This design comes from an exercise in tuning for small area and a short achievable clock period on the open sky130 flow, not from production work. RTL that was checked went through simulation tests only; none was proved equivalent to the original. Some runs may be left out. An edit can pass the tests and still lose a function that they never use. No functional check of the RTL was part of runs 3 to 5.

## constraint.sdc

```tcl
create_clock -name core_clock -period 13.0 [get_ports {clk}]
set_input_delay 2.6000 -clock core_clock [delete_from_list [all_inputs] [get_ports {clk}]]
set_output_delay 2.6000 -clock core_clock [all_outputs]
set_load 0.01 [all_outputs]
```

## design.v

```verilog
`timescale 1ns / 1ps
module control(
    input clk,
    input [2:0] OPC,
    output clk1,output clk2,output clk3,output clk4,output clk5  
    );
assign clk1=(OPC==0); 
assign clk2=(OPC==1); 
assign clk3=(OPC==2); 
assign clk4=(OPC==3); 
assign clk5=(OPC==4); 
endmodule
`timescale 1ns / 1ps
module ieeesub(input opc,
    output reg [31:0] out,
    input clk,
    input en,
    input [31:0] A,
    input [31:0] B
    );
reg [7:0]e_sam,e_diff;
reg [23:0]m;
reg [24:0]m_add,m_sub;
reg [4:0]i_baf,i;
reg x;
reg [31:0]X1,X2,X3;
always @(posedge clk)
    if(en)
    begin
    if(opc==0)
    begin
        X1=(A[30:0]>B[30:0])?A:B;
        X2=(A[30:0]<B[30:0])?A:B;
        out[31]=X1[31];
        e_diff=X1[30:23]-X2[30:23];
        e_sam=X1[30:23];
        m={1'b1,X2[22:0]}>>e_diff;
        if(X1[31]==X2[31])
            begin
                m_add={1'b1,X1[22:0]}+m;
                out[22:0]=(m_add[24]==1)?m_add[23:1]:m_add[22:0];
                out[30:23]=(m_add[24]==1)?(e_sam+1):e_sam;      
            end
         else
            begin
                m_add={1'b1,X1[22:0]}-m;
                i_baf=23;i=23; x=0;
                for (i=23;i>0;i=i-1)
                      begin
                           if((m_add[i]==1) && (x==0))
                                  begin
                                     i_baf=i;
                                     x=1;
                                     end
                       end
                 m_sub[23:0]=m_add[23:0]<<(23-i_baf);
                 out[22:0]=m_sub[22:0];
                 out[30:23]=e_sam-(23-i_baf);       
            end
    end 
        else
        begin
        X3={~B[31],B[30:0]};
        X1=(A[30:0]>B[30:0])?A:X3;
        X2=(A[30:0]<B[30:0])?A:X3;
        out[31]=X1[31];
        e_diff=X1[30:23]-X2[30:23];
        e_sam=X1[30:23];
        m={1'b1,X2[22:0]}>>e_diff;
        if(X1[31]==X2[31])
            begin
                m_add={1'b1,X1[22:0]}+m;
                out[22:0]=(m_add[24]==1)?m_add[23:1]:m_add[22:0];
                out[30:23]=(m_add[24]==1)?(e_sam+1):e_sam;      
            end
         else
            begin
                m_add={1'b1,X1[22:0]}-m;
                i_baf=23;i=23; x=0;
                for (i=23;i>0;i=i-1)
                      begin
                           if((m_add[i]==1) && (x==0))
                                  begin
                                     i_baf=i;
                                     x=1;
                                     end
                       end
                 m_sub[23:0]=m_add[23:0]<<(23-i_baf);
                 out[22:0]=m_sub[22:0];
                 out[30:23]=e_sam-(23-i_baf);       
            end
    end      
    end
endmodule
`timescale 1ns / 1ps
module ieeemul(output reg [31:0] ans,
    input clk,
    input en,
    input [31:0] A,
    input [31:0] B
    );
reg [47:0]inter;
always @ (posedge clk)
if(en)
begin
if(A ==0 | B==0)
ans=0;
else
begin
    ans[31]=A[31]^B[31];
    inter[47:0]={1'b1,A[22:0]}*{1'b1,B[22:0]};
    if (inter[47]==1)
        begin
        ans[30:23]=(A[30:23]+B[30:23]-8'd126);
        ans[22:0]=inter[46:24];
        end
    else
    begin
        ans[30:23]=(A[30:23]+B[30:23]-8'd127);
        ans[22:0]=inter[45:23];
        end
    end
end
endmodule
`timescale 1ns / 1ps
module ieeedivision(
    output reg [31:0] out,
    input [31:0] A,
    input [31:0] B,
    input clk,
    input en
    );
reg [26:0]X,Y,Z,W,V;
reg [3:0]Q;
reg [26:0]M;
reg k;
always @ (posedge clk)
if(en)
begin
    out[31]=A[31]^B[31];
    X={1'b1,25'd0}-{3'b001,B[22:0]};
    Y={1'b1,25'd0}-(2*{3'b001,B[22:0]});
    Z={1'b1,25'd0}-(3*{3'b001,B[22:0]});
    W={1'b1,25'd0}-(4*{3'b001,B[22:0]});
    V={1'b1,25'd0}-(5*{3'b001,B[22:0]});
    if(X[26]==1)
        Q=3'd0;
    else if(Y[26]==1)
        Q=3'd1;
    else if(Z[26]==1)
        Q=3'd2;
    else if(W[26]==1)
        Q=3'd3;
    else if(V[26]==1)
        Q=3'd4;
    M={1'b1,A[22:0]}*Q;
          out[30:23]=(M[26]==1) ? (A[30:23]-B[30:23]+8'd126) :(A[30:23]-B[30:23]+8'd127);
          out[22:0]=(M[26]==1)  ? M[25:3] : M[24:2];
end    
endmodule
`timescale 1ns / 1ps
module ieecomp(output reg AEB,output reg AGB,output reg ALB,
    input clk,
    input en,
    input [31:0] A,
    input [31:0] B
    );
reg [31:0]D;
always @ (posedge clk)
if(en)
begin
AEB=0;ALB=0;AGB=0;
    if(A[31]^B[31]==0)
        begin
                D=A[30:0]-B[30:0];
                if(D==0)
                    AEB=1'b1;
                else if(D[31]==1)
                    if(A[31]==1)
                    ALB=1'b1;
                    else
                    AGB=1'b1;
                else
                    if(A[31]==1)
                    AGB=1'b1;
                    else
                    ALB=1'b1;       
        end
    else
        if(A[31]==1)
                ALB=1'b1;
        else
                AGB=1'b1;
end
endmodule
`timescale 1ns / 1ps
module finalmux(
    input [31:0] add1,
    input [31:0] sub1,
    input [31:0] mul1,
    input [31:0] div1,
    input ce,
    input cg,
    input cl,
    input [2:0] opc,
    output reg [31:0] OUT,
    output reg AEB,
    output reg AGB,
    output reg ALB
    );
always @ (opc,add1,sub1,mul1,div1,ce,cg,cl)
begin
    if(opc==0)
        begin
        OUT=add1;
        AEB=0;AGB=0;ALB=0;
        end
    else if(opc==1)
        begin
        OUT=sub1;
        AEB=0;AGB=0;ALB=0;
        end
    else if(opc==2)
        begin
        OUT=mul1;
        AEB=0;AGB=0;ALB=0;
        end
    else if(opc==3)
        begin
        OUT=div1;
        AEB=0;AGB=0;ALB=0;
        end
    else if (opc==4)
        begin
        OUT=0;
        AEB=ce;ALB=cl;AGB=cg;
        end
    else
    begin
    OUT=0;
     AEB=0;ALB=0;AGB=0;
     end
end
endmodule
`timescale 1ns / 1ps
module FPU(
    input clk,
    input [31:0] A,
    input [31:0] B,
    input [2:0] OPC,
    output [31:0] OUT,
    output AEB,
    output ALB,
    output AGB
    );
wire clk1,clk2,clk3,clk4,clk5;
wire [31:0]o1,o2,o3,o4;
wire aeb,alb,agb;
control X1(clk,OPC,clk1,clk2,clk3,clk4,clk5);
ieeesub X2(1'b0,o1,clk,clk1,A,B);
ieeesub X3(1'b1,o2,clk,clk2,A,B);
ieeemul x4(o3,clk,clk3,A,B);
ieeedivision x5(o4,A,B,clk,clk4);
ieecomp x6(aeb,agb,alb,clk,clk5,A,B);
finalmux x7(o1,o2,o3,o4,aeb,agb,alb,OPC,OUT,AEB,AGB,ALB);
endmodule
```

## run.sh

```bash
#!/bin/bash
# synth_recipe.tcl (not shown) runs the flow's synth.tcl, then flattens the netlist and writes it again
# the make line also repeats each setting of config.mk as NAME=value (left out here)
make -C /OpenROAD-flow-scripts/flow DESIGN_CONFIG=/design/flow/config.mk WORK_HOME=/design/flow/orfs CLKGATE_MAP_FILE= SYNTH_SCRIPT=/design/flow/synth_recipe.tcl finish
```

## config.mk

```make
export PLATFORM = sky130hd
export DESIGN_NAME = FPU
export DESIGN_NICKNAME = FPU
export VERILOG_FILES = /design/flow/design.v
export SDC_FILE = /design/flow/constraint.sdc
export NUM_CORES = 4
export LEC_CHECK = 0
export CAP_MARGIN = 20
export CORE_MARGIN = 2
export CORE_UTILIZATION = 40
export SLEW_MARGIN = 20
```

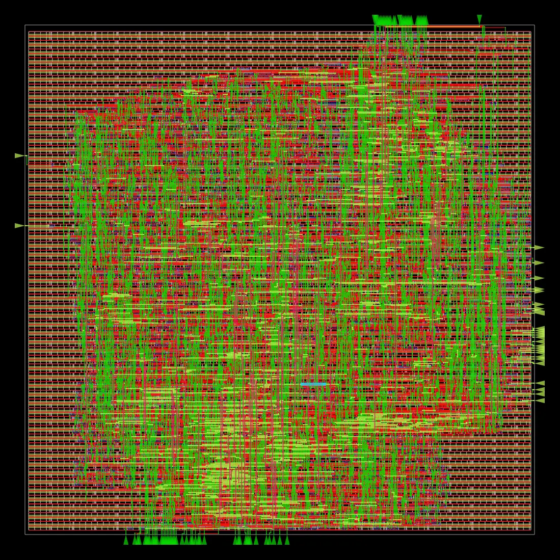
run_1/routed.png
metal3 WL: 9690 µm
WL/cell: 22.1 µm

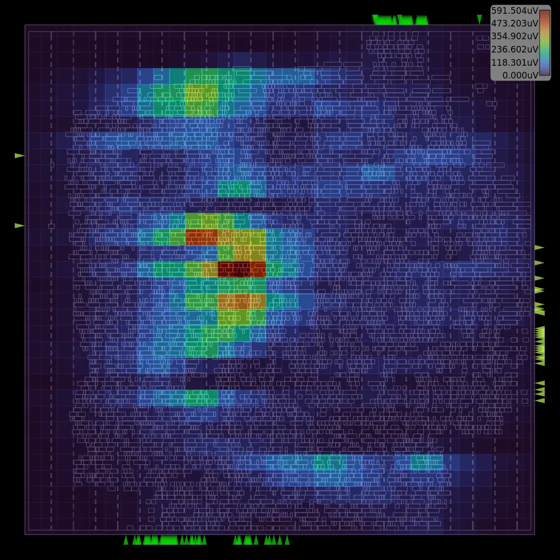
run_1/ir_map.png

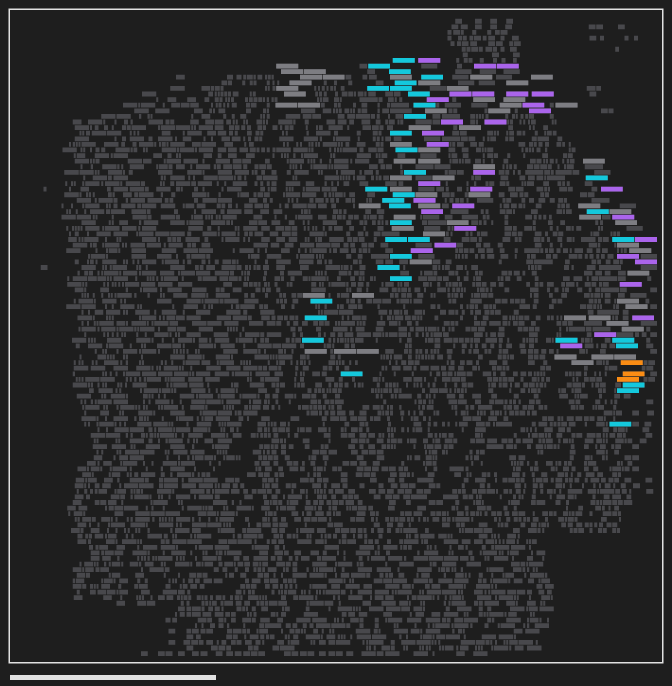
run_1/blocks.png
Scale bar: 100 µm.
`x5`: drawn in cyan, sequential cells 36. `x6`: drawn in orange, sequential cells 3. `X2`: drawn in purple, sequential cells 32.
Another 64 sequential cells are not coloured.

==> notes.md, run 1 <==
* Status: timing/DRC/antenna clean
* Sum Neg Setup Slack at 0 ns
* Syn_nets at 5590
* Worst min-delay path class: flip-flop to flip-flop
* Non-clk invs at 735
* Routed Antenna Nets at 0
* Hold Crit Depth at 2
* CP required at 13.17 ns
* GRT Residual Overflow at 0
* IO Port Bufs at 102
* Mapped cell area at 39200 µm²
* Share of the synthesized area in the top cell type at 27.2%
* Top FF cell, synth: edfxtp_1
* Die width at 317 µm
* Final setup viols at 0
* Post-synth EDFFs at 135
* Worst setup path endpoint: X3.out[30]
* Sequential cell area share at 9.24%
* Total track usage at 27.2%
* Crit path capture type: flip-flop
* Top cells by area, synth: fa_1 27%, ha_1 13%, edfxtp_1 10%
* Clock Path Buffers at 2
* CTS resizes at 0
* Critical path startpoint category: primary input
* Max-slew violations at 0
* Placed cell areas at 43200 µm²
* Ant diodes at 2
* Drt total wl at 134000 µm
* Reg area at 4050 µm²
* Nets at 5776
* Critical Path Source: A[0]
* Clk sinks at 135
* Tap Cells at 1276
* CTS Buf Count at 17
* Final core occ at 45.3%
* R2r startpoint: x5.Q[2]
* Count leader, synth: inv_1
* Number of global-route vias before repair at 33974
* Setup bufs post-CTS at 0
* Largest net degree at the start of global routing at 54
* Fmax at 80.5 MHz
* Vias per std cell at 5.59
* Io pins at 103
* Core area at 96900 µm²
* Multi-input combinational area share at 71.8%
* Post-synthesis sequential area ratio at 10.4%
* Multi-input gates at 3462
* Yosys warning count at 5
* Total number of vias at 33791
* First-pass GRT wire length at 208000 µm
* Buffers, non-clock at 408
* Residual DRC at 0
* TritonCTS clock tree: built
* Clock transition at the registers of the reported paths at 0.07 ns
* Synth cell count leaders: 730 x inv_1, 580 x nand2_1, 532 x fa_1, 417 x ha_1, 235 x nor2_1
* Fill count at 9460
* CP max stage delay at 0.56 ns
* Synth unique cells at 104
* DP Worst Slack at -0.00853 ns
* Post-synthesis async set-or-reset flop share at 0%
* Max Clock Skew at 0.0136 ns
## run 1: layer usage
| metal | vias up | GRT usage [%] | part of all wire (%) |
|---|---|---|---|
| met4 | 2 | 9.01 | 3.8 |
| met5 | - | 0 | 0.0097 |
| met2 | 1336 | 44.7 | 46 |
| met3 | 262 | 3.78 | 7.2 |
| met1 | 16772 | 36.8 | 43 |
| li1 | 15419 | - | - |
## run 1: cell families (layout without fill, tap and decap cells)
kind of cell	count (synthesis)	in the layout	share of synthesized area (%)
compound gates	738	738	12.3
xor+xnor	149	149	3.33
fa+ha+maj	956	956	40.7
buf+inv	976	1175	9.50
flops	135	135	10.4
mux	195	195	6.22
other cells	0	2	0
simple gates	1424	1424	17.6
## run 1: worst max-delay path, delay by kind of cell
family / cells / cell delay, ns
AO/OA/AOI/OAI: 21 / 4.33
XOR/XNOR: 2 / 0.57
adder cells (fa/ha/maj): 8 / 2.42
buffers and inverters: 5 / 1.05
multiplexers: 2 / 0.30
AND/OR/NAND/NOR: 11 / 1.33
## run 1: registers in the layout (all words and copies together), names as in the netlist
signal  cells
X3.out     32
x4.ans     32
x5.out     32
x6.AGB      1
x6.AEB      1
X2.out     32
x6.ALB      1
x5.Q        4
## Run 2: what changed since run 1
==> design.v (replaced) <==
module control(
    input clk,
    input [31:0] d_out,
    input d_aeb,
    input d_alb,
    input d_agb,
    output reg [31:0] q_out,
    output reg q_aeb,
    output reg q_alb,
    output reg q_agb
    );
always @(posedge clk) begin
    q_out <= d_out;
    q_aeb <= d_aeb;
    q_alb <= d_alb;
    q_agb <= d_agb;
end
endmodule
module ieeesub(
    input sub,
    input [31:0] A,
    input [31:0] B,
    input gt,
    input eq,
    output [31:0] out
    );
wire bs = B[31] ^ sub;
wire [30:0] mx   = gt ? A[30:0] : B[30:0];
wire [30:0] mn = gt ? B[30:0] : A[30:0];
wire sign = gt ? A[31] : bs;
wire effsub = (A[31] ^ bs) & ~eq;
wire [7:0] ediff = mx[30:23] - mn[30:23];
wire [23:0] sm = {1'b1, mn[22:0]} >> ediff;
wire [24:0] mb = {2'b01, mx[22:0]};
wire [24:0] s = effsub ? (mb - {1'b0, sm}) : (mb + {1'b0, sm});
wire [22:0] am = s[24] ? s[23:1] : s[22:0];
wire [7:0]  ae = mx[30:23] + {7'd0, s[24]};
reg [4:0] lz;
integer i;
always @* begin
    lz = 5'd0;
    for (i = 1; i <= 23; i = i + 1)
        if (s[i]) lz = 5'd23 - i[4:0];
end
wire [23:0] sl = s[23:0] << lz;
wire [22:0] smn = sl[22:0];
wire [7:0]  se = mx[30:23] - {3'd0, lz};
assign out = effsub ? {sign, se, smn} : {sign, ae, am};
endmodule
module ieeemul(
    input [31:0] A,
    input [31:0] B,
    output [31:0] ans
    );
wire [47:0] p = {1'b1, A[22:0]} * {1'b1, B[22:0]};
wire zero = (A == 32'd0) | (B == 32'd0);
wire [7:0] e = A[30:23] + B[30:23] + 8'd129 + {7'd0, p[47]};
wire [22:0] m = p[47] ? p[46:24] : p[45:23];
assign ans = zero ? 32'd0 : {A[31] ^ B[31], e, m};
endmodule
module ieeedivision(
    input [31:0] A,
    input [31:0] B,
    output [31:0] out
    );
wire [23:0] a = {1'b1, A[22:0]};
wire [25:0] a3 = {2'b00, a} + {1'b0, a, 1'b0};
wire q2 = B[22:0] > 23'd2796202;    
wire q4 = B[22:0] == 23'd0;
wire [22:0] m = q2 ? a[23:1] : (q4 ? a[22:0] : a3[24:2]);
wire [7:0] e = A[30:23] - B[30:23] + 8'd127;
assign out = {A[31] ^ B[31], e, m};
endmodule
module ieecomp(
    input [31:0] A,
    input [31:0] B,
    output gt,
    output eq,
    output ceq,
    output clt,
    output cgt
    );
assign gt = A[30:0] > B[30:0];
assign eq = A[30:0] == B[30:0];
wire lt = ~gt & ~eq;
wire same = ~(A[31] ^ B[31]);
assign ceq = same & eq;
assign cgt = same ? (~eq & (lt ^ A[31])) : ~A[31];
assign clt = same ? (~eq & ~(lt ^ A[31])) : A[31];
endmodule
module finalmux(
    input [2:0] opc,
    input [31:0] as_r,
    input [31:0] mul_r,
    input [31:0] div_r,
    input ceq,
    input clt,
    input cgt,
    output reg [31:0] out,
    output aeb,
    output alb,
    output agb
    );
always @* begin
    case (opc)
        3'd0, 3'd1: out = as_r;
        3'd2:       out = mul_r;
        3'd3:       out = div_r;
        default:    out = 32'd0;
    endcase
end
wire is_cmp = (opc == 3'd4);
assign aeb = is_cmp & ceq;
assign alb = is_cmp & clt;
assign agb = is_cmp & cgt;
endmodule
module FPU(
    input clk,
    input [31:0] A,
    input [31:0] B,
    input [2:0] OPC,
    output [31:0] OUT,
    output AEB,
    output ALB,
    output AGB
    );
wire gt, eq;
wire [31:0] o_as, o_mul, o_div;
wire ceq, clt, cgt;
wire [31:0] nxt_out;
wire nxt_aeb, nxt_alb, nxt_agb;
ieecomp      x6(A, B, gt, eq, ceq, clt, cgt);
ieeesub      x2(OPC[0], A, B, gt, eq, o_as);
ieeemul      x4(A, B, o_mul);
ieeedivision x5(A, B, o_div);
finalmux     x7(OPC, o_as, o_mul, o_div, ceq, clt, cgt, nxt_out, nxt_aeb, nxt_alb, nxt_agb);
control      x1(clk, nxt_out, nxt_aeb, nxt_alb, nxt_agb, OUT, AEB, ALB, AGB);
endmodule
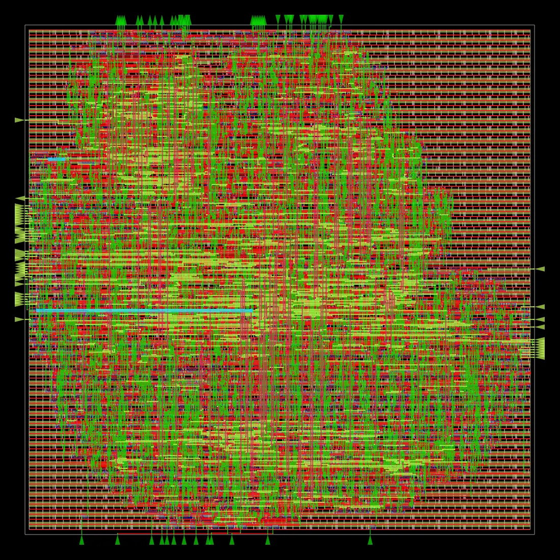
run_2/routed.png
drt total wl: 117000 µm
Met1 Wirelength: 47700 µm

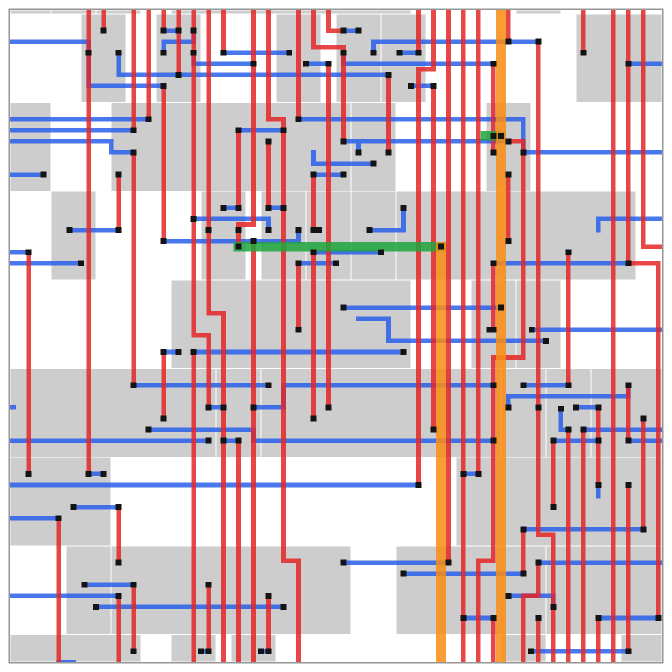
run_2/closeup.png
Region (59, 59) to (79, 79) µm. Cells in grey, sequential cells in the stronger grey; small squares are vias.
M4: drawn in orange. M1: drawn in blue. M2: drawn in red. M3: drawn in green.
Most frequent: nor2_1 (9), inv_1 (9), fa_1 (7). Sequential cells in the window: 0. 28 logic cells have their middle in the window.

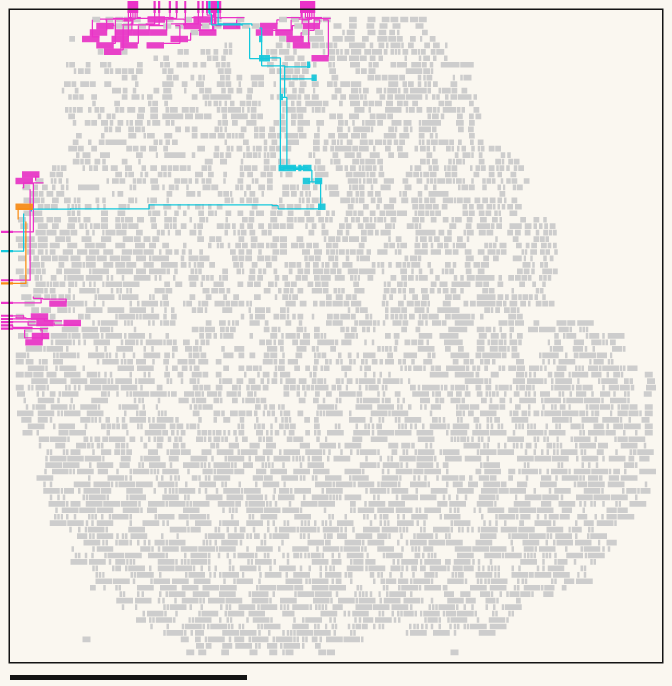
run_2/port_trees.png
Scale bar: 100 µm.
`ALB`: drawn in orange, bits 1, direction output, edge west, end cells 1, buffers 1, wire 42.6 µm. `OUT`: drawn in magenta, bits 32, direction output, edge 24 north, 8 west, end cells 32, buffers 32, wire 663 µm. `OPC`: drawn in cyan, bits 3, direction input, edge 2 north, 1 west, end cells 14, buffers 3, wire 420 µm.

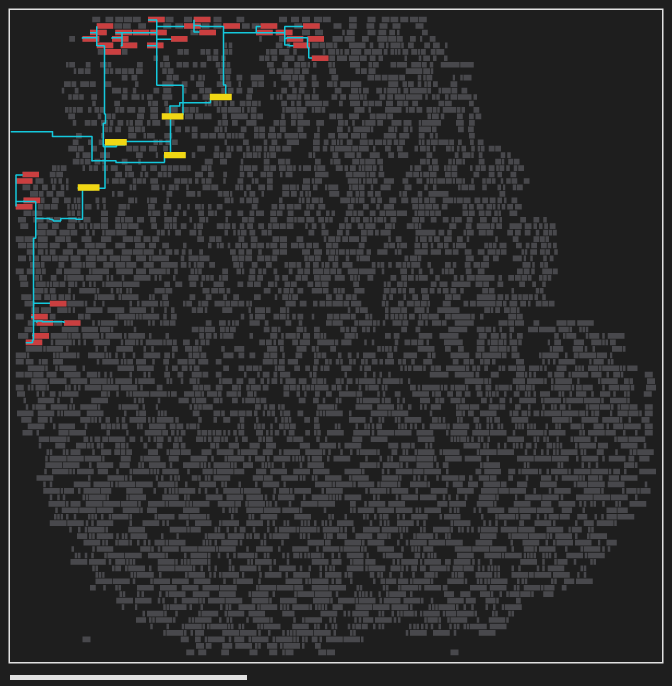
run_2/clock_wires.png
Scale bar: 100 µm.
clock-net drivers: drawn in yellow, count 5. clock wires: drawn in cyan, length 641 µm. flip-flops: drawn in red, count 35.
There are 6 routed clock nets.

==> run 2 against run 1 <==
Effect of this change: still clean; first-iteration DRC count grew 11%; synthesized cell count down 20%; area after synthesis down 25%; hold slack better by 2.3 ns; maximum frequency decreased by 2.6%; critical endpoint is now x1.q_out[29]; highest routed layer unchanged.
==> notes.md, run 2 <==
* Synth Area in Compound Gates at 16.8% (was 12.3%)
* GR Util met1 at 42.2% (was 36.8%)
* Met3 Use GR at 6.11% (was 3.78%)
* Fill count at 7240 (was 9460)
* Gr busiest metal: met2 (unchanged)
* Die area at 75400 µm² (was 100000 µm²)
* Clock transition at the registers of the reported paths at 0.06 ns (was 0.07 ns)
* Post-synthesis async set-or-reset flop share at 0% (unchanged)
* Number of flip-flops in the largest register at 32
* Largest Register: x1.q_out
* Io pins at 103 (unchanged)
* Status: timing/DRC/antenna clean (unchanged)
* Worst setup path endpoint: x1.q_out[29] (was X3.out[30])
* Crit path time final at 12.76 ns (was 12.42 ns)
* Mapped Cells at 3677 (was 4573)
* Hold_buf cts at 0 (unchanged)
* IO Port Bufs at 102 (unchanged)
* Row count at 99 (was 114)
* Hold Crit Depth at 2 (unchanged)
* Post-synth EDFFs at 0 (was 135)
* Synth Area in Simple Gates at 16.6% (was 17.6%)
* Setup ws final at 0.242 ns (was 0.576 ns)
* Largest net degree at the start of global routing at 42 (was 54)
* DR WL met2 at 50600 µm (was 61900 µm)
* Core area at 72700 µm² (was 96900 µm²)
* CP most frequent cell: fa_1
* Total track usage at 31.2% (was 27.2%)
* Clk sinks at 35 (was 135)
* CP max stage delay at 0.55 ns (was 0.56 ns)
* GRT Residual Overflow at 0 (unchanged)
* Routed Antenna Nets at 0 (unchanged)
* Crit-path max FO at 21 (was 9)
* Top sig layer: met5 (unchanged)
* H-tree depth at 2 (was 4)
* Mean Syn Cell Area at 7.97 µm² (was 8.56 µm²)
* P&R area growth vs syn at 17.6% (was 12.0%)
* Share of cells above drive strength 1 at 14.4% (was 10.3%)
* Synth cell count leaders: 644 x inv_1, 490 x fa_1, 455 x nand2_1, 330 x nor2_1, 306 x ha_1 (was 730 x inv_1, 580 x nand2_1, 532 x fa_1, 417 x ha_1, 235 x nor2_1)
* WHS at 3.05 ns (was 0.764 ns)
* Final setup viols at 0 (unchanged)
* Initial core utilization at 40.3% (was 40.4%)
* Hold Fails Final Rpt at 0 (unchanged)
* CP required at 13.13 ns (was 13.17 ns)
* CTS Buf Count at 5 (was 17)
* Critical path startpoint category: primary input (unchanged)
* Multiplexer area fraction after synthesis at 2.88% (was 6.22%)
* Crit path capture type: flip-flop (unchanged)
* Met2 global-route usage at 48.7% (was 44.7%)
* Most common cell after layout, fill and taps aside: inv_1 (unchanged)
* Relative slew slack at 26.3% (was 27.7%)
* Synth unique cells at 112 (was 104)
* Vias per std cell at 5.74 (was 5.59)
* Largest area contributor in the netlist: fa_1 (unchanged)
* Xor/xnor share of the synthesized area at 3.22% (was 3.33%)
* WL/cell at 23.5 µm (was 22.1 µm)
* Mapped cell area at 29300 µm² (was 39200 µm²)
* Top cells by area, synth: fa_1 33%, ha_1 13%, inv_1 8.2% (was fa_1 27%, ha_1 13%, edfxtp_1 10%)
* Largest family of logic cells by synthesized area: adder cells (unchanged)
* Critical Path Source: A[4] (was A[0])
* First-pass iteration count of the detailed router at 5 (unchanged)
* First-pass GRT wire length at 177000 µm (was 208000 µm)
* Crit Path Class: primary input to flip-flop (unchanged)
* RePlAce Congestion at 1.01 (was 0.994)
* Yosys warning count at 3 (was 5)
* Clock Path Buffers at 2 (unchanged)
* Sum Neg Setup Slack at 0 ns (unchanged)
* Setup bufs post-CTS at 0 (unchanged)
* Detailed Route Iter0 Violations at 3110 (was 2809)
* Flops & latches, synth at 35 (was 135)
* Count leader, synth: inv_1 (unchanged)
* Nets at 4880 (was 5776)
* Top FF cell, synth: dfxtp_1 (was edfxtp_1)
* Buf+Inv Stages, Crit Path at 8 (was 5)
* Cell family with the largest share of critical-path delay: adder cells (was compound AO/OA/AOI/OAI gates)
* Die Y at 275 µm (was 317 µm)
* Max-Cap Viols at 0 (unchanged)
* Max-slew violations at 0 (unchanged)
* DP Worst Slack at -0.333 ns (was -0.00853 ns)
* Commonest non-fill, non-tap cells in the layout: 639 x inv_1, 490 x fa_1, 455 x nand2_1 (was 730 x inv_1, 580 x nand2_1, 530 x fa_1)
* Dpl hpwl at 95100 µm (was 106000 µm)
* Crit-path slowest cell: fa_1 (was clkdlybuf4s50_1)
* CTS resizes at 2 (was 0)
* TritonCTS clock tree: built (unchanged)
* Arrival time worst endpoint at 12.89 ns (was 12.59 ns)
* Worst min-delay path class: primary input to flip-flop (was flip-flop to flip-flop)
* Adder-Cell Fraction of Synth Area at 46.5% (was 40.7%)
* Die width at 275 µm (was 317 µm)
* Number of global-route vias before repair at 28466 (was 33974)
* Residual DRC at 0 (unchanged)
* Critical path depth at 39 (was 49)
* Hold worst-path end: x1.q_out[28] (was x5.Q[1])
* Metal3 WL at 11900 µm (was 9690 µm)
* Fin crit share at 98.1% (was 95.6%)
* Hold path startpoint: OPC[2] (was x5.Q[1])
* Initial antenna violation count at 3 (was 2)
* Fmax at 78.4 MHz (was 80.5 MHz)
* Slew @ Worst Pin at 1.11 ns (was 1.08 ns)
* Total number of vias at 28566 (was 33791)
* Share of the synthesized area in the top cell type at 33.5% (was 27.2%)
* Post-synthesis sequential area ratio at 2.39% (was 10.4%)
* Root buffer selected by CTS: clkbuf_16 (unchanged)
* Syn_nets at 4541 (was 5590)
[run 2: kinds of logic after synthesis]
| kind of cell | Yosys count |
|---|---|
| xor+xnor | 105 |
| simple gates | 1087 |
| compound gates | 717 |
| buf+inv | 872 |
| flops | 35 |
| fa+ha+maj | 796 |
| mux | 65 |
[run 2: through the flow]
stage	cells	utilization (%)	cell area, µm²
after floorplan	3677	-	29300
after global placement	4960	46.8	34100
after detailed placement	4960	46.8	34100
after CTS	4968	47.1	34200
after global routing	4976	47.4	34500
final	4977	47.4	34500
[run 2: cell type report]
type / count / area [µm²] / share of cell area, %
Sequential cell: 35 / 701 / 2.03
Tap cell: 959 / 1200 / 3.48
Clock buffer: 7 / 143 / 0.414
Clock inverter: 1 / 8.76 / 0.0254
Inverter: 648 / 2440 / 7.09
Timing Repair Buffer: 556 / 4600 / 13.3
Antenna cell: 1 / 2.50 / 0.00726
Multi-Input combinational cell: 2770 / 25400 / 73.6
## Run 3: large edit since run 2, in outline
design.v: 138 -> 1879 lines; modules unchanged: 2
  control: edited, 18 -> 15 lines
  ieeesub_pre: new, 34 lines
  ieeesub_post_far: new, 19 lines
  ieeesub_post_near: new, 18 lines
  as_add25: new, 188 lines
  as_sub24: new, 181 lines
  mul_tree: new, 928 lines
  ieeemul_pre: new, 15 lines
  ieeemul_post: new, 12 lines
  mul_lo23: new, 170 lines
  mul_hi25: new, 188 lines
  finalmux_pre: new, 27 lines
  finalmux_post: new, 22 lines
  FPU: edited, 22 -> 32 lines
  removed: ieeesub, ieeemul, finalmux
==> module mul_lo23 as of run 3 <==
module mul_lo23(input [22:0] x, input [22:0] y, input ci, output [22:0] s, output co);
wire a_g0_0 = x[0] & y[0];
wire a_p0_0 = x[0] ^ y[0];
wire a_g1_1 = x[1] & y[1];
wire a_p1_1 = x[1] ^ y[1];
wire a_g2_2 = x[2] & y[2];
wire a_p2_2 = x[2] ^ y[2];
wire a_g3_3 = x[3] & y[3];
wire a_p3_3 = x[3] ^ y[3];
wire a_g4_4 = x[4] & y[4];
wire a_p4_4 = x[4] ^ y[4];
wire a_g5_5 = x[5] & y[5];
wire a_p5_5 = x[5] ^ y[5];
wire a_g6_6 = x[6] & y[6];
wire a_p6_6 = x[6] ^ y[6];
wire a_g7_7 = x[7] & y[7];
wire a_p7_7 = x[7] ^ y[7];
wire a_g8_8 = x[8] & y[8];
wire a_p8_8 = x[8] ^ y[8];
wire a_g9_9 = x[9] & y[9];
wire a_p9_9 = x[9] ^ y[9];
wire a_g10_10 = x[10] & y[10];
wire a_p10_10 = x[10] ^ y[10];
wire a_g11_11 = x[11] & y[11];
wire a_p11_11 = x[11] ^ y[11];
wire a_g12_12 = x[12] & y[12];
wire a_p12_12 = x[12] ^ y[12];
wire a_g13_13 = x[13] & y[13];
wire a_p13_13 = x[13] ^ y[13];
wire a_g14_14 = x[14] & y[14];
wire a_p14_14 = x[14] ^ y[14];
wire a_g15_15 = x[15] & y[15];
wire a_p15_15 = x[15] ^ y[15];
wire a_g16_16 = x[16] & y[16];
wire a_p16_16 = x[16] ^ y[16];
wire a_g17_17 = x[17] & y[17];
wire a_p17_17 = x[17] ^ y[17];
wire a_g18_18 = x[18] & y[18];
wire a_p18_18 = x[18] ^ y[18];
wire a_g19_19 = x[19] & y[19];
wire a_p19_19 = x[19] ^ y[19];
wire a_g20_20 = x[20] & y[20];
wire a_p20_20 = x[20] ^ y[20];
wire a_g21_21 = x[21] & y[21];
wire a_p21_21 = x[21] ^ y[21];
wire a_g22_22 = x[22] & y[22];
wire a_p22_22 = x[22] ^ y[22];
wire a_g0c = a_g0_0 | (a_p0_0 & ci);
wire a_G1 = a_g1_1 | (a_p1_1 & a_g0c);
wire a_P1 = a_p1_1 & a_p0_0;
wire a_G2 = a_g3_3 | (a_p3_3 & a_g2_2);
wire a_P2 = a_p3_3 & a_p2_2;
wire a_G3 = a_g5_5 | (a_p5_5 & a_g4_4);
wire a_P3 = a_p5_5 & a_p4_4;
wire a_G4 = a_g7_7 | (a_p7_7 & a_g6_6);
wire a_P4 = a_p7_7 & a_p6_6;
wire a_G5 = a_g9_9 | (a_p9_9 & a_g8_8);
wire a_P5 = a_p9_9 & a_p8_8;
wire a_G6 = a_g11_11 | (a_p11_11 & a_g10_10);
wire a_P6 = a_p11_11 & a_p10_10;
wire a_G7 = a_g13_13 | (a_p13_13 & a_g12_12);
wire a_P7 = a_p13_13 & a_p12_12;
wire a_G8 = a_g15_15 | (a_p15_15 & a_g14_14);
wire a_P8 = a_p15_15 & a_p14_14;
wire a_G9 = a_g17_17 | (a_p17_17 & a_g16_16);
wire a_P9 = a_p17_17 & a_p16_16;
wire a_G10 = a_g19_19 | (a_p19_19 & a_g18_18);
wire a_P10 = a_p19_19 & a_p18_18;
wire a_G11 = a_g21_21 | (a_p21_21 & a_g20_20);
wire a_P11 = a_p21_21 & a_p20_20;
wire a_G12 = a_g2_2 | (a_p2_2 & a_G1);
wire a_P12 = a_p2_2 & a_P1;
wire a_G13 = a_G2 | (a_P2 & a_G1);
wire a_P13 = a_P2 & a_P1;
wire a_G14 = a_g6_6 | (a_p6_6 & a_G3);
wire a_P14 = a_p6_6 & a_P3;
wire a_G15 = a_G4 | (a_P4 & a_G3);
wire a_P15 = a_P4 & a_P3;
wire a_G16 = a_g10_10 | (a_p10_10 & a_G5);
wire a_P16 = a_p10_10 & a_P5;
wire a_G17 = a_G6 | (a_P6 & a_G5);
wire a_P17 = a_P6 & a_P5;
wire a_G18 = a_g14_14 | (a_p14_14 & a_G7);
wire a_P18 = a_p14_14 & a_P7;
wire a_G19 = a_G8 | (a_P8 & a_G7);
wire a_P19 = a_P8 & a_P7;
wire a_G20 = a_g18_18 | (a_p18_18 & a_G9);
wire a_P20 = a_p18_18 & a_P9;
wire a_G21 = a_G10 | (a_P10 & a_G9);
wire a_P21 = a_P10 & a_P9;
wire a_G22 = a_g22_22 | (a_p22_22 & a_G11);
wire a_P22 = a_p22_22 & a_P11;
wire a_G23 = a_g4_4 | (a_p4_4 & a_G13);
wire a_P23 = a_p4_4 & a_P13;
wire a_G24 = a_G3 | (a_P3 & a_G13);
wire a_P24 = a_P3 & a_P13;
wire a_G25 = a_G14 | (a_P14 & a_G13);
wire a_P25 = a_P14 & a_P13;
wire a_G26 = a_G15 | (a_P15 & a_G13);
wire a_P26 = a_P15 & a_P13;
wire a_G27 = a_g12_12 | (a_p12_12 & a_G17);
wire a_P27 = a_p12_12 & a_P17;
wire a_G28 = a_G7 | (a_P7 & a_G17);
wire a_P28 = a_P7 & a_P17;
wire a_G29 = a_G18 | (a_P18 & a_G17);
wire a_P29 = a_P18 & a_P17;
wire a_G30 = a_G19 | (a_P19 & a_G17);
wire a_P30 = a_P19 & a_P17;
wire a_G31 = a_g20_20 | (a_p20_20 & a_G21);
wire a_P31 = a_p20_20 & a_P21;
wire a_G32 = a_G11 | (a_P11 & a_G21);
wire a_P32 = a_P11 & a_P21;
wire a_G33 = a_G22 | (a_P22 & a_G21);
wire a_P33 = a_P22 & a_P21;
wire a_G34 = a_g8_8 | (a_p8_8 & a_G26);
wire a_P34 = a_p8_8 & a_P26;
wire a_G35 = a_G5 | (a_P5 & a_G26);
wire a_P35 = a_P5 & a_P26;
wire a_G36 = a_G16 | (a_P16 & a_G26);
wire a_P36 = a_P16 & a_P26;
wire a_G37 = a_G17 | (a_P17 & a_G26);
wire a_P37 = a_P17 & a_P26;
wire a_G38 = a_G27 | (a_P27 & a_G26);
wire a_P38 = a_P27 & a_P26;
wire a_G39 = a_G28 | (a_P28 & a_G26);
wire a_P39 = a_P28 & a_P26;
wire a_G40 = a_G29 | (a_P29 & a_G26);
wire a_P40 = a_P29 & a_P26;
wire a_G41 = a_G30 | (a_P30 & a_G26);
wire a_P41 = a_P30 & a_P26;
wire a_G42 = a_g16_16 | (a_p16_16 & a_G41);
wire a_P42 = a_p16_16 & a_P41;
wire a_G43 = a_G9 | (a_P9 & a_G41);
wire a_P43 = a_P9 & a_P41;
wire a_G44 = a_G20 | (a_P20 & a_G41);
wire a_P44 = a_P20 & a_P41;
wire a_G45 = a_G21 | (a_P21 & a_G41);
wire a_P45 = a_P21 & a_P41;
wire a_G46 = a_G31 | (a_P31 & a_G41);
wire a_P46 = a_P31 & a_P41;
wire a_G47 = a_G32 | (a_P32 & a_G41);
wire a_P47 = a_P32 & a_P41;
wire a_G48 = a_G33 | (a_P33 & a_G41);
wire a_P48 = a_P33 & a_P41;
wire a_s0 = a_p0_0 ^ ci;
wire a_s1 = a_p1_1 ^ a_g0c;
wire a_s2 = a_p2_2 ^ a_G1;
wire a_s3 = a_p3_3 ^ a_G12;
wire a_s4 = a_p4_4 ^ a_G13;
wire a_s5 = a_p5_5 ^ a_G23;
wire a_s6 = a_p6_6 ^ a_G24;
wire a_s7 = a_p7_7 ^ a_G25;
wire a_s8 = a_p8_8 ^ a_G26;
wire a_s9 = a_p9_9 ^ a_G34;
wire a_s10 = a_p10_10 ^ a_G35;
wire a_s11 = a_p11_11 ^ a_G36;
wire a_s12 = a_p12_12 ^ a_G37;
wire a_s13 = a_p13_13 ^ a_G38;
wire a_s14 = a_p14_14 ^ a_G39;
wire a_s15 = a_p15_15 ^ a_G40;
wire a_s16 = a_p16_16 ^ a_G41;
wire a_s17 = a_p17_17 ^ a_G42;
wire a_s18 = a_p18_18 ^ a_G43;
wire a_s19 = a_p19_19 ^ a_G44;
wire a_s20 = a_p20_20 ^ a_G45;
wire a_s21 = a_p21_21 ^ a_G46;
wire a_s22 = a_p22_22 ^ a_G47;
assign s = {a_s22, a_s21, a_s20, a_s19, a_s18, a_s17, a_s16, a_s15, a_s14, a_s13, a_s12, a_s11, a_s10, a_s9, a_s8, a_s7, a_s6, a_s5, a_s4, a_s3, a_s2, a_s1, a_s0};
assign co = a_G48;
endmodule
==> module finalmux_pre as of run 3 <==
module finalmux_pre(
    input [2:0] opc,
    input [56:0] st_as,
    input as_near,
    input [59:0] st_mul,
    input mul_zero,
    input [31:0] div_r,
    input ceq,
    input clt,
    input cgt,
    output reg [59:0] st,
    output reg [1:0] tag,
    output [2:0] flg
    );
always @* begin
    st = 60'd0;
    tag = 2'd0;
    case (opc)
        3'd0, 3'd1: begin st = {3'd0, st_as}; tag = as_near ? 2'd3 : 2'd2; end
        3'd2: if (!mul_zero) begin st = st_mul; tag = 2'd1; end
        3'd3: st = {28'd0, div_r};
        default: ;
    endcase
end
wire is_cmp = (opc == 3'd4);
assign flg = {is_cmp & ceq, is_cmp & clt, is_cmp & cgt};
endmodule
==> module as_sub24 as of run 3 <==
module as_sub24(input [23:0] x, input [23:0] y, input ci, output [23:0] s, output co);
wire a_g0_0 = x[0] & y[0];
wire a_p0_0 = x[0] ^ y[0];
wire a_g1_1 = x[1] & y[1];
wire a_p1_1 = x[1] ^ y[1];
wire a_g2_2 = x[2] & y[2];
wire a_p2_2 = x[2] ^ y[2];
wire a_g3_3 = x[3] & y[3];
wire a_p3_3 = x[3] ^ y[3];
wire a_g4_4 = x[4] & y[4];
wire a_p4_4 = x[4] ^ y[4];
wire a_g5_5 = x[5] & y[5];
wire a_p5_5 = x[5] ^ y[5];
wire a_g6_6 = x[6] & y[6];
wire a_p6_6 = x[6] ^ y[6];
wire a_g7_7 = x[7] & y[7];
wire a_p7_7 = x[7] ^ y[7];
wire a_g8_8 = x[8] & y[8];
wire a_p8_8 = x[8] ^ y[8];
wire a_g9_9 = x[9] & y[9];
wire a_p9_9 = x[9] ^ y[9];
wire a_g10_10 = x[10] & y[10];
wire a_p10_10 = x[10] ^ y[10];
wire a_g11_11 = x[11] & y[11];
wire a_p11_11 = x[11] ^ y[11];
wire a_g12_12 = x[12] & y[12];
wire a_p12_12 = x[12] ^ y[12];
wire a_g13_13 = x[13] & y[13];
wire a_p13_13 = x[13] ^ y[13];
wire a_g14_14 = x[14] & y[14];
wire a_p14_14 = x[14] ^ y[14];
wire a_g15_15 = x[15] & y[15];
wire a_p15_15 = x[15] ^ y[15];
wire a_g16_16 = x[16] & y[16];
wire a_p16_16 = x[16] ^ y[16];
wire a_g17_17 = x[17] & y[17];
wire a_p17_17 = x[17] ^ y[17];
wire a_g18_18 = x[18] & y[18];
wire a_p18_18 = x[18] ^ y[18];
wire a_g19_19 = x[19] & y[19];
wire a_p19_19 = x[19] ^ y[19];
wire a_g20_20 = x[20] & y[20];
wire a_p20_20 = x[20] ^ y[20];
wire a_g21_21 = x[21] & y[21];
wire a_p21_21 = x[21] ^ y[21];
wire a_g22_22 = x[22] & y[22];
wire a_p22_22 = x[22] ^ y[22];
wire a_g23_23 = x[23] & y[23];
wire a_p23_23 = x[23] ^ y[23];
wire a_g0c = a_g0_0 | (a_p0_0 & ci);
wire a_G1 = a_g1_1 | (a_p1_1 & a_g0c);
wire a_P1 = a_p1_1 & a_p0_0;
wire a_G2 = a_g3_3 | (a_p3_3 & a_g2_2);
wire a_P2 = a_p3_3 & a_p2_2;
wire a_G3 = a_g5_5 | (a_p5_5 & a_g4_4);
wire a_P3 = a_p5_5 & a_p4_4;
wire a_G4 = a_g7_7 | (a_p7_7 & a_g6_6);
wire a_P4 = a_p7_7 & a_p6_6;
wire a_G5 = a_g9_9 | (a_p9_9 & a_g8_8);
wire a_P5 = a_p9_9 & a_p8_8;
wire a_G6 = a_g11_11 | (a_p11_11 & a_g10_10);
wire a_P6 = a_p11_11 & a_p10_10;
wire a_G7 = a_g13_13 | (a_p13_13 & a_g12_12);
wire a_P7 = a_p13_13 & a_p12_12;
wire a_G8 = a_g15_15 | (a_p15_15 & a_g14_14);
wire a_P8 = a_p15_15 & a_p14_14;
wire a_G9 = a_g17_17 | (a_p17_17 & a_g16_16);
wire a_P9 = a_p17_17 & a_p16_16;
wire a_G10 = a_g19_19 | (a_p19_19 & a_g18_18);
wire a_P10 = a_p19_19 & a_p18_18;
wire a_G11 = a_g21_21 | (a_p21_21 & a_g20_20);
wire a_P11 = a_p21_21 & a_p20_20;
wire a_G12 = a_g23_23 | (a_p23_23 & a_g22_22);
wire a_P12 = a_p23_23 & a_p22_22;
wire a_G13 = a_g2_2 | (a_p2_2 & a_G1);
wire a_P13 = a_p2_2 & a_P1;
wire a_G14 = a_G2 | (a_P2 & a_G1);
wire a_P14 = a_P2 & a_P1;
wire a_G15 = a_g6_6 | (a_p6_6 & a_G3);
wire a_P15 = a_p6_6 & a_P3;
wire a_G16 = a_G4 | (a_P4 & a_G3);
wire a_P16 = a_P4 & a_P3;
wire a_G17 = a_g10_10 | (a_p10_10 & a_G5);
wire a_P17 = a_p10_10 & a_P5;
wire a_G18 = a_G6 | (a_P6 & a_G5);
wire a_P18 = a_P6 & a_P5;
wire a_G19 = a_g14_14 | (a_p14_14 & a_G7);
wire a_P19 = a_p14_14 & a_P7;
wire a_G20 = a_G8 | (a_P8 & a_G7);
wire a_P20 = a_P8 & a_P7;
wire a_G21 = a_g18_18 | (a_p18_18 & a_G9);
wire a_P21 = a_p18_18 & a_P9;
wire a_G22 = a_G10 | (a_P10 & a_G9);
wire a_P22 = a_P10 & a_P9;
wire a_G23 = a_g22_22 | (a_p22_22 & a_G11);
wire a_P23 = a_p22_22 & a_P11;
wire a_G24 = a_G12 | (a_P12 & a_G11);
wire a_P24 = a_P12 & a_P11;
wire a_G25 = a_g4_4 | (a_p4_4 & a_G14);
wire a_P25 = a_p4_4 & a_P14;
wire a_G26 = a_G3 | (a_P3 & a_G14);
wire a_P26 = a_P3 & a_P14;
wire a_G27 = a_G15 | (a_P15 & a_G14);
wire a_P27 = a_P15 & a_P14;
wire a_G28 = a_G16 | (a_P16 & a_G14);
wire a_P28 = a_P16 & a_P14;
wire a_G29 = a_g12_12 | (a_p12_12 & a_G18);
wire a_P29 = a_p12_12 & a_P18;
wire a_G30 = a_G7 | (a_P7 & a_G18);
wire a_P30 = a_P7 & a_P18;
wire a_G31 = a_G19 | (a_P19 & a_G18);
wire a_P31 = a_P19 & a_P18;
wire a_G32 = a_G20 | (a_P20 & a_G18);
wire a_P32 = a_P20 & a_P18;
wire a_G33 = a_g20_20 | (a_p20_20 & a_G22);
wire a_P33 = a_p20_20 & a_P22;
wire a_G34 = a_G11 | (a_P11 & a_G22);
wire a_P34 = a_P11 & a_P22;
wire a_G35 = a_G23 | (a_P23 & a_G22);
wire a_P35 = a_P23 & a_P22;
wire a_G36 = a_G24 | (a_P24 & a_G22);
wire a_P36 = a_P24 & a_P22;
wire a_G37 = a_g8_8 | (a_p8_8 & a_G28);
wire a_P37 = a_p8_8 & a_P28;
wire a_G38 = a_G5 | (a_P5 & a_G28);
wire a_P38 = a_P5 & a_P28;
wire a_G39 = a_G17 | (a_P17 & a_G28);
wire a_P39 = a_P17 & a_P28;
wire a_G40 = a_G18 | (a_P18 & a_G28);
wire a_P40 = a_P18 & a_P28;
wire a_G41 = a_G29 | (a_P29 & a_G28);
wire a_P41 = a_P29 & a_P28;
wire a_G42 = a_G30 | (a_P30 & a_G28);
wire a_P42 = a_P30 & a_P28;
wire a_G43 = a_G31 | (a_P31 & a_G28);
wire a_P43 = a_P31 & a_P28;
wire a_G44 = a_G32 | (a_P32 & a_G28);
wire a_P44 = a_P32 & a_P28;
wire a_G45 = a_g16_16 | (a_p16_16 & a_G44);
wire a_P45 = a_p16_16 & a_P44;
wire a_G46 = a_G9 | (a_P9 & a_G44);
wire a_P46 = a_P9 & a_P44;
wire a_G47 = a_G21 | (a_P21 & a_G44);
wire a_P47 = a_P21 & a_P44;
wire a_G48 = a_G22 | (a_P22 & a_G44);
wire a_P48 = a_P22 & a_P44;
wire a_G49 = a_G33 | (a_P33 & a_G44);
wire a_P49 = a_P33 & a_P44;
wire a_G50 = a_G34 | (a_P34 & a_G44);
wire a_P50 = a_P34 & a_P44;
wire a_G51 = a_G35 | (a_P35 & a_G44);
wire a_P51 = a_P35 & a_P44;
wire a_G52 = a_G36 | (a_P36 & a_G44);
wire a_P52 = a_P36 & a_P44;
wire a_s0 = a_p0_0 ^ ci;
wire a_s1 = a_p1_1 ^ a_g0c;
wire a_s2 = a_p2_2 ^ a_G1;
wire a_s3 = a_p3_3 ^ a_G13;
wire a_s4 = a_p4_4 ^ a_G14;
wire a_s5 = a_p5_5 ^ a_G25;
wire a_s6 = a_p6_6 ^ a_G26;
wire a_s7 = a_p7_7 ^ a_G27;
wire a_s8 = a_p8_8 ^ a_G28;
wire a_s9 = a_p9_9 ^ a_G37;
wire a_s10 = a_p10_10 ^ a_G38;
wire a_s11 = a_p11_11 ^ a_G39;
wire a_s12 = a_p12_12 ^ a_G40;
wire a_s13 = a_p13_13 ^ a_G41;
wire a_s14 = a_p14_14 ^ a_G42;
wire a_s15 = a_p15_15 ^ a_G43;
wire a_s16 = a_p16_16 ^ a_G44;
wire a_s17 = a_p17_17 ^ a_G45;
wire a_s18 = a_p18_18 ^ a_G46;
wire a_s19 = a_p19_19 ^ a_G47;
wire a_s20 = a_p20_20 ^ a_G48;
wire a_s21 = a_p21_21 ^ a_G49;
wire a_s22 = a_p22_22 ^ a_G50;
wire a_s23 = a_p23_23 ^ a_G51;
assign s = {a_s23, a_s22, a_s21, a_s20, a_s19, a_s18, a_s17, a_s16, a_s15, a_s14, a_s13, a_s12, a_s11, a_s10, a_s9, a_s8, a_s7, a_s6, a_s5, a_s4, a_s3, a_s2, a_s1, a_s0};
assign co = a_G52;
endmodule
--- a/config.mk
+++ b/config.mk
@@ -9,3 +9,4 @@
 export CORE_MARGIN = 2
 export CORE_UTILIZATION = 40
+export SETUP_SLACK_MARGIN = 4
 export SLEW_MARGIN = 20
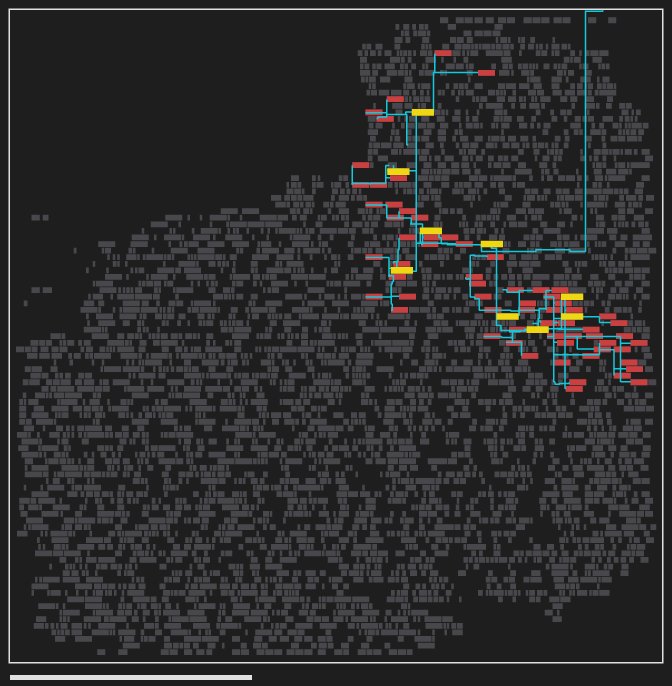
run_3/clock_wires.png
Scale bar: 100 µm.
flip-flops: drawn in red, count 65. clock wires: drawn in cyan, length 1030 µm. clock-net drivers: drawn in yellow, count 9.
There are 10 routed clock nets.

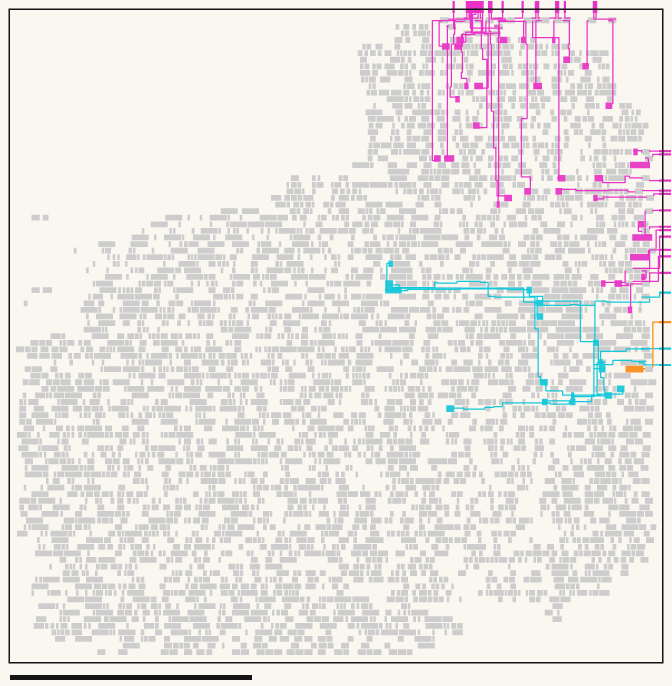
run_3/port_trees.png
Scale bar: 100 µm.
`OUT`: drawn in magenta, bits 32, direction output, edge 20 north, 12 east, end cells 32, buffers 32, wire 1200 µm. `OPC`: drawn in cyan, bits 3, direction input, edge east, end cells 20, buffers 3, wire 667 µm. `ALB`: drawn in orange, bits 1, direction output, edge east, end cells 1, buffers 1, wire 23.6 µm.

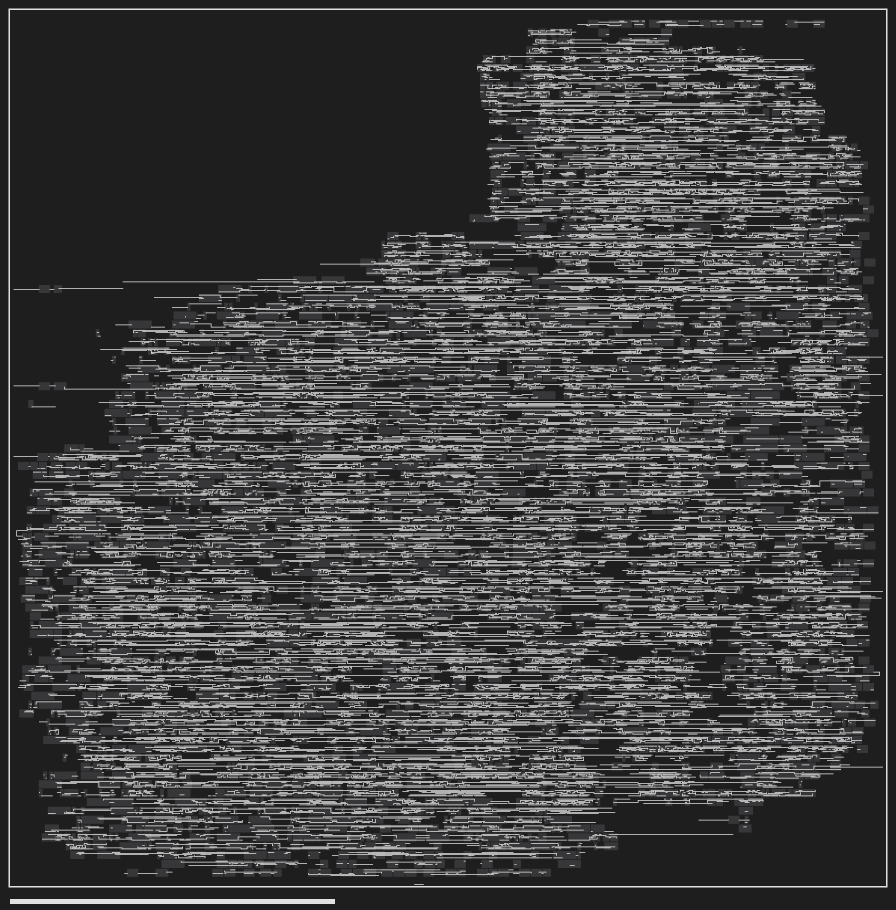
run_3/m1.png
Scale bar: 100 µm.
The layer holds 39% of the routed length. The wires run mostly horizontal. The longest straight run is 135 µm.
total number of vias: 29085
GR Util met1: 42.3%
drt total wl: 122000 µm

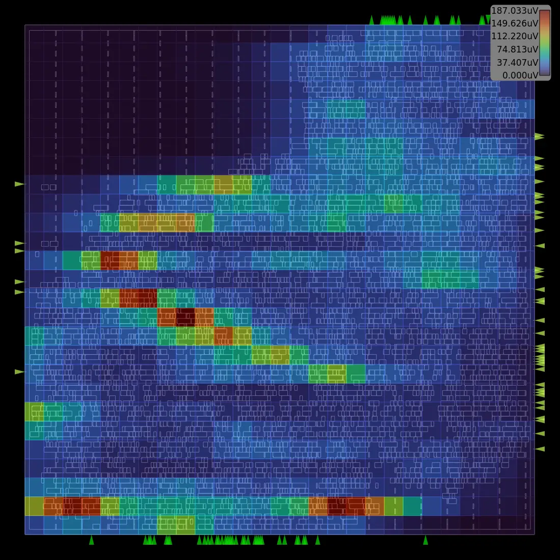
run_3/ir_map.png

==> run 3 against run 2 <==
Effect of this change: final cell count down 6.4%; critical path depth down 14; core utilization down 3.7 points; critical path type unchanged; critical endpoint is now x1.q_st[23].
==> notes.md, run 3 <==
* Commonest non-fill, non-tap cells in the layout: 415 x nand2_1, 398 x inv_1, 351 x o21ai_0 (was 639 x inv_1, 490 x fa_1, 455 x nand2_1)
* Fin crit share at 68.4% (was 98.1%)
* Synth Area in Compound Gates at 23.5% (was 16.8%)
* Setup bufs post-CTS at 1 (was 0)
* Adder-Cell Fraction of Synth Area at 30.8% (was 46.5%)
* Synth Area in Simple Gates at 16.0% (was 16.6%)
* Hold_buf cts at 0 (unchanged)
* Largest family of logic cells by synthesized area: adder cells (unchanged)
* Yosys warning count at 4 (was 3)
* Mapped Cells at 3771 (was 3677)
* Initial core utilization at 40.3% (about the same)
* Critical path startpoint category: primary input (unchanged)
* Relative slew slack at 26.6% (was 26.3%)
* Post-synth EDFFs at 0 (unchanged)
* Fill count at 7247 (was 7240)
* CTS resizes at 9 (was 2)
* Core area at 69900 µm² (was 72700 µm²)
* Clock network area share at 1.02% (was 0.439%)
* First-pass iteration count of the detailed router at 8 (was 5)
* Arrival time worst endpoint at 9.15 ns (was 12.89 ns)
* Non-clk invs at 409 (was 648)
* Largest class: multi-input gates (unchanged)
* Crit path time final at 8.89 ns (was 12.76 ns)
* CP most frequent cell: o21ai_0 (was fa_1)
* Slew @ Worst Pin at 1.09 ns (was 1.11 ns)
* Multiplexer area fraction after synthesis at 4.75% (was 2.88%)
* Met2 global-route usage at 50.2% (was 48.7%)
* Crit Path Class: primary input to flip-flop (unchanged)
* Ant diodes at 1 (unchanged)
* Max-Cap Viols at 0 (unchanged)
* DR WL met2 at 52000 µm (was 50600 µm)
* CP required at 13.26 ns (was 13.13 ns)
* Mean Syn Cell Area at 7.47 µm² (was 7.97 µm²)
* Io pins at 103 (unchanged)
* Synth unique cells at 99 (was 112)
* Routed Antenna Nets at 0 (unchanged)
* Tap Cells at 940 (was 959)
* CP max stage delay at 0.56 ns (was 0.55 ns)
* Number of global-route vias before repair at 27877 (was 28466)
* Initial antenna violation count at 4 (was 3)
* Largest Register: x1.q_st (was x1.q_out)
* Top cells by area, synth: fa_1 20%, ha_1 11%, xnor2_1 9.6% (was fa_1 33%, ha_1 13%, inv_1 8.2%)
* Clk sinks at 65 (was 35)
* Die width at 269 µm (was 275 µm)
* Nets at 4305 (was 4880)
* Multi-input combinational area share at 80.0% (was 73.6%)
* Share of the synthesized area in the top cell type at 19.6% (was 33.5%)
* Reg area at 1300 µm² (was 701 µm²)
* IO Port Bufs at 102 (unchanged)
* Crit-path slowest cell: a311oi_1 (was fa_1)
* P&R area growth vs syn at 8.40% (was 17.6%)
* Share of cells above drive strength 1 at 6.11% (was 14.4%)
* Residual DRC at 0 (unchanged)
* WL/cell at 26.2 µm (was 23.5 µm)
* Die area at 72600 µm² (was 75400 µm²)
* Mapped cell area at 28200 µm² (was 29300 µm²)
* Cell family with the largest share of critical-path delay: compound AO/OA/AOI/OAI gates (was adder cells)
* RePlAce Congestion at 1.00 (was 1.01)
* Flops & latches, synth at 65 (was 35)
* Metal3 WL at 14400 µm (was 11900 µm)
* Buffers, non-clock at 202 (was 556)
* Buf+Inv Stages, Crit Path at 5 (was 8)
* Total track usage at 32.6% (was 31.2%)
* Number of flip-flops in the largest register at 60 (was 32)
* Vias per std cell at 6.24 (was 5.74)
* Worst min-delay path class: primary input to flip-flop (unchanged)
* Non-clock buffering overhead at 5.84% (was 13.3%)
* Multi-input gates at 3026 (was 2770)
* Met1 Wirelength at 47200 µm (was 47700 µm)
* Status: timing/DRC/antenna clean (unchanged)
* Gr busiest metal: met2 (unchanged)
* Top FF cell, synth: dfxtp_1 (unchanged)
* Multi-input logic area at 24400 µm² (was 25400 µm²)
* GRT Residual Overflow at 0 (unchanged)
* First-pass GRT wire length at 181000 µm (was 177000 µm)
* Sum Neg Setup Slack at 0 ns (unchanged)
* Largest registers: x1.q_st (60), x1.q_flg (3), x1.q_tag (2)
* Largest net degree at the start of global routing at 51 (was 42)
* Max-slew violations at 0 (unchanged)
* Setup ws final at 4.11 ns (was 0.242 ns)
* Final Non-Filler Cells at 4659 (was 4977)
* DP Worst Slack at 2.99 ns (was -0.333 ns)
* Die Y at 269 µm (was 275 µm)
* FF+latch count at 65 (was 35)
* Syn_nets at 4363 (was 4541)
* Top sig layer: met5 (unchanged)
* Crit-path max FO at 27 (was 21)
* Post-synthesis sequential area ratio at 4.62% (was 2.39%)
* Row count at 97 (was 99)
run 3: cell types whose count changed after synthesis, sizes merged, moves of 44 or more:
cell,change
xnor2,+241
inv,-240
o21ai,+227
fa,-214
nor2,-147
ha,-58
mux2i,+46
clkbuf,+44
run 3: cell families (layout without fill, tap and decap cells):
logic type      Yosys count  in the layout
compound gates         1040           1040
fa+ha+maj               529            529
xor+xnor                354            354
flops                    65             65
simple gates            978            981
buf+inv                 683            627
other cells               0              1
mux                     122            122
run 3: metrics by stage:
step	area [µm²]	hold WS, ns
after floorplan	28200	2.74
after global placement	30000	3.35
after detailed placement	30000	3.35
after CTS	30400	3.06
after global routing	30500	3.09
final	30500	3.07
run 3: final timing paths:
check | startpoint | end | slack (ns) | cells past startpoint
min | A[31] | x1.q_flg[1] | 3.07 | 3
max | B[17] | x1.q_st[23] | 4.11 | 25
## Run 4: what changed since run 3
--- a/config.mk
+++ b/config.mk
@@ -8,5 +8,4 @@
 export CAP_MARGIN = 20
 export CORE_MARGIN = 2
 export CORE_UTILIZATION = 40
-export SETUP_SLACK_MARGIN = 4
 export SLEW_MARGIN = 20
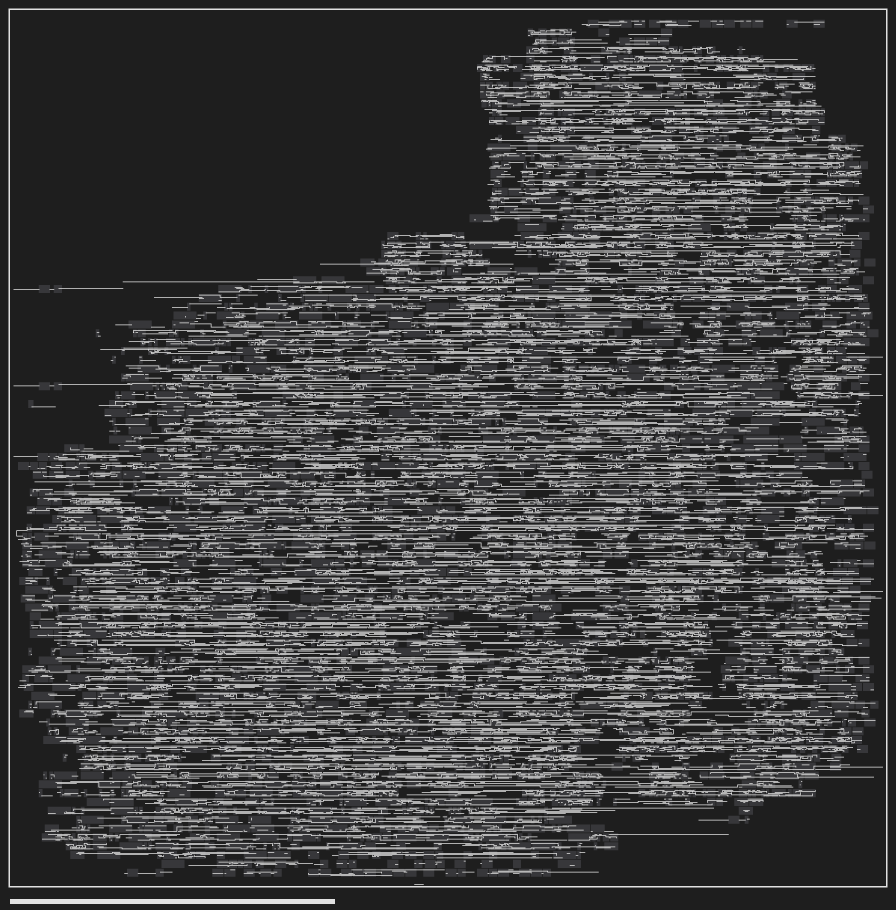
run_4/m1.png
Scale bar: 100 µm.
The wires run mostly horizontal. 3988 nets have wire on it.
GR Util met1: 42.5%
total number of vias: 29133

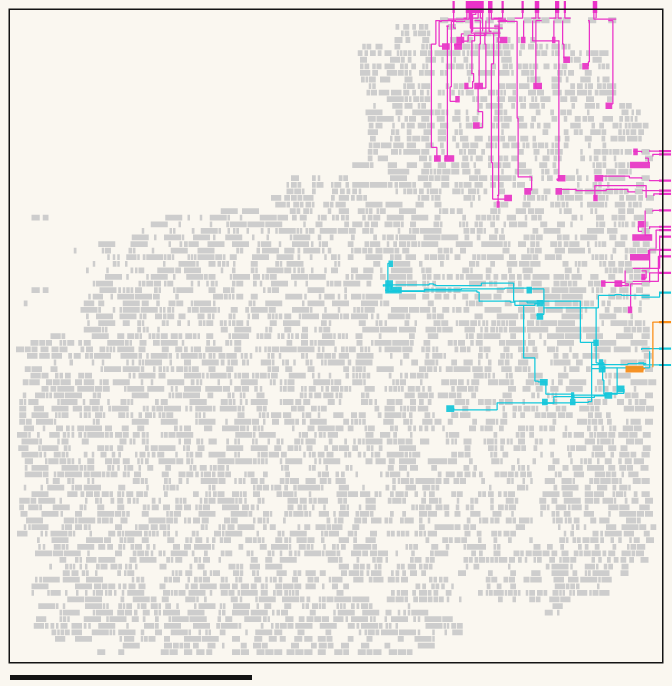
run_4/port_trees.png
Scale bar: 100 µm.
`OUT`: drawn in magenta, bits 32, direction output, edge 20 north, 12 east, end cells 32, buffers 32, wire 1190 µm. `ALB`: drawn in orange, bits 1, direction output, edge east, end cells 1, buffers 1, wire 23.6 µm. `OPC`: drawn in cyan, bits 3, direction input, edge east, end cells 20, buffers 3, wire 674 µm.

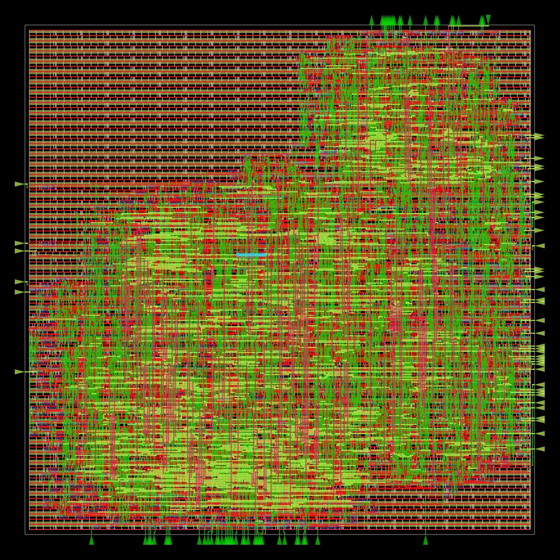
run_4/routed.png
metal3 WL: 13700 µm
drt total wl: 121000 µm

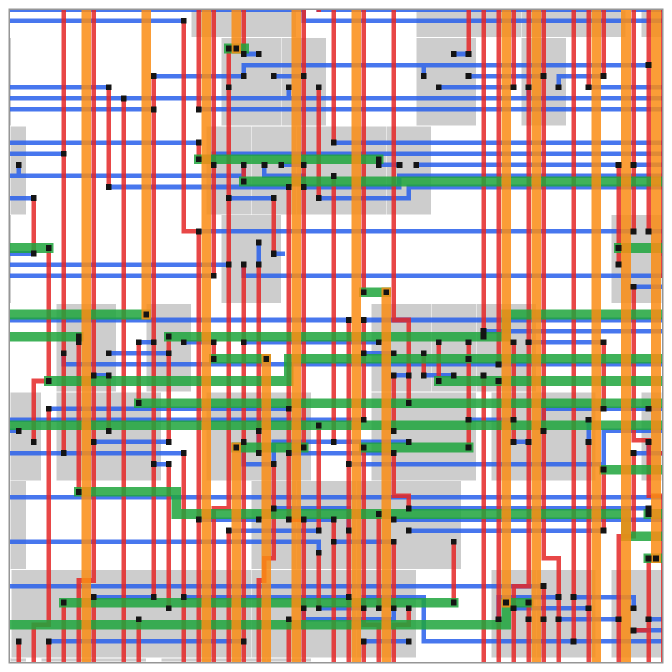
run_4/closeup.png
Region (57, 57) to (77, 77) µm. Cells in grey, sequential cells in the stronger grey; small squares are vias.
M1: drawn in blue. M4: drawn in orange. M3: drawn in green. M2: drawn in red.
28 logic cells have their middle in the window. Most frequent: nand2_1 (8), o21ai_0 (8), xnor2_1 (6). Sequential cells in the window: 0.

==> run 4 against run 3 <==
Effect of this change: area after synthesis stayed put; wire length decreased by 0.74%; via count up 0.17%; non-clock buffer count decreased by 10; sequential cell count is the same; die area did not move; hold slack worse by 0.010 ns.
==> notes.md, run 4 <==
* Status: timing/DRC/antenna clean (unchanged)
* Crit path time final at 9.92 ns (was 8.89 ns)
* Relative slew slack at 24.4% (was 26.6%)
* Crit-path slowest cell: o311ai_0 (was a311oi_1)
* Critical path startpoint category: primary input (unchanged)
* GRT Residual Overflow at 0 (unchanged)
* RePlAce Congestion at 1.00 (unchanged)
* Crit Path Class: primary input to flip-flop (unchanged)
* Largest area contributor in the netlist: fa_1 (unchanged)
* Share of cells above drive strength 1 at 5.51% (was 6.11%)
* CLK BUF at 9 (unchanged)
* Largest Register: x1.q_st (unchanged)
* Final Non-Filler Cells at 4648 (was 4659)
* CTS Buf Count at 9 (unchanged)
* Clock network area share at 1.03% (was 1.02%)
* Number of flip-flops in the largest register at 60 (unchanged)
* Crit-path max FO at 41 (was 27)
* Met1 Wirelength at 47200 µm (about the same)
* Non-clk invs at 409 (unchanged)
* Synth unique cells at 99 (unchanged)
* Largest net degree at the start of global routing at 51 (unchanged)
* Post-synth EDFFs at 0 (unchanged)
* IO Port Bufs at 102 (unchanged)
* Reg area at 1300 µm² (unchanged)
* H-tree depth at 3 (unchanged)
* Die width at 269 µm (unchanged)
* Clk sinks at 65 (unchanged)
* Post-synthesis async set-or-reset flop share at 0% (unchanged)
* Synth Area in Compound Gates at 23.5% (unchanged)
* Buf+Inv Stages, Crit Path at 4 (was 5)
* Arrival time worst endpoint at 10.18 ns (was 9.15 ns)
* CTS resizes at 0 (was 9)
* Synth Area in Simple Gates at 16.0% (unchanged)
* Ant diodes at 3 (was 1)
* Share of the synthesized area in the top cell type at 19.6% (unchanged)
* CP required at 13.26 ns (about the same)
* Top cells by area, synth: fa_1 20%, ha_1 11%, xnor2_1 9.6% (unchanged)
* Buffers, non-clock at 192 (was 202)
* TritonCTS clock tree: built (unchanged)
* Core area at 69900 µm² (unchanged)
* Max-slew violations at 0 (unchanged)
* Top sig layer: met5 (unchanged)
* Setup bufs post-CTS at 0 (was 1)
* Non-clock buffering overhead at 5.56% (was 5.84%)
* Worst min-delay path class: primary input to flip-flop (unchanged)
* Met3 Use GR at 6.58% (was 7.03%)
* Largest family of logic cells by synthesized area: adder cells (unchanged)
* First-pass GRT wire length at 180000 µm (was 181000 µm)
* Fmax at 101 MHz (was 113 MHz)
* Mapped cell area at 28200 µm² (unchanged)
* Mapped Cells at 3771 (unchanged)
* Slew @ Worst Pin at 1.12 ns (was 1.09 ns)
* Crit path capture type: flip-flop (unchanged)
* Flops & latches, synth at 65 (unchanged)
* Nets at 4292 (was 4305)
* Design area at 30300 µm² (was 30500 µm²)
* Commonest non-fill, non-tap cells in the layout: 416 x nand2_1, 399 x inv_1, 352 x o21ai_0 (was 415 x nand2_1, 398 x inv_1, 351 x o21ai_0)
-- run 4: cell types whose count changed in the layout (fill, tap and decap cells not counted), moves of 4 or more --
cell,change
inv_4,-4
buf_4,-4
buf_6,-6
inv_2,+4
-- run 4: final timing paths --
check / from / to / slack [ns] / cells after the start
worst max-delay path: B[17] / x1.q_st[23] / 3.08 / 25
worst min-delay path: A[31] / x1.q_flg[1] / 3.06 / 3
-- run 4: through the flow --
stage / hold WS (ns) / setup WS [ns]
3_5_place_dp: 3.35 / 2.99
4_1_cts: 3.06 / 3.34
2_1_floorplan: 2.74 / 4.54
6_report: 3.06 / 3.08
5_1_grt: 3.09 / 2.56
3_3_place_gp: 3.35 / 3.08
-- run 4: cell families (layout without fill, tap and decap cells) --
kind of cell    count (synthesis)  in the layout
compound gates               1040           1040
xor+xnor                      354            354
fa+ha+maj                     529            529
buf+inv                       683            617
flops                          65             65
mux                           122            122
other cells                     0              3
simple gates                  978            978
## Run 5: what changed since run 4
--- a/config.mk
+++ b/config.mk
@@ -8,4 +8,5 @@
 export CAP_MARGIN = 20
 export CORE_MARGIN = 2
 export CORE_UTILIZATION = 40
+export SETUP_SLACK_MARGIN = 5
 export SLEW_MARGIN = 20
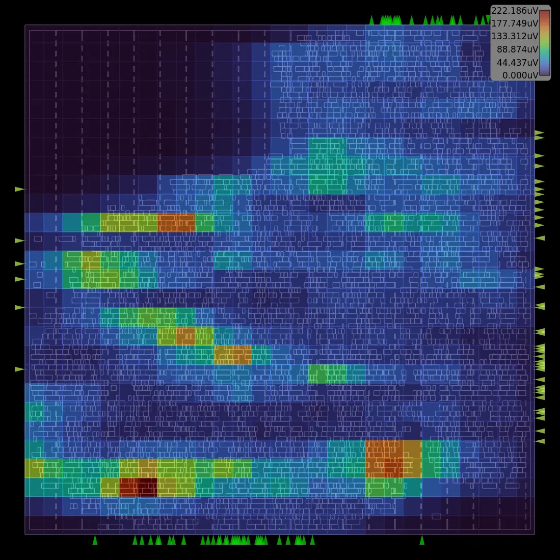
run_5/ir_map.png

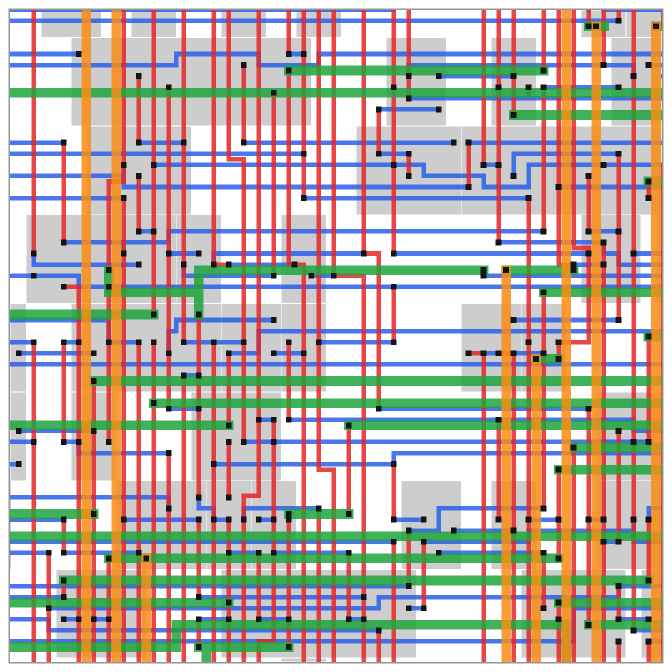
run_5/closeup.png
Region (57, 57) to (77, 77) µm. Cells in grey, sequential cells in the stronger grey; small squares are vias.
M2: drawn in red. M1: drawn in blue. M3: drawn in green. M4: drawn in orange.
31 logic cells have their middle in the window. Most frequent: nand2_1 (9), o21ai_0 (7), xnor2_1 (7). Sequential cells in the window: 0.

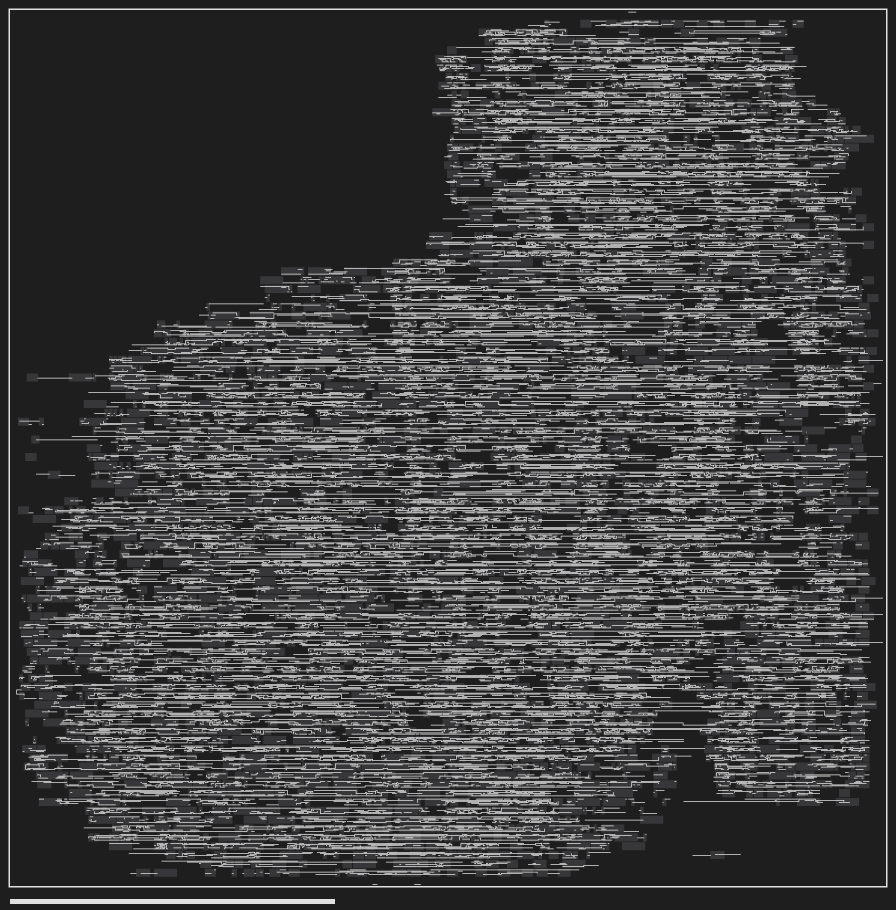
run_5/m1.png
Scale bar: 100 µm.
4074 nets have wire on it. The longest straight run is 114 µm. The layer holds 38% of the routed length. The layer carries 48.6 mm of wire.

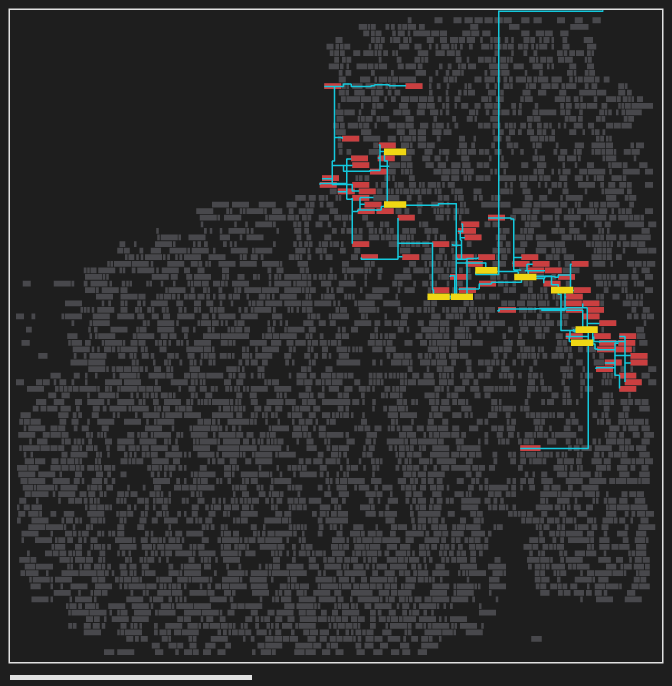
run_5/clock_wires.png
Scale bar: 100 µm.
clock wires: drawn in cyan, length 1130 µm. flip-flops: drawn in red, count 65. clock-net drivers: drawn in yellow, count 9.
There are 10 routed clock nets.

==> run 5 against run 4 <==
Effect of this change: still clean; sequential share of layout area is 0.20 points lower; maximum frequency increased by 25%; die area unchanged; critical path depth down 4; via count grew 2.4%; final cell count rose by 1.9%; global-route usage is 1.2 points higher; wire length up 4.8%; area after synthesis did not move.
==> notes.md, run 5 <==
* CP max stage delay at 0.62 ns (was 0.48 ns)
* Dpl hpwl at 90300 µm (was 89400 µm)
* WL/cell at 26.8 µm (was 26.0 µm)
* Crit path capture type: flip-flop (unchanged)
* Final core occ at 45.8% (was 43.4%)
* Top cells by area, synth: fa_1 20%, ha_1 11%, xnor2_1 9.6% (unchanged)
* Fmax at 126 MHz (was 101 MHz)
* Multiplexer area fraction after synthesis at 4.75% (unchanged)
* Gr busiest metal: met2 (unchanged)
* Post-synth EDFFs at 0 (unchanged)
* Drt total wl at 127000 µm (was 121000 µm)
* Buf+Inv Stages, Crit Path at 4 (unchanged)
* CP most frequent cell: fa_1
* Metal3 WL at 16000 µm (was 13700 µm)
* CP required at 13.19 ns (was 13.26 ns)
* Crit Path Class: primary input to flip-flop (unchanged)
* Initial core utilization at 40.3% (unchanged)
* Xor/xnor share of the synthesized area at 11.0% (unchanged)
* Crit-path slowest cell: inv_1 (was o311ai_0)
* Mean Syn Cell Area at 7.47 µm² (unchanged)
* Arrival time worst endpoint at 8.10 ns (was 10.18 ns)
* Post-synthesis sequential area ratio at 4.62% (unchanged)
* Hold Fails Final Rpt at 0 (unchanged)
* Die area at 72600 µm² (unchanged)
* GRT Residual Overflow at 0 (unchanged)
* First-pass GRT wire length at 187000 µm (was 180000 µm)
* Synth Area in Compound Gates at 23.5% (unchanged)
* Clk sinks at 65 (unchanged)
* Slew @ Worst Pin at 1.18 ns (was 1.12 ns)
* Synth Area in Simple Gates at 16.0% (unchanged)
* Routed Antenna Nets at 0 (unchanged)
* Largest area contributor in the netlist: fa_1 (unchanged)
* First-pass iteration count of the detailed router at 7 (unchanged)
* Relative slew slack at 21.0% (was 24.4%)
* Sum Neg Setup Slack at 0 ns (unchanged)
* TritonCTS clock tree: built (unchanged)
* Hold Crit Depth at 3 (unchanged)
* Detailed Route Iter0 Violations at 3684 (was 3897)
* Largest registers: x1.q_st (60), x1.q_flg (3), x1.q_tag (2) (unchanged)
* Max-slew violations at 0 (unchanged)
* Largest net degree at the start of global routing at 52 (was 51)
* Cell family with the largest share of critical-path delay: adder cells (was compound AO/OA/AOI/OAI gates)
* CTS resizes at 129 (was 0)
* Worst min-delay path class: primary input to flip-flop (unchanged)
* Synth cell count leaders: 416 x nand2_1, 399 x inv_1, 352 x o21ai_0, 310 x xnor2_1, 276 x fa_1 (unchanged)
* Fin crit share at 60.8% (was 76.3%)
* Nets at 4378 (was 4292)
* Total number of vias at 29842 (was 29133)
* Final setup viols at 0 (unchanged)
* CTS Buf Count at 9 (unchanged)
* Met1 Wirelength at 48600 µm (was 47200 µm)
* GR Util met1 at 44.1% (was 42.5%)
* Count leader, synth: nand2_1 (unchanged)
* Core area at 69900 µm² (unchanged)
* Top sig layer: met5 (unchanged)
* Synth unique cells at 99 (unchanged)
* DP Worst Slack at 3.12 ns (was 2.99 ns)
* Placed cell areas at 30000 µm² (about the same)
* P&R area growth vs syn at 13.5% (was 7.67%)
* Most common cell after layout, fill and taps aside: nand2_1 (unchanged)
* Largest family of logic cells by synthesized area: adder cells (unchanged)
* Root buffer selected by CTS: clkbuf_16 (unchanged)
* Share of cells above drive strength 1 at 9.94% (was 5.51%)
* Share of the synthesized area in the top cell type at 19.6% (unchanged)
* Top FF cell, synth: dfxtp_1 (unchanged)
* Total track usage at 33.7% (was 32.5%)
* Initial antenna violation count at 9 (was 5)
* Status: timing/DRC/antenna clean (unchanged)
* Die width at 269 µm (unchanged)
* Hold_buf cts at 0 (unchanged)
* Critical path startpoint category: primary input (unchanged)
* Hold worst-path end: x1.q_st[50] (was x1.q_flg[1])
* Yosys warning count at 4 (unchanged)
* RePlAce Congestion at 1.01 (was 1.00)
-- run 5: area by class of cell --
type                       count  area, µm²
clock buffer                  10        239
tap                          940       1180
timing repair buffer         272       2720
clock inverter                 6       91.3
multi-input combinational   3029      24800
sequential                    65       1310
inverter                     409       1600
antenna                        5       12.5
fill                        7095      37900
-- run 5: through the flow --
stage | hold WS (ns) | cells
finish | 2.80 | 4736
floorplan | 2.74 | 3771
global placement | 3.34 | 4627
global route | 2.81 | 4731
detailed placement | 3.34 | 4627
CTS | 2.93 | 4689
-- run 5: cells by family after synthesis --
family	Yosys count
AOI/OAI and AO/OA	1040
and+or+nand+nor	978
buffers and inverters	683
adders and majority gates	529
xor gates and xnor gates	354
muxes	122
DFF	65
-- run 5: how the worst max path moves through the flow --
stage                      from          end  slack (ns)  cells past startpoint
after global routing      A[11]  x1.q_st[14]        4.95                     30
after floorplan           B[17]  x1.q_st[23]        5.07                     28
after CTS                  B[8]  x1.q_st[23]        4.98                     25
after global placement    B[17]  x1.q_st[23]        3.26                     23
after detailed placement  B[17]  x1.q_st[23]        3.12                     23
final                      B[1]  x1.q_st[50]        5.09                     21
## Run 6: large edit since run 5, in outline
design.v: 1879 -> 2023 lines; modules unchanged: 14
  mul_lo23: edited, 170 -> 148 lines
  ieeedivision: edited, 13 -> 15 lines
  div_add25: new, 164 lines
==> module div_add25 as of run 6 <==
module div_add25(input [24:0] x, input [24:0] y, input ci, output [24:0] s, output co);
wire a_g0_0 = x[0] & y[0];
wire a_p0_0 = x[0] ^ y[0];
wire a_g1_1 = x[1] & y[1];
wire a_p1_1 = x[1] ^ y[1];
wire a_g2_2 = x[2] & y[2];
wire a_p2_2 = x[2] ^ y[2];
wire a_g3_3 = x[3] & y[3];
wire a_p3_3 = x[3] ^ y[3];
wire a_g4_4 = x[4] & y[4];
wire a_p4_4 = x[4] ^ y[4];
wire a_g5_5 = x[5] & y[5];
wire a_p5_5 = x[5] ^ y[5];
wire a_g6_6 = x[6] & y[6];
wire a_p6_6 = x[6] ^ y[6];
wire a_g7_7 = x[7] & y[7];
wire a_p7_7 = x[7] ^ y[7];
wire a_g8_8 = x[8] & y[8];
wire a_p8_8 = x[8] ^ y[8];
wire a_g9_9 = x[9] & y[9];
wire a_p9_9 = x[9] ^ y[9];
wire a_g10_10 = x[10] & y[10];
wire a_p10_10 = x[10] ^ y[10];
wire a_g11_11 = x[11] & y[11];
wire a_p11_11 = x[11] ^ y[11];
wire a_g12_12 = x[12] & y[12];
wire a_p12_12 = x[12] ^ y[12];
wire a_g13_13 = x[13] & y[13];
wire a_p13_13 = x[13] ^ y[13];
wire a_g14_14 = x[14] & y[14];
wire a_p14_14 = x[14] ^ y[14];
wire a_g15_15 = x[15] & y[15];
wire a_p15_15 = x[15] ^ y[15];
wire a_g16_16 = x[16] & y[16];
wire a_p16_16 = x[16] ^ y[16];
wire a_g17_17 = x[17] & y[17];
wire a_p17_17 = x[17] ^ y[17];
wire a_g18_18 = x[18] & y[18];
wire a_p18_18 = x[18] ^ y[18];
wire a_g19_19 = x[19] & y[19];
wire a_p19_19 = x[19] ^ y[19];
wire a_g20_20 = x[20] & y[20];
wire a_p20_20 = x[20] ^ y[20];
wire a_g21_21 = x[21] & y[21];
wire a_p21_21 = x[21] ^ y[21];
wire a_g22_22 = x[22] & y[22];
wire a_p22_22 = x[22] ^ y[22];
wire a_g23_23 = x[23] & y[23];
wire a_p23_23 = x[23] ^ y[23];
wire a_g24_24 = x[24] & y[24];
wire a_p24_24 = x[24] ^ y[24];
wire a_g0c = a_g0_0 | (a_p0_0 & ci);
wire a_G1 = a_g1_1 | (a_p1_1 & a_g0c);
wire a_P1 = a_p1_1 & a_p0_0;
wire a_G2 = a_g3_3 | (a_p3_3 & a_g2_2);
wire a_P2 = a_p3_3 & a_p2_2;
wire a_G3 = a_g5_5 | (a_p5_5 & a_g4_4);
wire a_P3 = a_p5_5 & a_p4_4;
wire a_G4 = a_g7_7 | (a_p7_7 & a_g6_6);
wire a_P4 = a_p7_7 & a_p6_6;
wire a_G5 = a_g9_9 | (a_p9_9 & a_g8_8);
wire a_P5 = a_p9_9 & a_p8_8;
wire a_G6 = a_g11_11 | (a_p11_11 & a_g10_10);
wire a_P6 = a_p11_11 & a_p10_10;
wire a_G7 = a_g13_13 | (a_p13_13 & a_g12_12);
wire a_P7 = a_p13_13 & a_p12_12;
wire a_G8 = a_g15_15 | (a_p15_15 & a_g14_14);
wire a_P8 = a_p15_15 & a_p14_14;
wire a_G9 = a_g17_17 | (a_p17_17 & a_g16_16);
wire a_P9 = a_p17_17 & a_p16_16;
wire a_G10 = a_g19_19 | (a_p19_19 & a_g18_18);
wire a_P10 = a_p19_19 & a_p18_18;
wire a_G11 = a_g21_21 | (a_p21_21 & a_g20_20);
wire a_P11 = a_p21_21 & a_p20_20;
wire a_G12 = a_g23_23 | (a_p23_23 & a_g22_22);
wire a_P12 = a_p23_23 & a_p22_22;
wire a_G13 = a_G2 | (a_P2 & a_G1);
wire a_P13 = a_P2 & a_P1;
wire a_G14 = a_G4 | (a_P4 & a_G3);
wire a_P14 = a_P4 & a_P3;
wire a_G15 = a_G6 | (a_P6 & a_G5);
wire a_P15 = a_P6 & a_P5;
wire a_G16 = a_G8 | (a_P8 & a_G7);
wire a_P16 = a_P8 & a_P7;
wire a_G17 = a_G10 | (a_P10 & a_G9);
wire a_P17 = a_P10 & a_P9;
wire a_G18 = a_G12 | (a_P12 & a_G11);
wire a_P18 = a_P12 & a_P11;
wire a_G19 = a_G14 | (a_P14 & a_G13);
wire a_P19 = a_P14 & a_P13;
wire a_G20 = a_G16 | (a_P16 & a_G15);
wire a_P20 = a_P16 & a_P15;
wire a_G21 = a_G18 | (a_P18 & a_G17);
wire a_P21 = a_P18 & a_P17;
wire a_G22 = a_G20 | (a_P20 & a_G19);
wire a_P22 = a_P20 & a_P19;
wire a_G23 = a_G21 | (a_P21 & a_G22);
wire a_P23 = a_P21 & a_P22;
wire a_G24 = a_G15 | (a_P15 & a_G19);
wire a_P24 = a_P15 & a_P19;
wire a_G25 = a_G17 | (a_P17 & a_G22);
wire a_P25 = a_P17 & a_P22;
wire a_G26 = a_G3 | (a_P3 & a_G13);
wire a_P26 = a_P3 & a_P13;
wire a_G27 = a_G5 | (a_P5 & a_G19);
wire a_P27 = a_P5 & a_P19;
wire a_G28 = a_G7 | (a_P7 & a_G24);
wire a_P28 = a_P7 & a_P24;
wire a_G29 = a_G9 | (a_P9 & a_G22);
wire a_P29 = a_P9 & a_P22;
wire a_G30 = a_G11 | (a_P11 & a_G25);
wire a_P30 = a_P11 & a_P25;
wire a_G31 = a_g2_2 | (a_p2_2 & a_G1);
wire a_P31 = a_p2_2 & a_P1;
wire a_G32 = a_g4_4 | (a_p4_4 & a_G13);
wire a_P32 = a_p4_4 & a_P13;
wire a_G33 = a_g6_6 | (a_p6_6 & a_G26);
wire a_P33 = a_p6_6 & a_P26;
wire a_G34 = a_g8_8 | (a_p8_8 & a_G19);
wire a_P34 = a_p8_8 & a_P19;
wire a_G35 = a_g10_10 | (a_p10_10 & a_G27);
wire a_P35 = a_p10_10 & a_P27;
wire a_G36 = a_g12_12 | (a_p12_12 & a_G24);
wire a_P36 = a_p12_12 & a_P24;
wire a_G37 = a_g14_14 | (a_p14_14 & a_G28);
wire a_P37 = a_p14_14 & a_P28;
wire a_G38 = a_g16_16 | (a_p16_16 & a_G22);
wire a_P38 = a_p16_16 & a_P22;
wire a_G39 = a_g18_18 | (a_p18_18 & a_G29);
wire a_P39 = a_p18_18 & a_P29;
wire a_G40 = a_g20_20 | (a_p20_20 & a_G25);
wire a_P40 = a_p20_20 & a_P25;
wire a_G41 = a_g22_22 | (a_p22_22 & a_G30);
wire a_P41 = a_p22_22 & a_P30;
wire a_G42 = a_g24_24 | (a_p24_24 & a_G23);
wire a_P42 = a_p24_24 & a_P23;
wire a_s0 = a_p0_0 ^ ci;
wire a_s1 = a_p1_1 ^ a_g0c;
wire a_s2 = a_p2_2 ^ a_G1;
wire a_s3 = a_p3_3 ^ a_G31;
wire a_s4 = a_p4_4 ^ a_G13;
wire a_s5 = a_p5_5 ^ a_G32;
wire a_s6 = a_p6_6 ^ a_G26;
wire a_s7 = a_p7_7 ^ a_G33;
wire a_s8 = a_p8_8 ^ a_G19;
wire a_s9 = a_p9_9 ^ a_G34;
wire a_s10 = a_p10_10 ^ a_G27;
wire a_s11 = a_p11_11 ^ a_G35;
wire a_s12 = a_p12_12 ^ a_G24;
wire a_s13 = a_p13_13 ^ a_G36;
wire a_s14 = a_p14_14 ^ a_G28;
wire a_s15 = a_p15_15 ^ a_G37;
wire a_s16 = a_p16_16 ^ a_G22;
wire a_s17 = a_p17_17 ^ a_G38;
wire a_s18 = a_p18_18 ^ a_G29;
wire a_s19 = a_p19_19 ^ a_G39;
wire a_s20 = a_p20_20 ^ a_G25;
wire a_s21 = a_p21_21 ^ a_G40;
wire a_s22 = a_p22_22 ^ a_G30;
wire a_s23 = a_p23_23 ^ a_G41;
wire a_s24 = a_p24_24 ^ a_G23;
assign s = {a_s24, a_s23, a_s22, a_s21, a_s20, a_s19, a_s18, a_s17, a_s16, a_s15, a_s14, a_s13, a_s12, a_s11, a_s10, a_s9, a_s8, a_s7, a_s6, a_s5, a_s4, a_s3, a_s2, a_s1, a_s0};
assign co = a_G42;
endmodule
==> module ieeedivision as of run 6 <==
module ieeedivision(
    input [31:0] A,
    input [31:0] B,
    output [31:0] out
    );
wire [23:0] a = {1'b1, A[22:0]};
wire [24:0] a3;
wire a3_co;
div_add25 ad({1'b0, a}, {a, 1'b0}, 1'b0, a3, a3_co);
wire q2 = B[22:0] > 23'd2796202;    
wire q4 = B[22:0] == 23'd0;
wire [22:0] m = q2 ? a[23:1] : (q4 ? a[22:0] : a3[24:2]);
wire [7:0] e = A[30:23] - B[30:23] + 8'd127;
assign out = {A[31] ^ B[31], e, m};
endmodule
==> flow/run.sh (new file) <==
#!/bin/bash
set -euo pipefail
bash standard.sh SETUP_SLACK_MARGIN=7 finish > layout.log 2>&1
==> standard.sh (new file) <==
#!/bin/bash
# synth_recipe.tcl (not shown) runs the flow's synth.tcl, then flattens the netlist and writes it again
# the make line also repeats each setting of config.mk as NAME=value (left out here)
make -C /OpenROAD-flow-scripts/flow DESIGN_CONFIG=/design/flow/config.mk WORK_HOME=/design/flow/orfs CLKGATE_MAP_FILE= SYNTH_SCRIPT=/design/flow/synth_recipe.tcl "${@:-finish}"
removed: run.sh
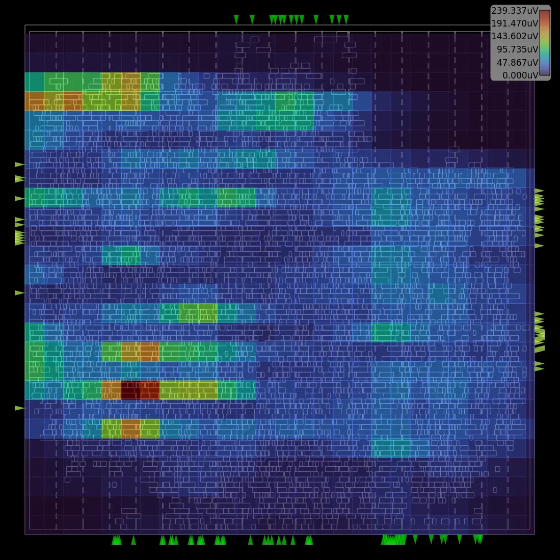
run_6/ir_map.png

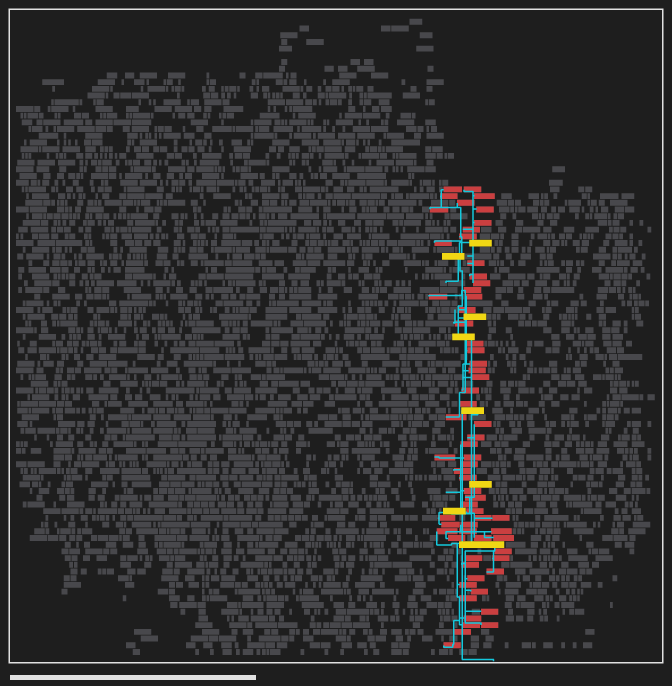
run_6/clock_wires.png
Scale bar: 100 µm.
clock wires: drawn in cyan, length 886 µm. clock-net drivers: drawn in yellow, count 9. flip-flops: drawn in red, count 65.
There are 10 routed clock nets.

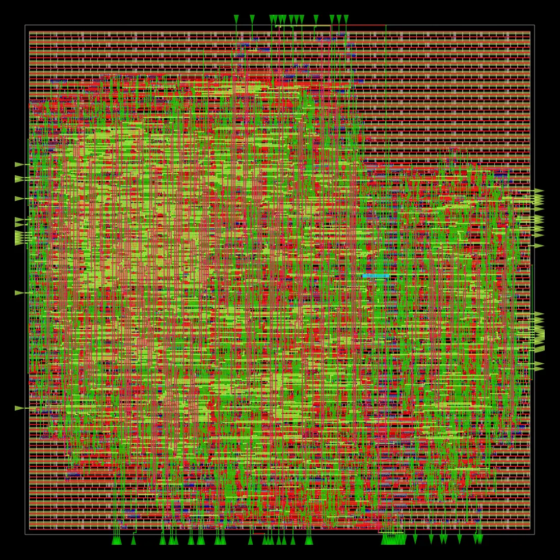
run_6/routed.png
Met1 Wirelength: 46000 µm
total track usage: 36.5%
DR WL met2: 56800 µm
drt total wl: 130000 µm
WL/cell: 27.9 µm

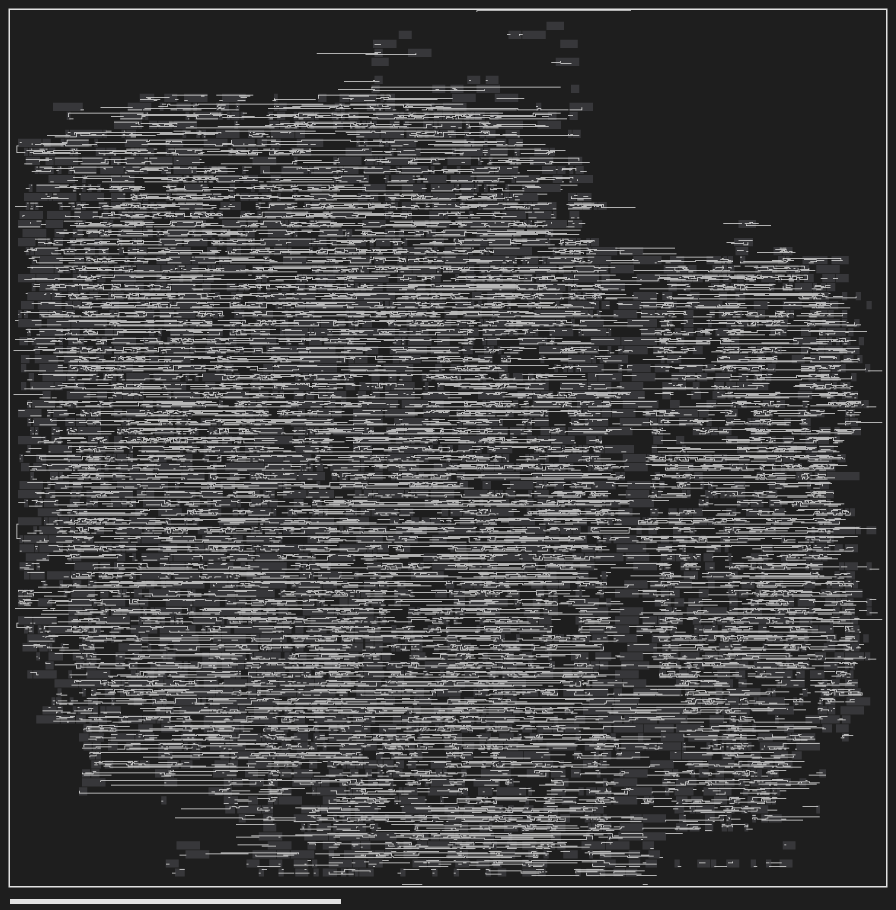
run_6/m1.png
Scale bar: 100 µm.
The longest straight run is 83.7 µm. The layer carries 46.0 mm of wire. 4097 nets have wire on it.

==> run 6 against run 5 <==
Effect of this change: critical endpoint is now x1.q_st[23]; wire length increased by 2.9%; via count decreased by 2.1%; die area decreased by 3.6%; global-route usage increased by 2.8 points; synthesized cell count decreased by 5.6%; design area increased by 9.9%; critical path depth increased by 6.
==> notes.md, run 6 <==
* Synth Area in Simple Gates at 13.8% (was 16.0%)
* Buffers, non-clock at 456 (was 272)
* Mapped Cells at 3558 (was 3771)
* Setup ws final at 5.51 ns (was 5.09 ns)
* Non-clock buffering overhead at 15.0% (was 8.51%)
* Final setup viols at 0 (unchanged)
* Dpl hpwl at 82100 µm (was 90300 µm)
* IO Port Bufs at 102 (unchanged)
* Yosys warning count at 4 (unchanged)
* Residual DRC at 0 (unchanged)
* Root buffer selected by CTS: clkbuf_16 (unchanged)
* Nets at 4390 (was 4378)
* Largest net degree at the start of global routing at 51 (was 52)
* Critical path startpoint category: primary input (unchanged)
* Clock transition at the registers of the reported paths at 0.06 ns (about the same)
* Relative slew slack at 20.2% (was 21.0%)
* Fin crit share at 57.6% (was 60.8%)
* Crit Path Class: primary input to flip-flop (unchanged)
* Syn_nets at 4160 (was 4363)
* Initial antenna violation count at 5 (was 9)
* Largest Register: x1.q_st (unchanged)
* Top cells by area, synth: fa_1 21%, ha_1 11%, xnor2_1 10% (was fa_1 20%, ha_1 11%, xnor2_1 9.6%)
* Multi-input gates at 2816 (was 3029)
* Placed instance count at 4377 (was 4627)
* Mean Syn Cell Area at 7.63 µm² (was 7.47 µm²)
* Initial core utilization at 40.4% (was 40.3%)
* Vias per std cell at 6.26 (was 6.30)
* Share of cells above drive strength 1 at 24.3% (was 9.94%)
* TritonCTS clock tree: built (unchanged)
* Max-Cap Viols at 0 (unchanged)
* Slew @ Worst Pin at 1.20 ns (was 1.18 ns)
* Synth cell count leaders: 426 x inv_1, 413 x nand2_1, 341 x o21ai_0, 312 x xnor2_1, 286 x fa_1 (was 416 x nand2_1, 399 x inv_1, 352 x o21ai_0, 310 x xnor2_1, 276 x fa_1)
* Synth unique cells at 90 (was 99)
* CTS Buf Count at 9 (unchanged)
* Die area at 70000 µm² (was 72600 µm²)
* Flops & latches, synth at 65 (unchanged)
* Metal3 WL at 14900 µm (was 16000 µm)
* Crit path capture type: flip-flop (unchanged)
* CLK BUF at 10 (unchanged)
* Arrival time worst endpoint at 7.70 ns (was 8.10 ns)
* Io pins at 103 (unchanged)
* Share of the synthesized area in the top cell type at 21.1% (was 19.6%)
* Largest registers: x1.q_st (60), x1.q_flg (3), x1.q_tag (2) (unchanged)
* Die width at 265 µm (was 269 µm)
* Tap Cells at 873 (was 940)
* Max-slew violations at 0 (unchanged)
* Mapped cell area at 27200 µm² (was 28200 µm²)
* GR Util met1 at 43.4% (was 44.1%)
* H-tree depth at 3 (unchanged)
* Row count at 95 (was 97)
* Design area at 35200 µm² (was 32000 µm²)
* Clock Path Buffers at 2 (unchanged)
* Most common cell after layout, fill and taps aside: nand2_1 (unchanged)
* Synth Area in Compound Gates at 20.4% (was 23.5%)
* RePlAce Congestion at 1.00 (was 1.01)
* Multi-input logic area at 25200 µm² (was 24800 µm²)
* Reg area at 1340 µm² (was 1310 µm²)
* Fill count at 6306 (was 7095)
* Die Y at 265 µm (was 269 µm)
* Gr busiest metal: met2 (unchanged)
* Adder-Cell Fraction of Synth Area at 32.8% (was 30.8%)
* First-pass GRT wire length at 190000 µm (was 187000 µm)
* Worst min-delay path class: primary input to flip-flop (unchanged)
* Commonest non-fill, non-tap cells in the layout: 393 x nand2_1, 366 x inv_1, 302 x xnor2_1 (was 415 x nand2_1, 383 x inv_1, 345 x o21ai_0)
* FF+latch count at 65 (unchanged)
* Routed Antenna Nets at 0 (unchanged)
* Post-synthesis async set-or-reset flop share at 0% (unchanged)
* Clk sinks at 65 (unchanged)
* First-pass iteration count of the detailed router at 7 (unchanged)
* Non-clk invs at 440 (was 409)
* P&R area growth vs syn at 29.5% (was 13.5%)
* Ant diodes at 6 (was 5)
* Largest family of logic cells by synthesized area: adder cells (unchanged)
* Total number of vias at 29224 (was 29842)
* Number of flip-flops in the largest register at 60 (unchanged)
* Final Non-Filler Cells at 4672 (was 4736)
* Sequential cell area share at 3.80% (was 4.09%)
* Hold Crit Depth at 3 (unchanged)
* Count leader, synth: inv_1 (was nand2_1)
* Status: timing/DRC/antenna clean (unchanged)
* Clock network area share at 0.936% (was 1.03%)
* Met2 global-route usage at 56.9% (was 51.3%)
## run 6: changes by cell type after synthesis, moves of 24 or more
| cell | before | now |
|---|---|---|
| nor3_1 | 91 | 47 |
| nand3_1 | 76 | 52 |
| inv_1 | 399 | 426 |
| a211oi_1 | 51 | 20 |
| mux2i_1 | 91 | 121 |
| clkbuf_1 | 217 | 190 |
## run 6: critical path: stages
cell       delay (ns)
buf_4            0.16
inv_4            0.07
ha_4             0.27
buf_4            0.10
nand2_1          0.04
o21ai_0          0.51
nor4_2           0.07
o211ai_1         0.24
buf_4            0.21
nand3_4          0.08
buf_6            0.14
a21oi_4          0.18
ha_4             0.15
inv_2            0.03
fa_2             0.38
a211oi_4         0.33
o21ai_4          0.11
a2111oi_4        0.49
o311ai_2         0.14
a31oi_1          0.20
nor2b_1          0.10
o21ai_2          0.18
a21boi_2         0.09
o21a_1           0.19
or4_4            0.48
nand3_2          0.09
o21ai_2          0.05
## run 6: timing repair
action,CTS,global route
resized for setup,850,180
pin swaps,127,118
setup endpoints to repair,90,81
endpoints found under the hold margin,0,0
gates cloned,43,1
setup buffers,178,50
## run 6: path summary, 6_finish.rpt
kind / startpoint / endpoint
max: B[18] / x1.q_st[23]
min: B[29] / x1.q_st[54]
## Run 7: what changed since run 6
==> run.sh (new file) <==
#!/bin/bash
# synth_recipe.tcl (not shown) runs the flow's synth.tcl, then flattens the netlist and writes it again
# the make line also repeats each setting of config.mk as NAME=value (left out here)
make -C /OpenROAD-flow-scripts/flow DESIGN_CONFIG=/design/flow/config.mk WORK_HOME=/design/flow/orfs CLKGATE_MAP_FILE= SYNTH_SCRIPT=/design/flow/synth_recipe.tcl finish
removed: flow/run.sh
removed: standard.sh
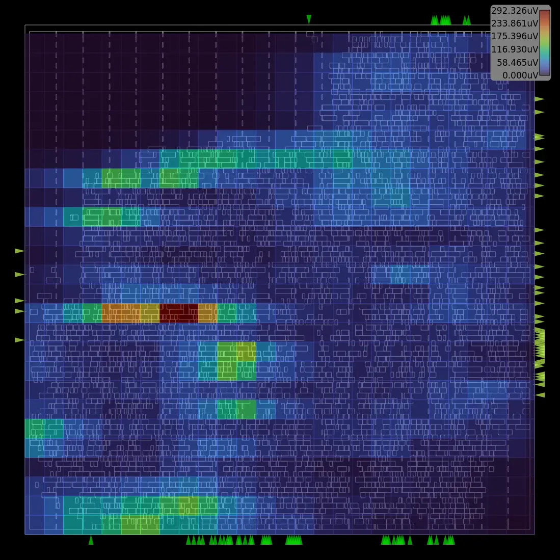
run_7/ir_map.png

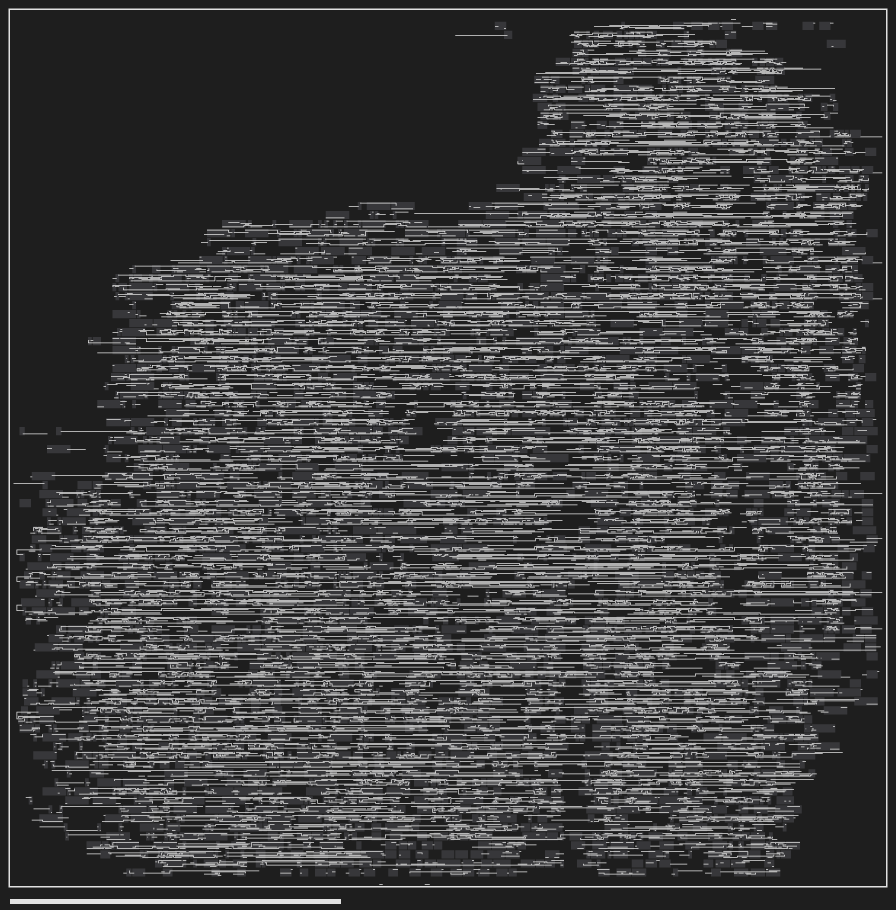
run_7/m1.png
Scale bar: 100 µm.
The layer carries 46.0 mm of wire. 3888 nets have wire on it. The longest straight run is 75.9 µm. The wires run mostly horizontal.

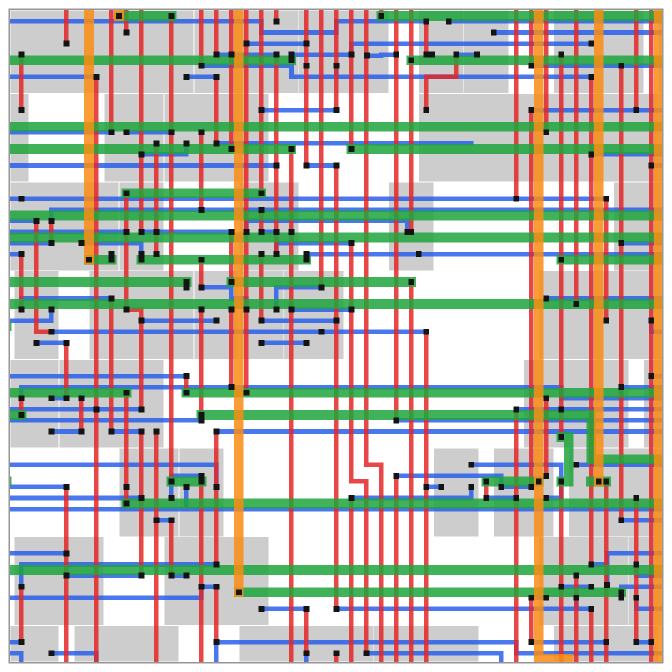
run_7/closeup.png
Region (56, 56) to (76, 76) µm. Cells in grey, sequential cells in the stronger grey; small squares are vias.
M2: drawn in red. M3: drawn in green. M4: drawn in orange. M1: drawn in blue.
30 logic cells have their middle in the window. Sequential cells in the window: 0. Most frequent: xnor2_1 (6), nand2_1 (5), o21ai_0 (4).

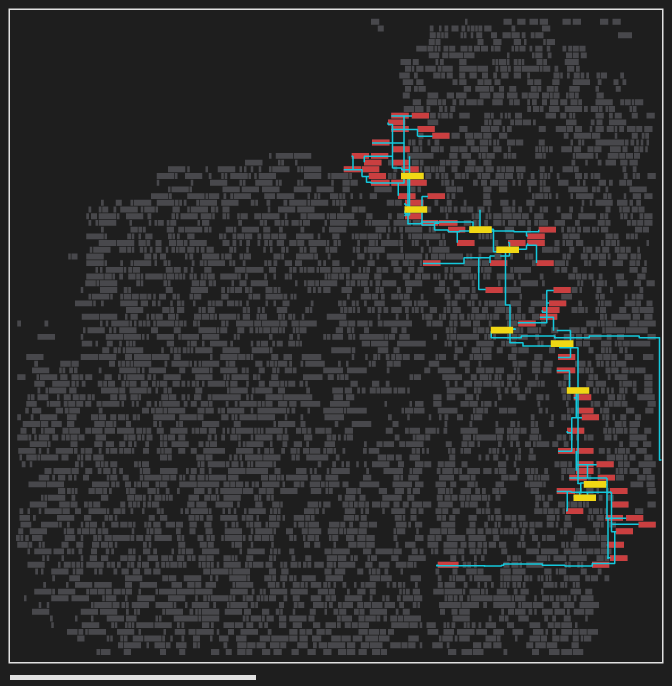
run_7/clock_wires.png
Scale bar: 100 µm.
clock-net drivers: drawn in yellow, count 9. clock wires: drawn in cyan, length 1060 µm. flip-flops: drawn in red, count 65.
There are 10 routed clock nets.

==> run 7 against run 6 <==
Effect of this change: synthesized cell count did not move; critical endpoint unchanged; sequential cell count did not move; still clean on timing, DRC and antenna; core utilization fell by 6.8 points; count of clock-buffer cells in the layout fell by 1; die area did not move; design area fell by 13%; global-route usage fell by 3.1 points; via count fell by 6.6%; largest cell class unchanged; critical path depth fell by 4.
==> notes.md, run 7 <==
* Status: timing/DRC/antenna clean (unchanged)
* Top FF cell, synth: dfxtp_1 (unchanged)
* Met1 Wirelength at 46000 µm (about the same)
* Critical path startpoint category: primary input (unchanged)
* P&R area growth vs syn at 12.6% (was 29.5%)
* Yosys warning count at 4 (unchanged)
* Post-synthesis async set-or-reset flop share at 0% (unchanged)
* Vias per std cell at 6.13 (was 6.26)
* Row count at 95 (unchanged)
* Fin crit share at 63.2% (was 57.6%)
* Most common cell after layout, fill and taps aside: inv_1 (was nand2_1)
* Die area at 70000 µm² (unchanged)
* Post-synth EDFFs at 0 (unchanged)
* CTS Buf Count at 9 (unchanged)
* Die width at 265 µm (unchanged)
* GRT Residual Overflow at 0 (unchanged)
* Largest net degree at the start of global routing at 51 (unchanged)
* Total number of vias at 27306 (was 29224)
* First-pass iteration count of the detailed router at 6 (was 7)
* Commonest non-fill, non-tap cells in the layout: 415 x inv_1, 412 x nand2_1, 332 x o21ai_0 (was 393 x nand2_1, 366 x inv_1, 302 x xnor2_1)
* First-pass GRT wire length at 176000 µm (was 190000 µm)
* Largest area contributor in the netlist: fa_1 (unchanged)
* Crit path time final at 8.21 ns (was 7.49 ns)
* Hold Crit Depth at 3 (unchanged)
* Hold path startpoint: B[29] (unchanged)
* Initial antenna violation count at 4 (was 5)
* Max-Cap Viols at 0 (unchanged)
* Mean Syn Cell Area at 7.63 µm² (unchanged)
* CP most frequent cell: o21ai_2 (was buf_4)
* Nets at 4178 (was 4390)
* Placed instance count at 4384 (was 4377)
* Met2 global-route usage at 51.1% (was 56.9%)
* GR Util met1 at 43.1% (was 43.4%)
* Buf+Inv Stages, Crit Path at 3 (was 6)
* Cell family with the largest share of critical-path delay: compound AO/OA/AOI/OAI gates (unchanged)
* Dpl hpwl at 84600 µm (was 82100 µm)
* Mapped Cells at 3558 (unchanged)
* Routed Antenna Nets at 0 (unchanged)
* Total track usage at 33.3% (was 36.5%)
* Detailed Route Iter0 Violations at 3659 (was 3579)
* Placed cell areas at 29000 µm² (was 29500 µm²)
* WHS at 2.79 ns (was 2.71 ns)
* RePlAce Congestion at 1.01 (was 1.00)
* Residual DRC at 0 (unchanged)
* Worst min-delay path class: primary input to flip-flop (unchanged)
* Count leader, synth: inv_1 (unchanged)
* Number of flip-flops in the largest register at 60 (unchanged)
* Setup ws final at 4.79 ns (was 5.51 ns)
* Post-synthesis sequential area ratio at 4.79% (unchanged)
run 7: cell counts after synthesis:
Identical to the previous run, type by type.
run 7: cells by family (layout without fill, tap and decap cells):
kind of cell	after synthesis	after routing	share of synthesized area, %
xor+xnor	359	359	11.6
simple gates	849	851	13.8
buf+inv	682	703	9.61
other cells	0	3	0
flops	65	65	4.79
fa+ha+maj	541	541	32.8
compound gates	901	901	20.4
mux	161	161	7.10
run 7: layout make-up:
cell class,instances,area (µm²)
fill,6726,36600
tap,873,1090
multi-input combinational,2813,23600
inverter,439,1700
antenna,3,7.51
clock inverter,7,77.6
timing repair buffer,248,2530
clock buffer,9,225
sequential,65,1310
run 7: what timing repair did:
action                     in CTS  in global routing
setup endpoints to repair      59                 27
cloned                          9                  4
setup buffers                  21                 20
gates resized for setup       109                 92
hold buffers                    0                  0
pin swaps                       9                 13

==> layout pictures side by side <==
Nets reached from selected ports.
Scale bar: 100 µm.
image #1
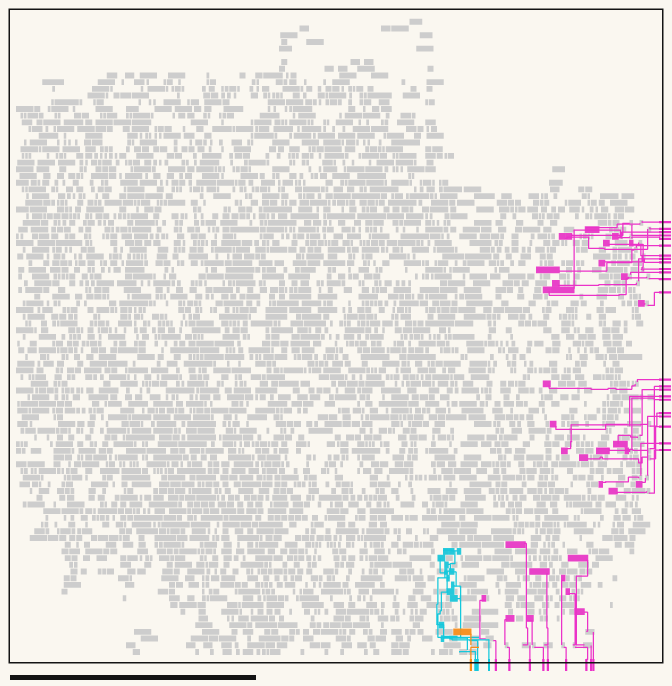
image #2
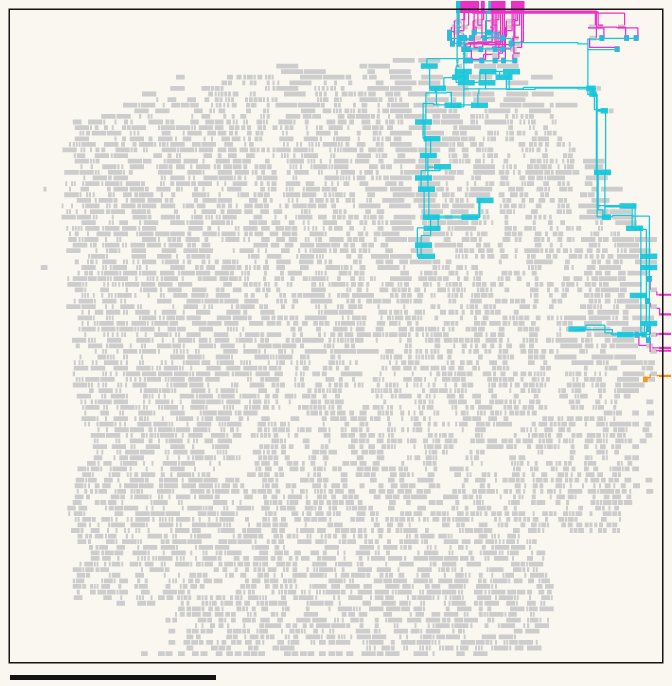
image #3
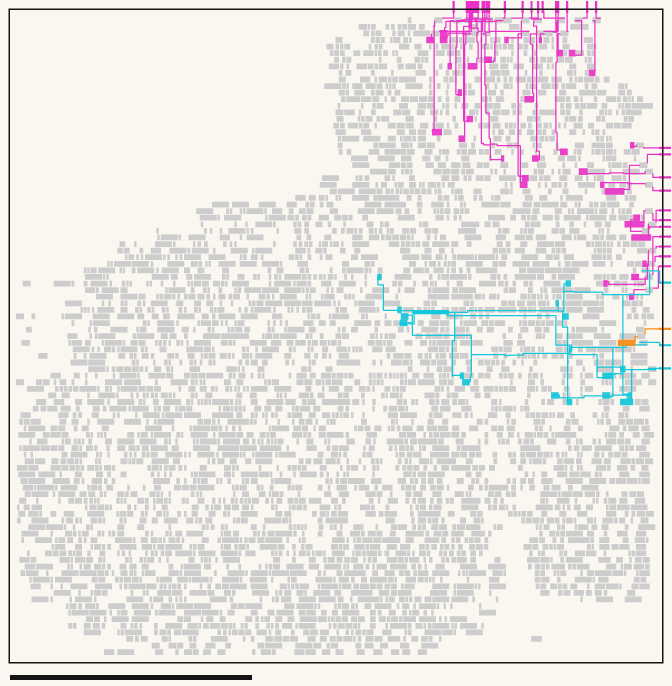
image #4
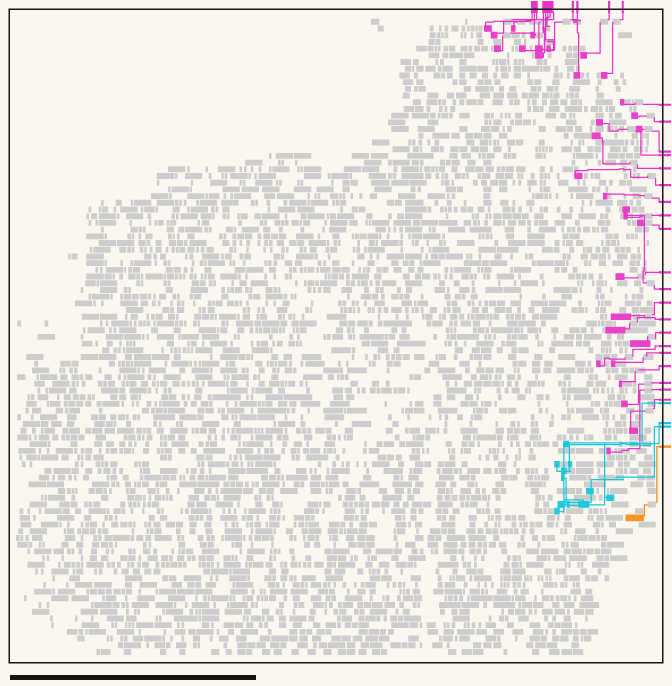
The one with the largest die is image #2.
The one with the most cells is image #2.
- run 5 = image #3
- run 6 = image #1
- run 7 = image #4
- run 1 = image #2

## port drivers added, routing unchanged
Ports are ideal in the flow. The routed layouts listed here were re-timed in OpenROAD. Step 1 (the two cells are an assumption about what drives the block):
set clk [get_ports {clk}]
set_driving_cell -lib_cell sky130_fd_sc_hd__clkbuf_16 $clk
set_driving_cell -lib_cell sky130_fd_sc_hd__buf_2 [delete_from_list [all_inputs] $clk]
Step 2 also shifts input and output timing later by t, the mid clock arrival at the registers, as if the neighbouring blocks saw the same clock. a / b / c = no drivers / after step 1 / after step 2; a / b = the first two.
run	t (ns)	slack for setup (ns)	hold WS [ns]	worst setup path after step 2	clock arrival spread, ns
run 1	0.481	0.576 / 0.587 / 0.105	0.764 / 0.764 / 0.764	input to register	0.021 / 0.021
run 2	0.325	0.242 / 0.255 / -0.070	3.049 / 3.046 / 3.353	input to register	0.010 / 0.010
run 3	0.394	4.112 / 4.129 / 3.736	3.073 / 3.048 / 3.372	input to register	0.011 / 0.011
run 4	0.388	3.080 / 3.096 / 2.708	3.063 / 3.040 / 3.370	input to register	0.010 / 0.011
run 5	0.385	5.093 / 5.123 / 4.738	2.801 / 2.773 / 3.158	input to register	0.014 / 0.014
run 6	0.369	5.513 / 5.407 / 5.038	2.712 / 2.696 / 3.065	input to register	0.006 / 0.006
run 7	0.389	4.790 / 4.797 / 4.409	2.788 / 2.768 / 3.157	input to register	0.013 / 0.013
With both steps, setup timing fails in run 2, where it was met with ideal ports. The setup slack of run 6, which loses most, moves by -0.106 ns with the drivers and by -0.475 ns with both steps.
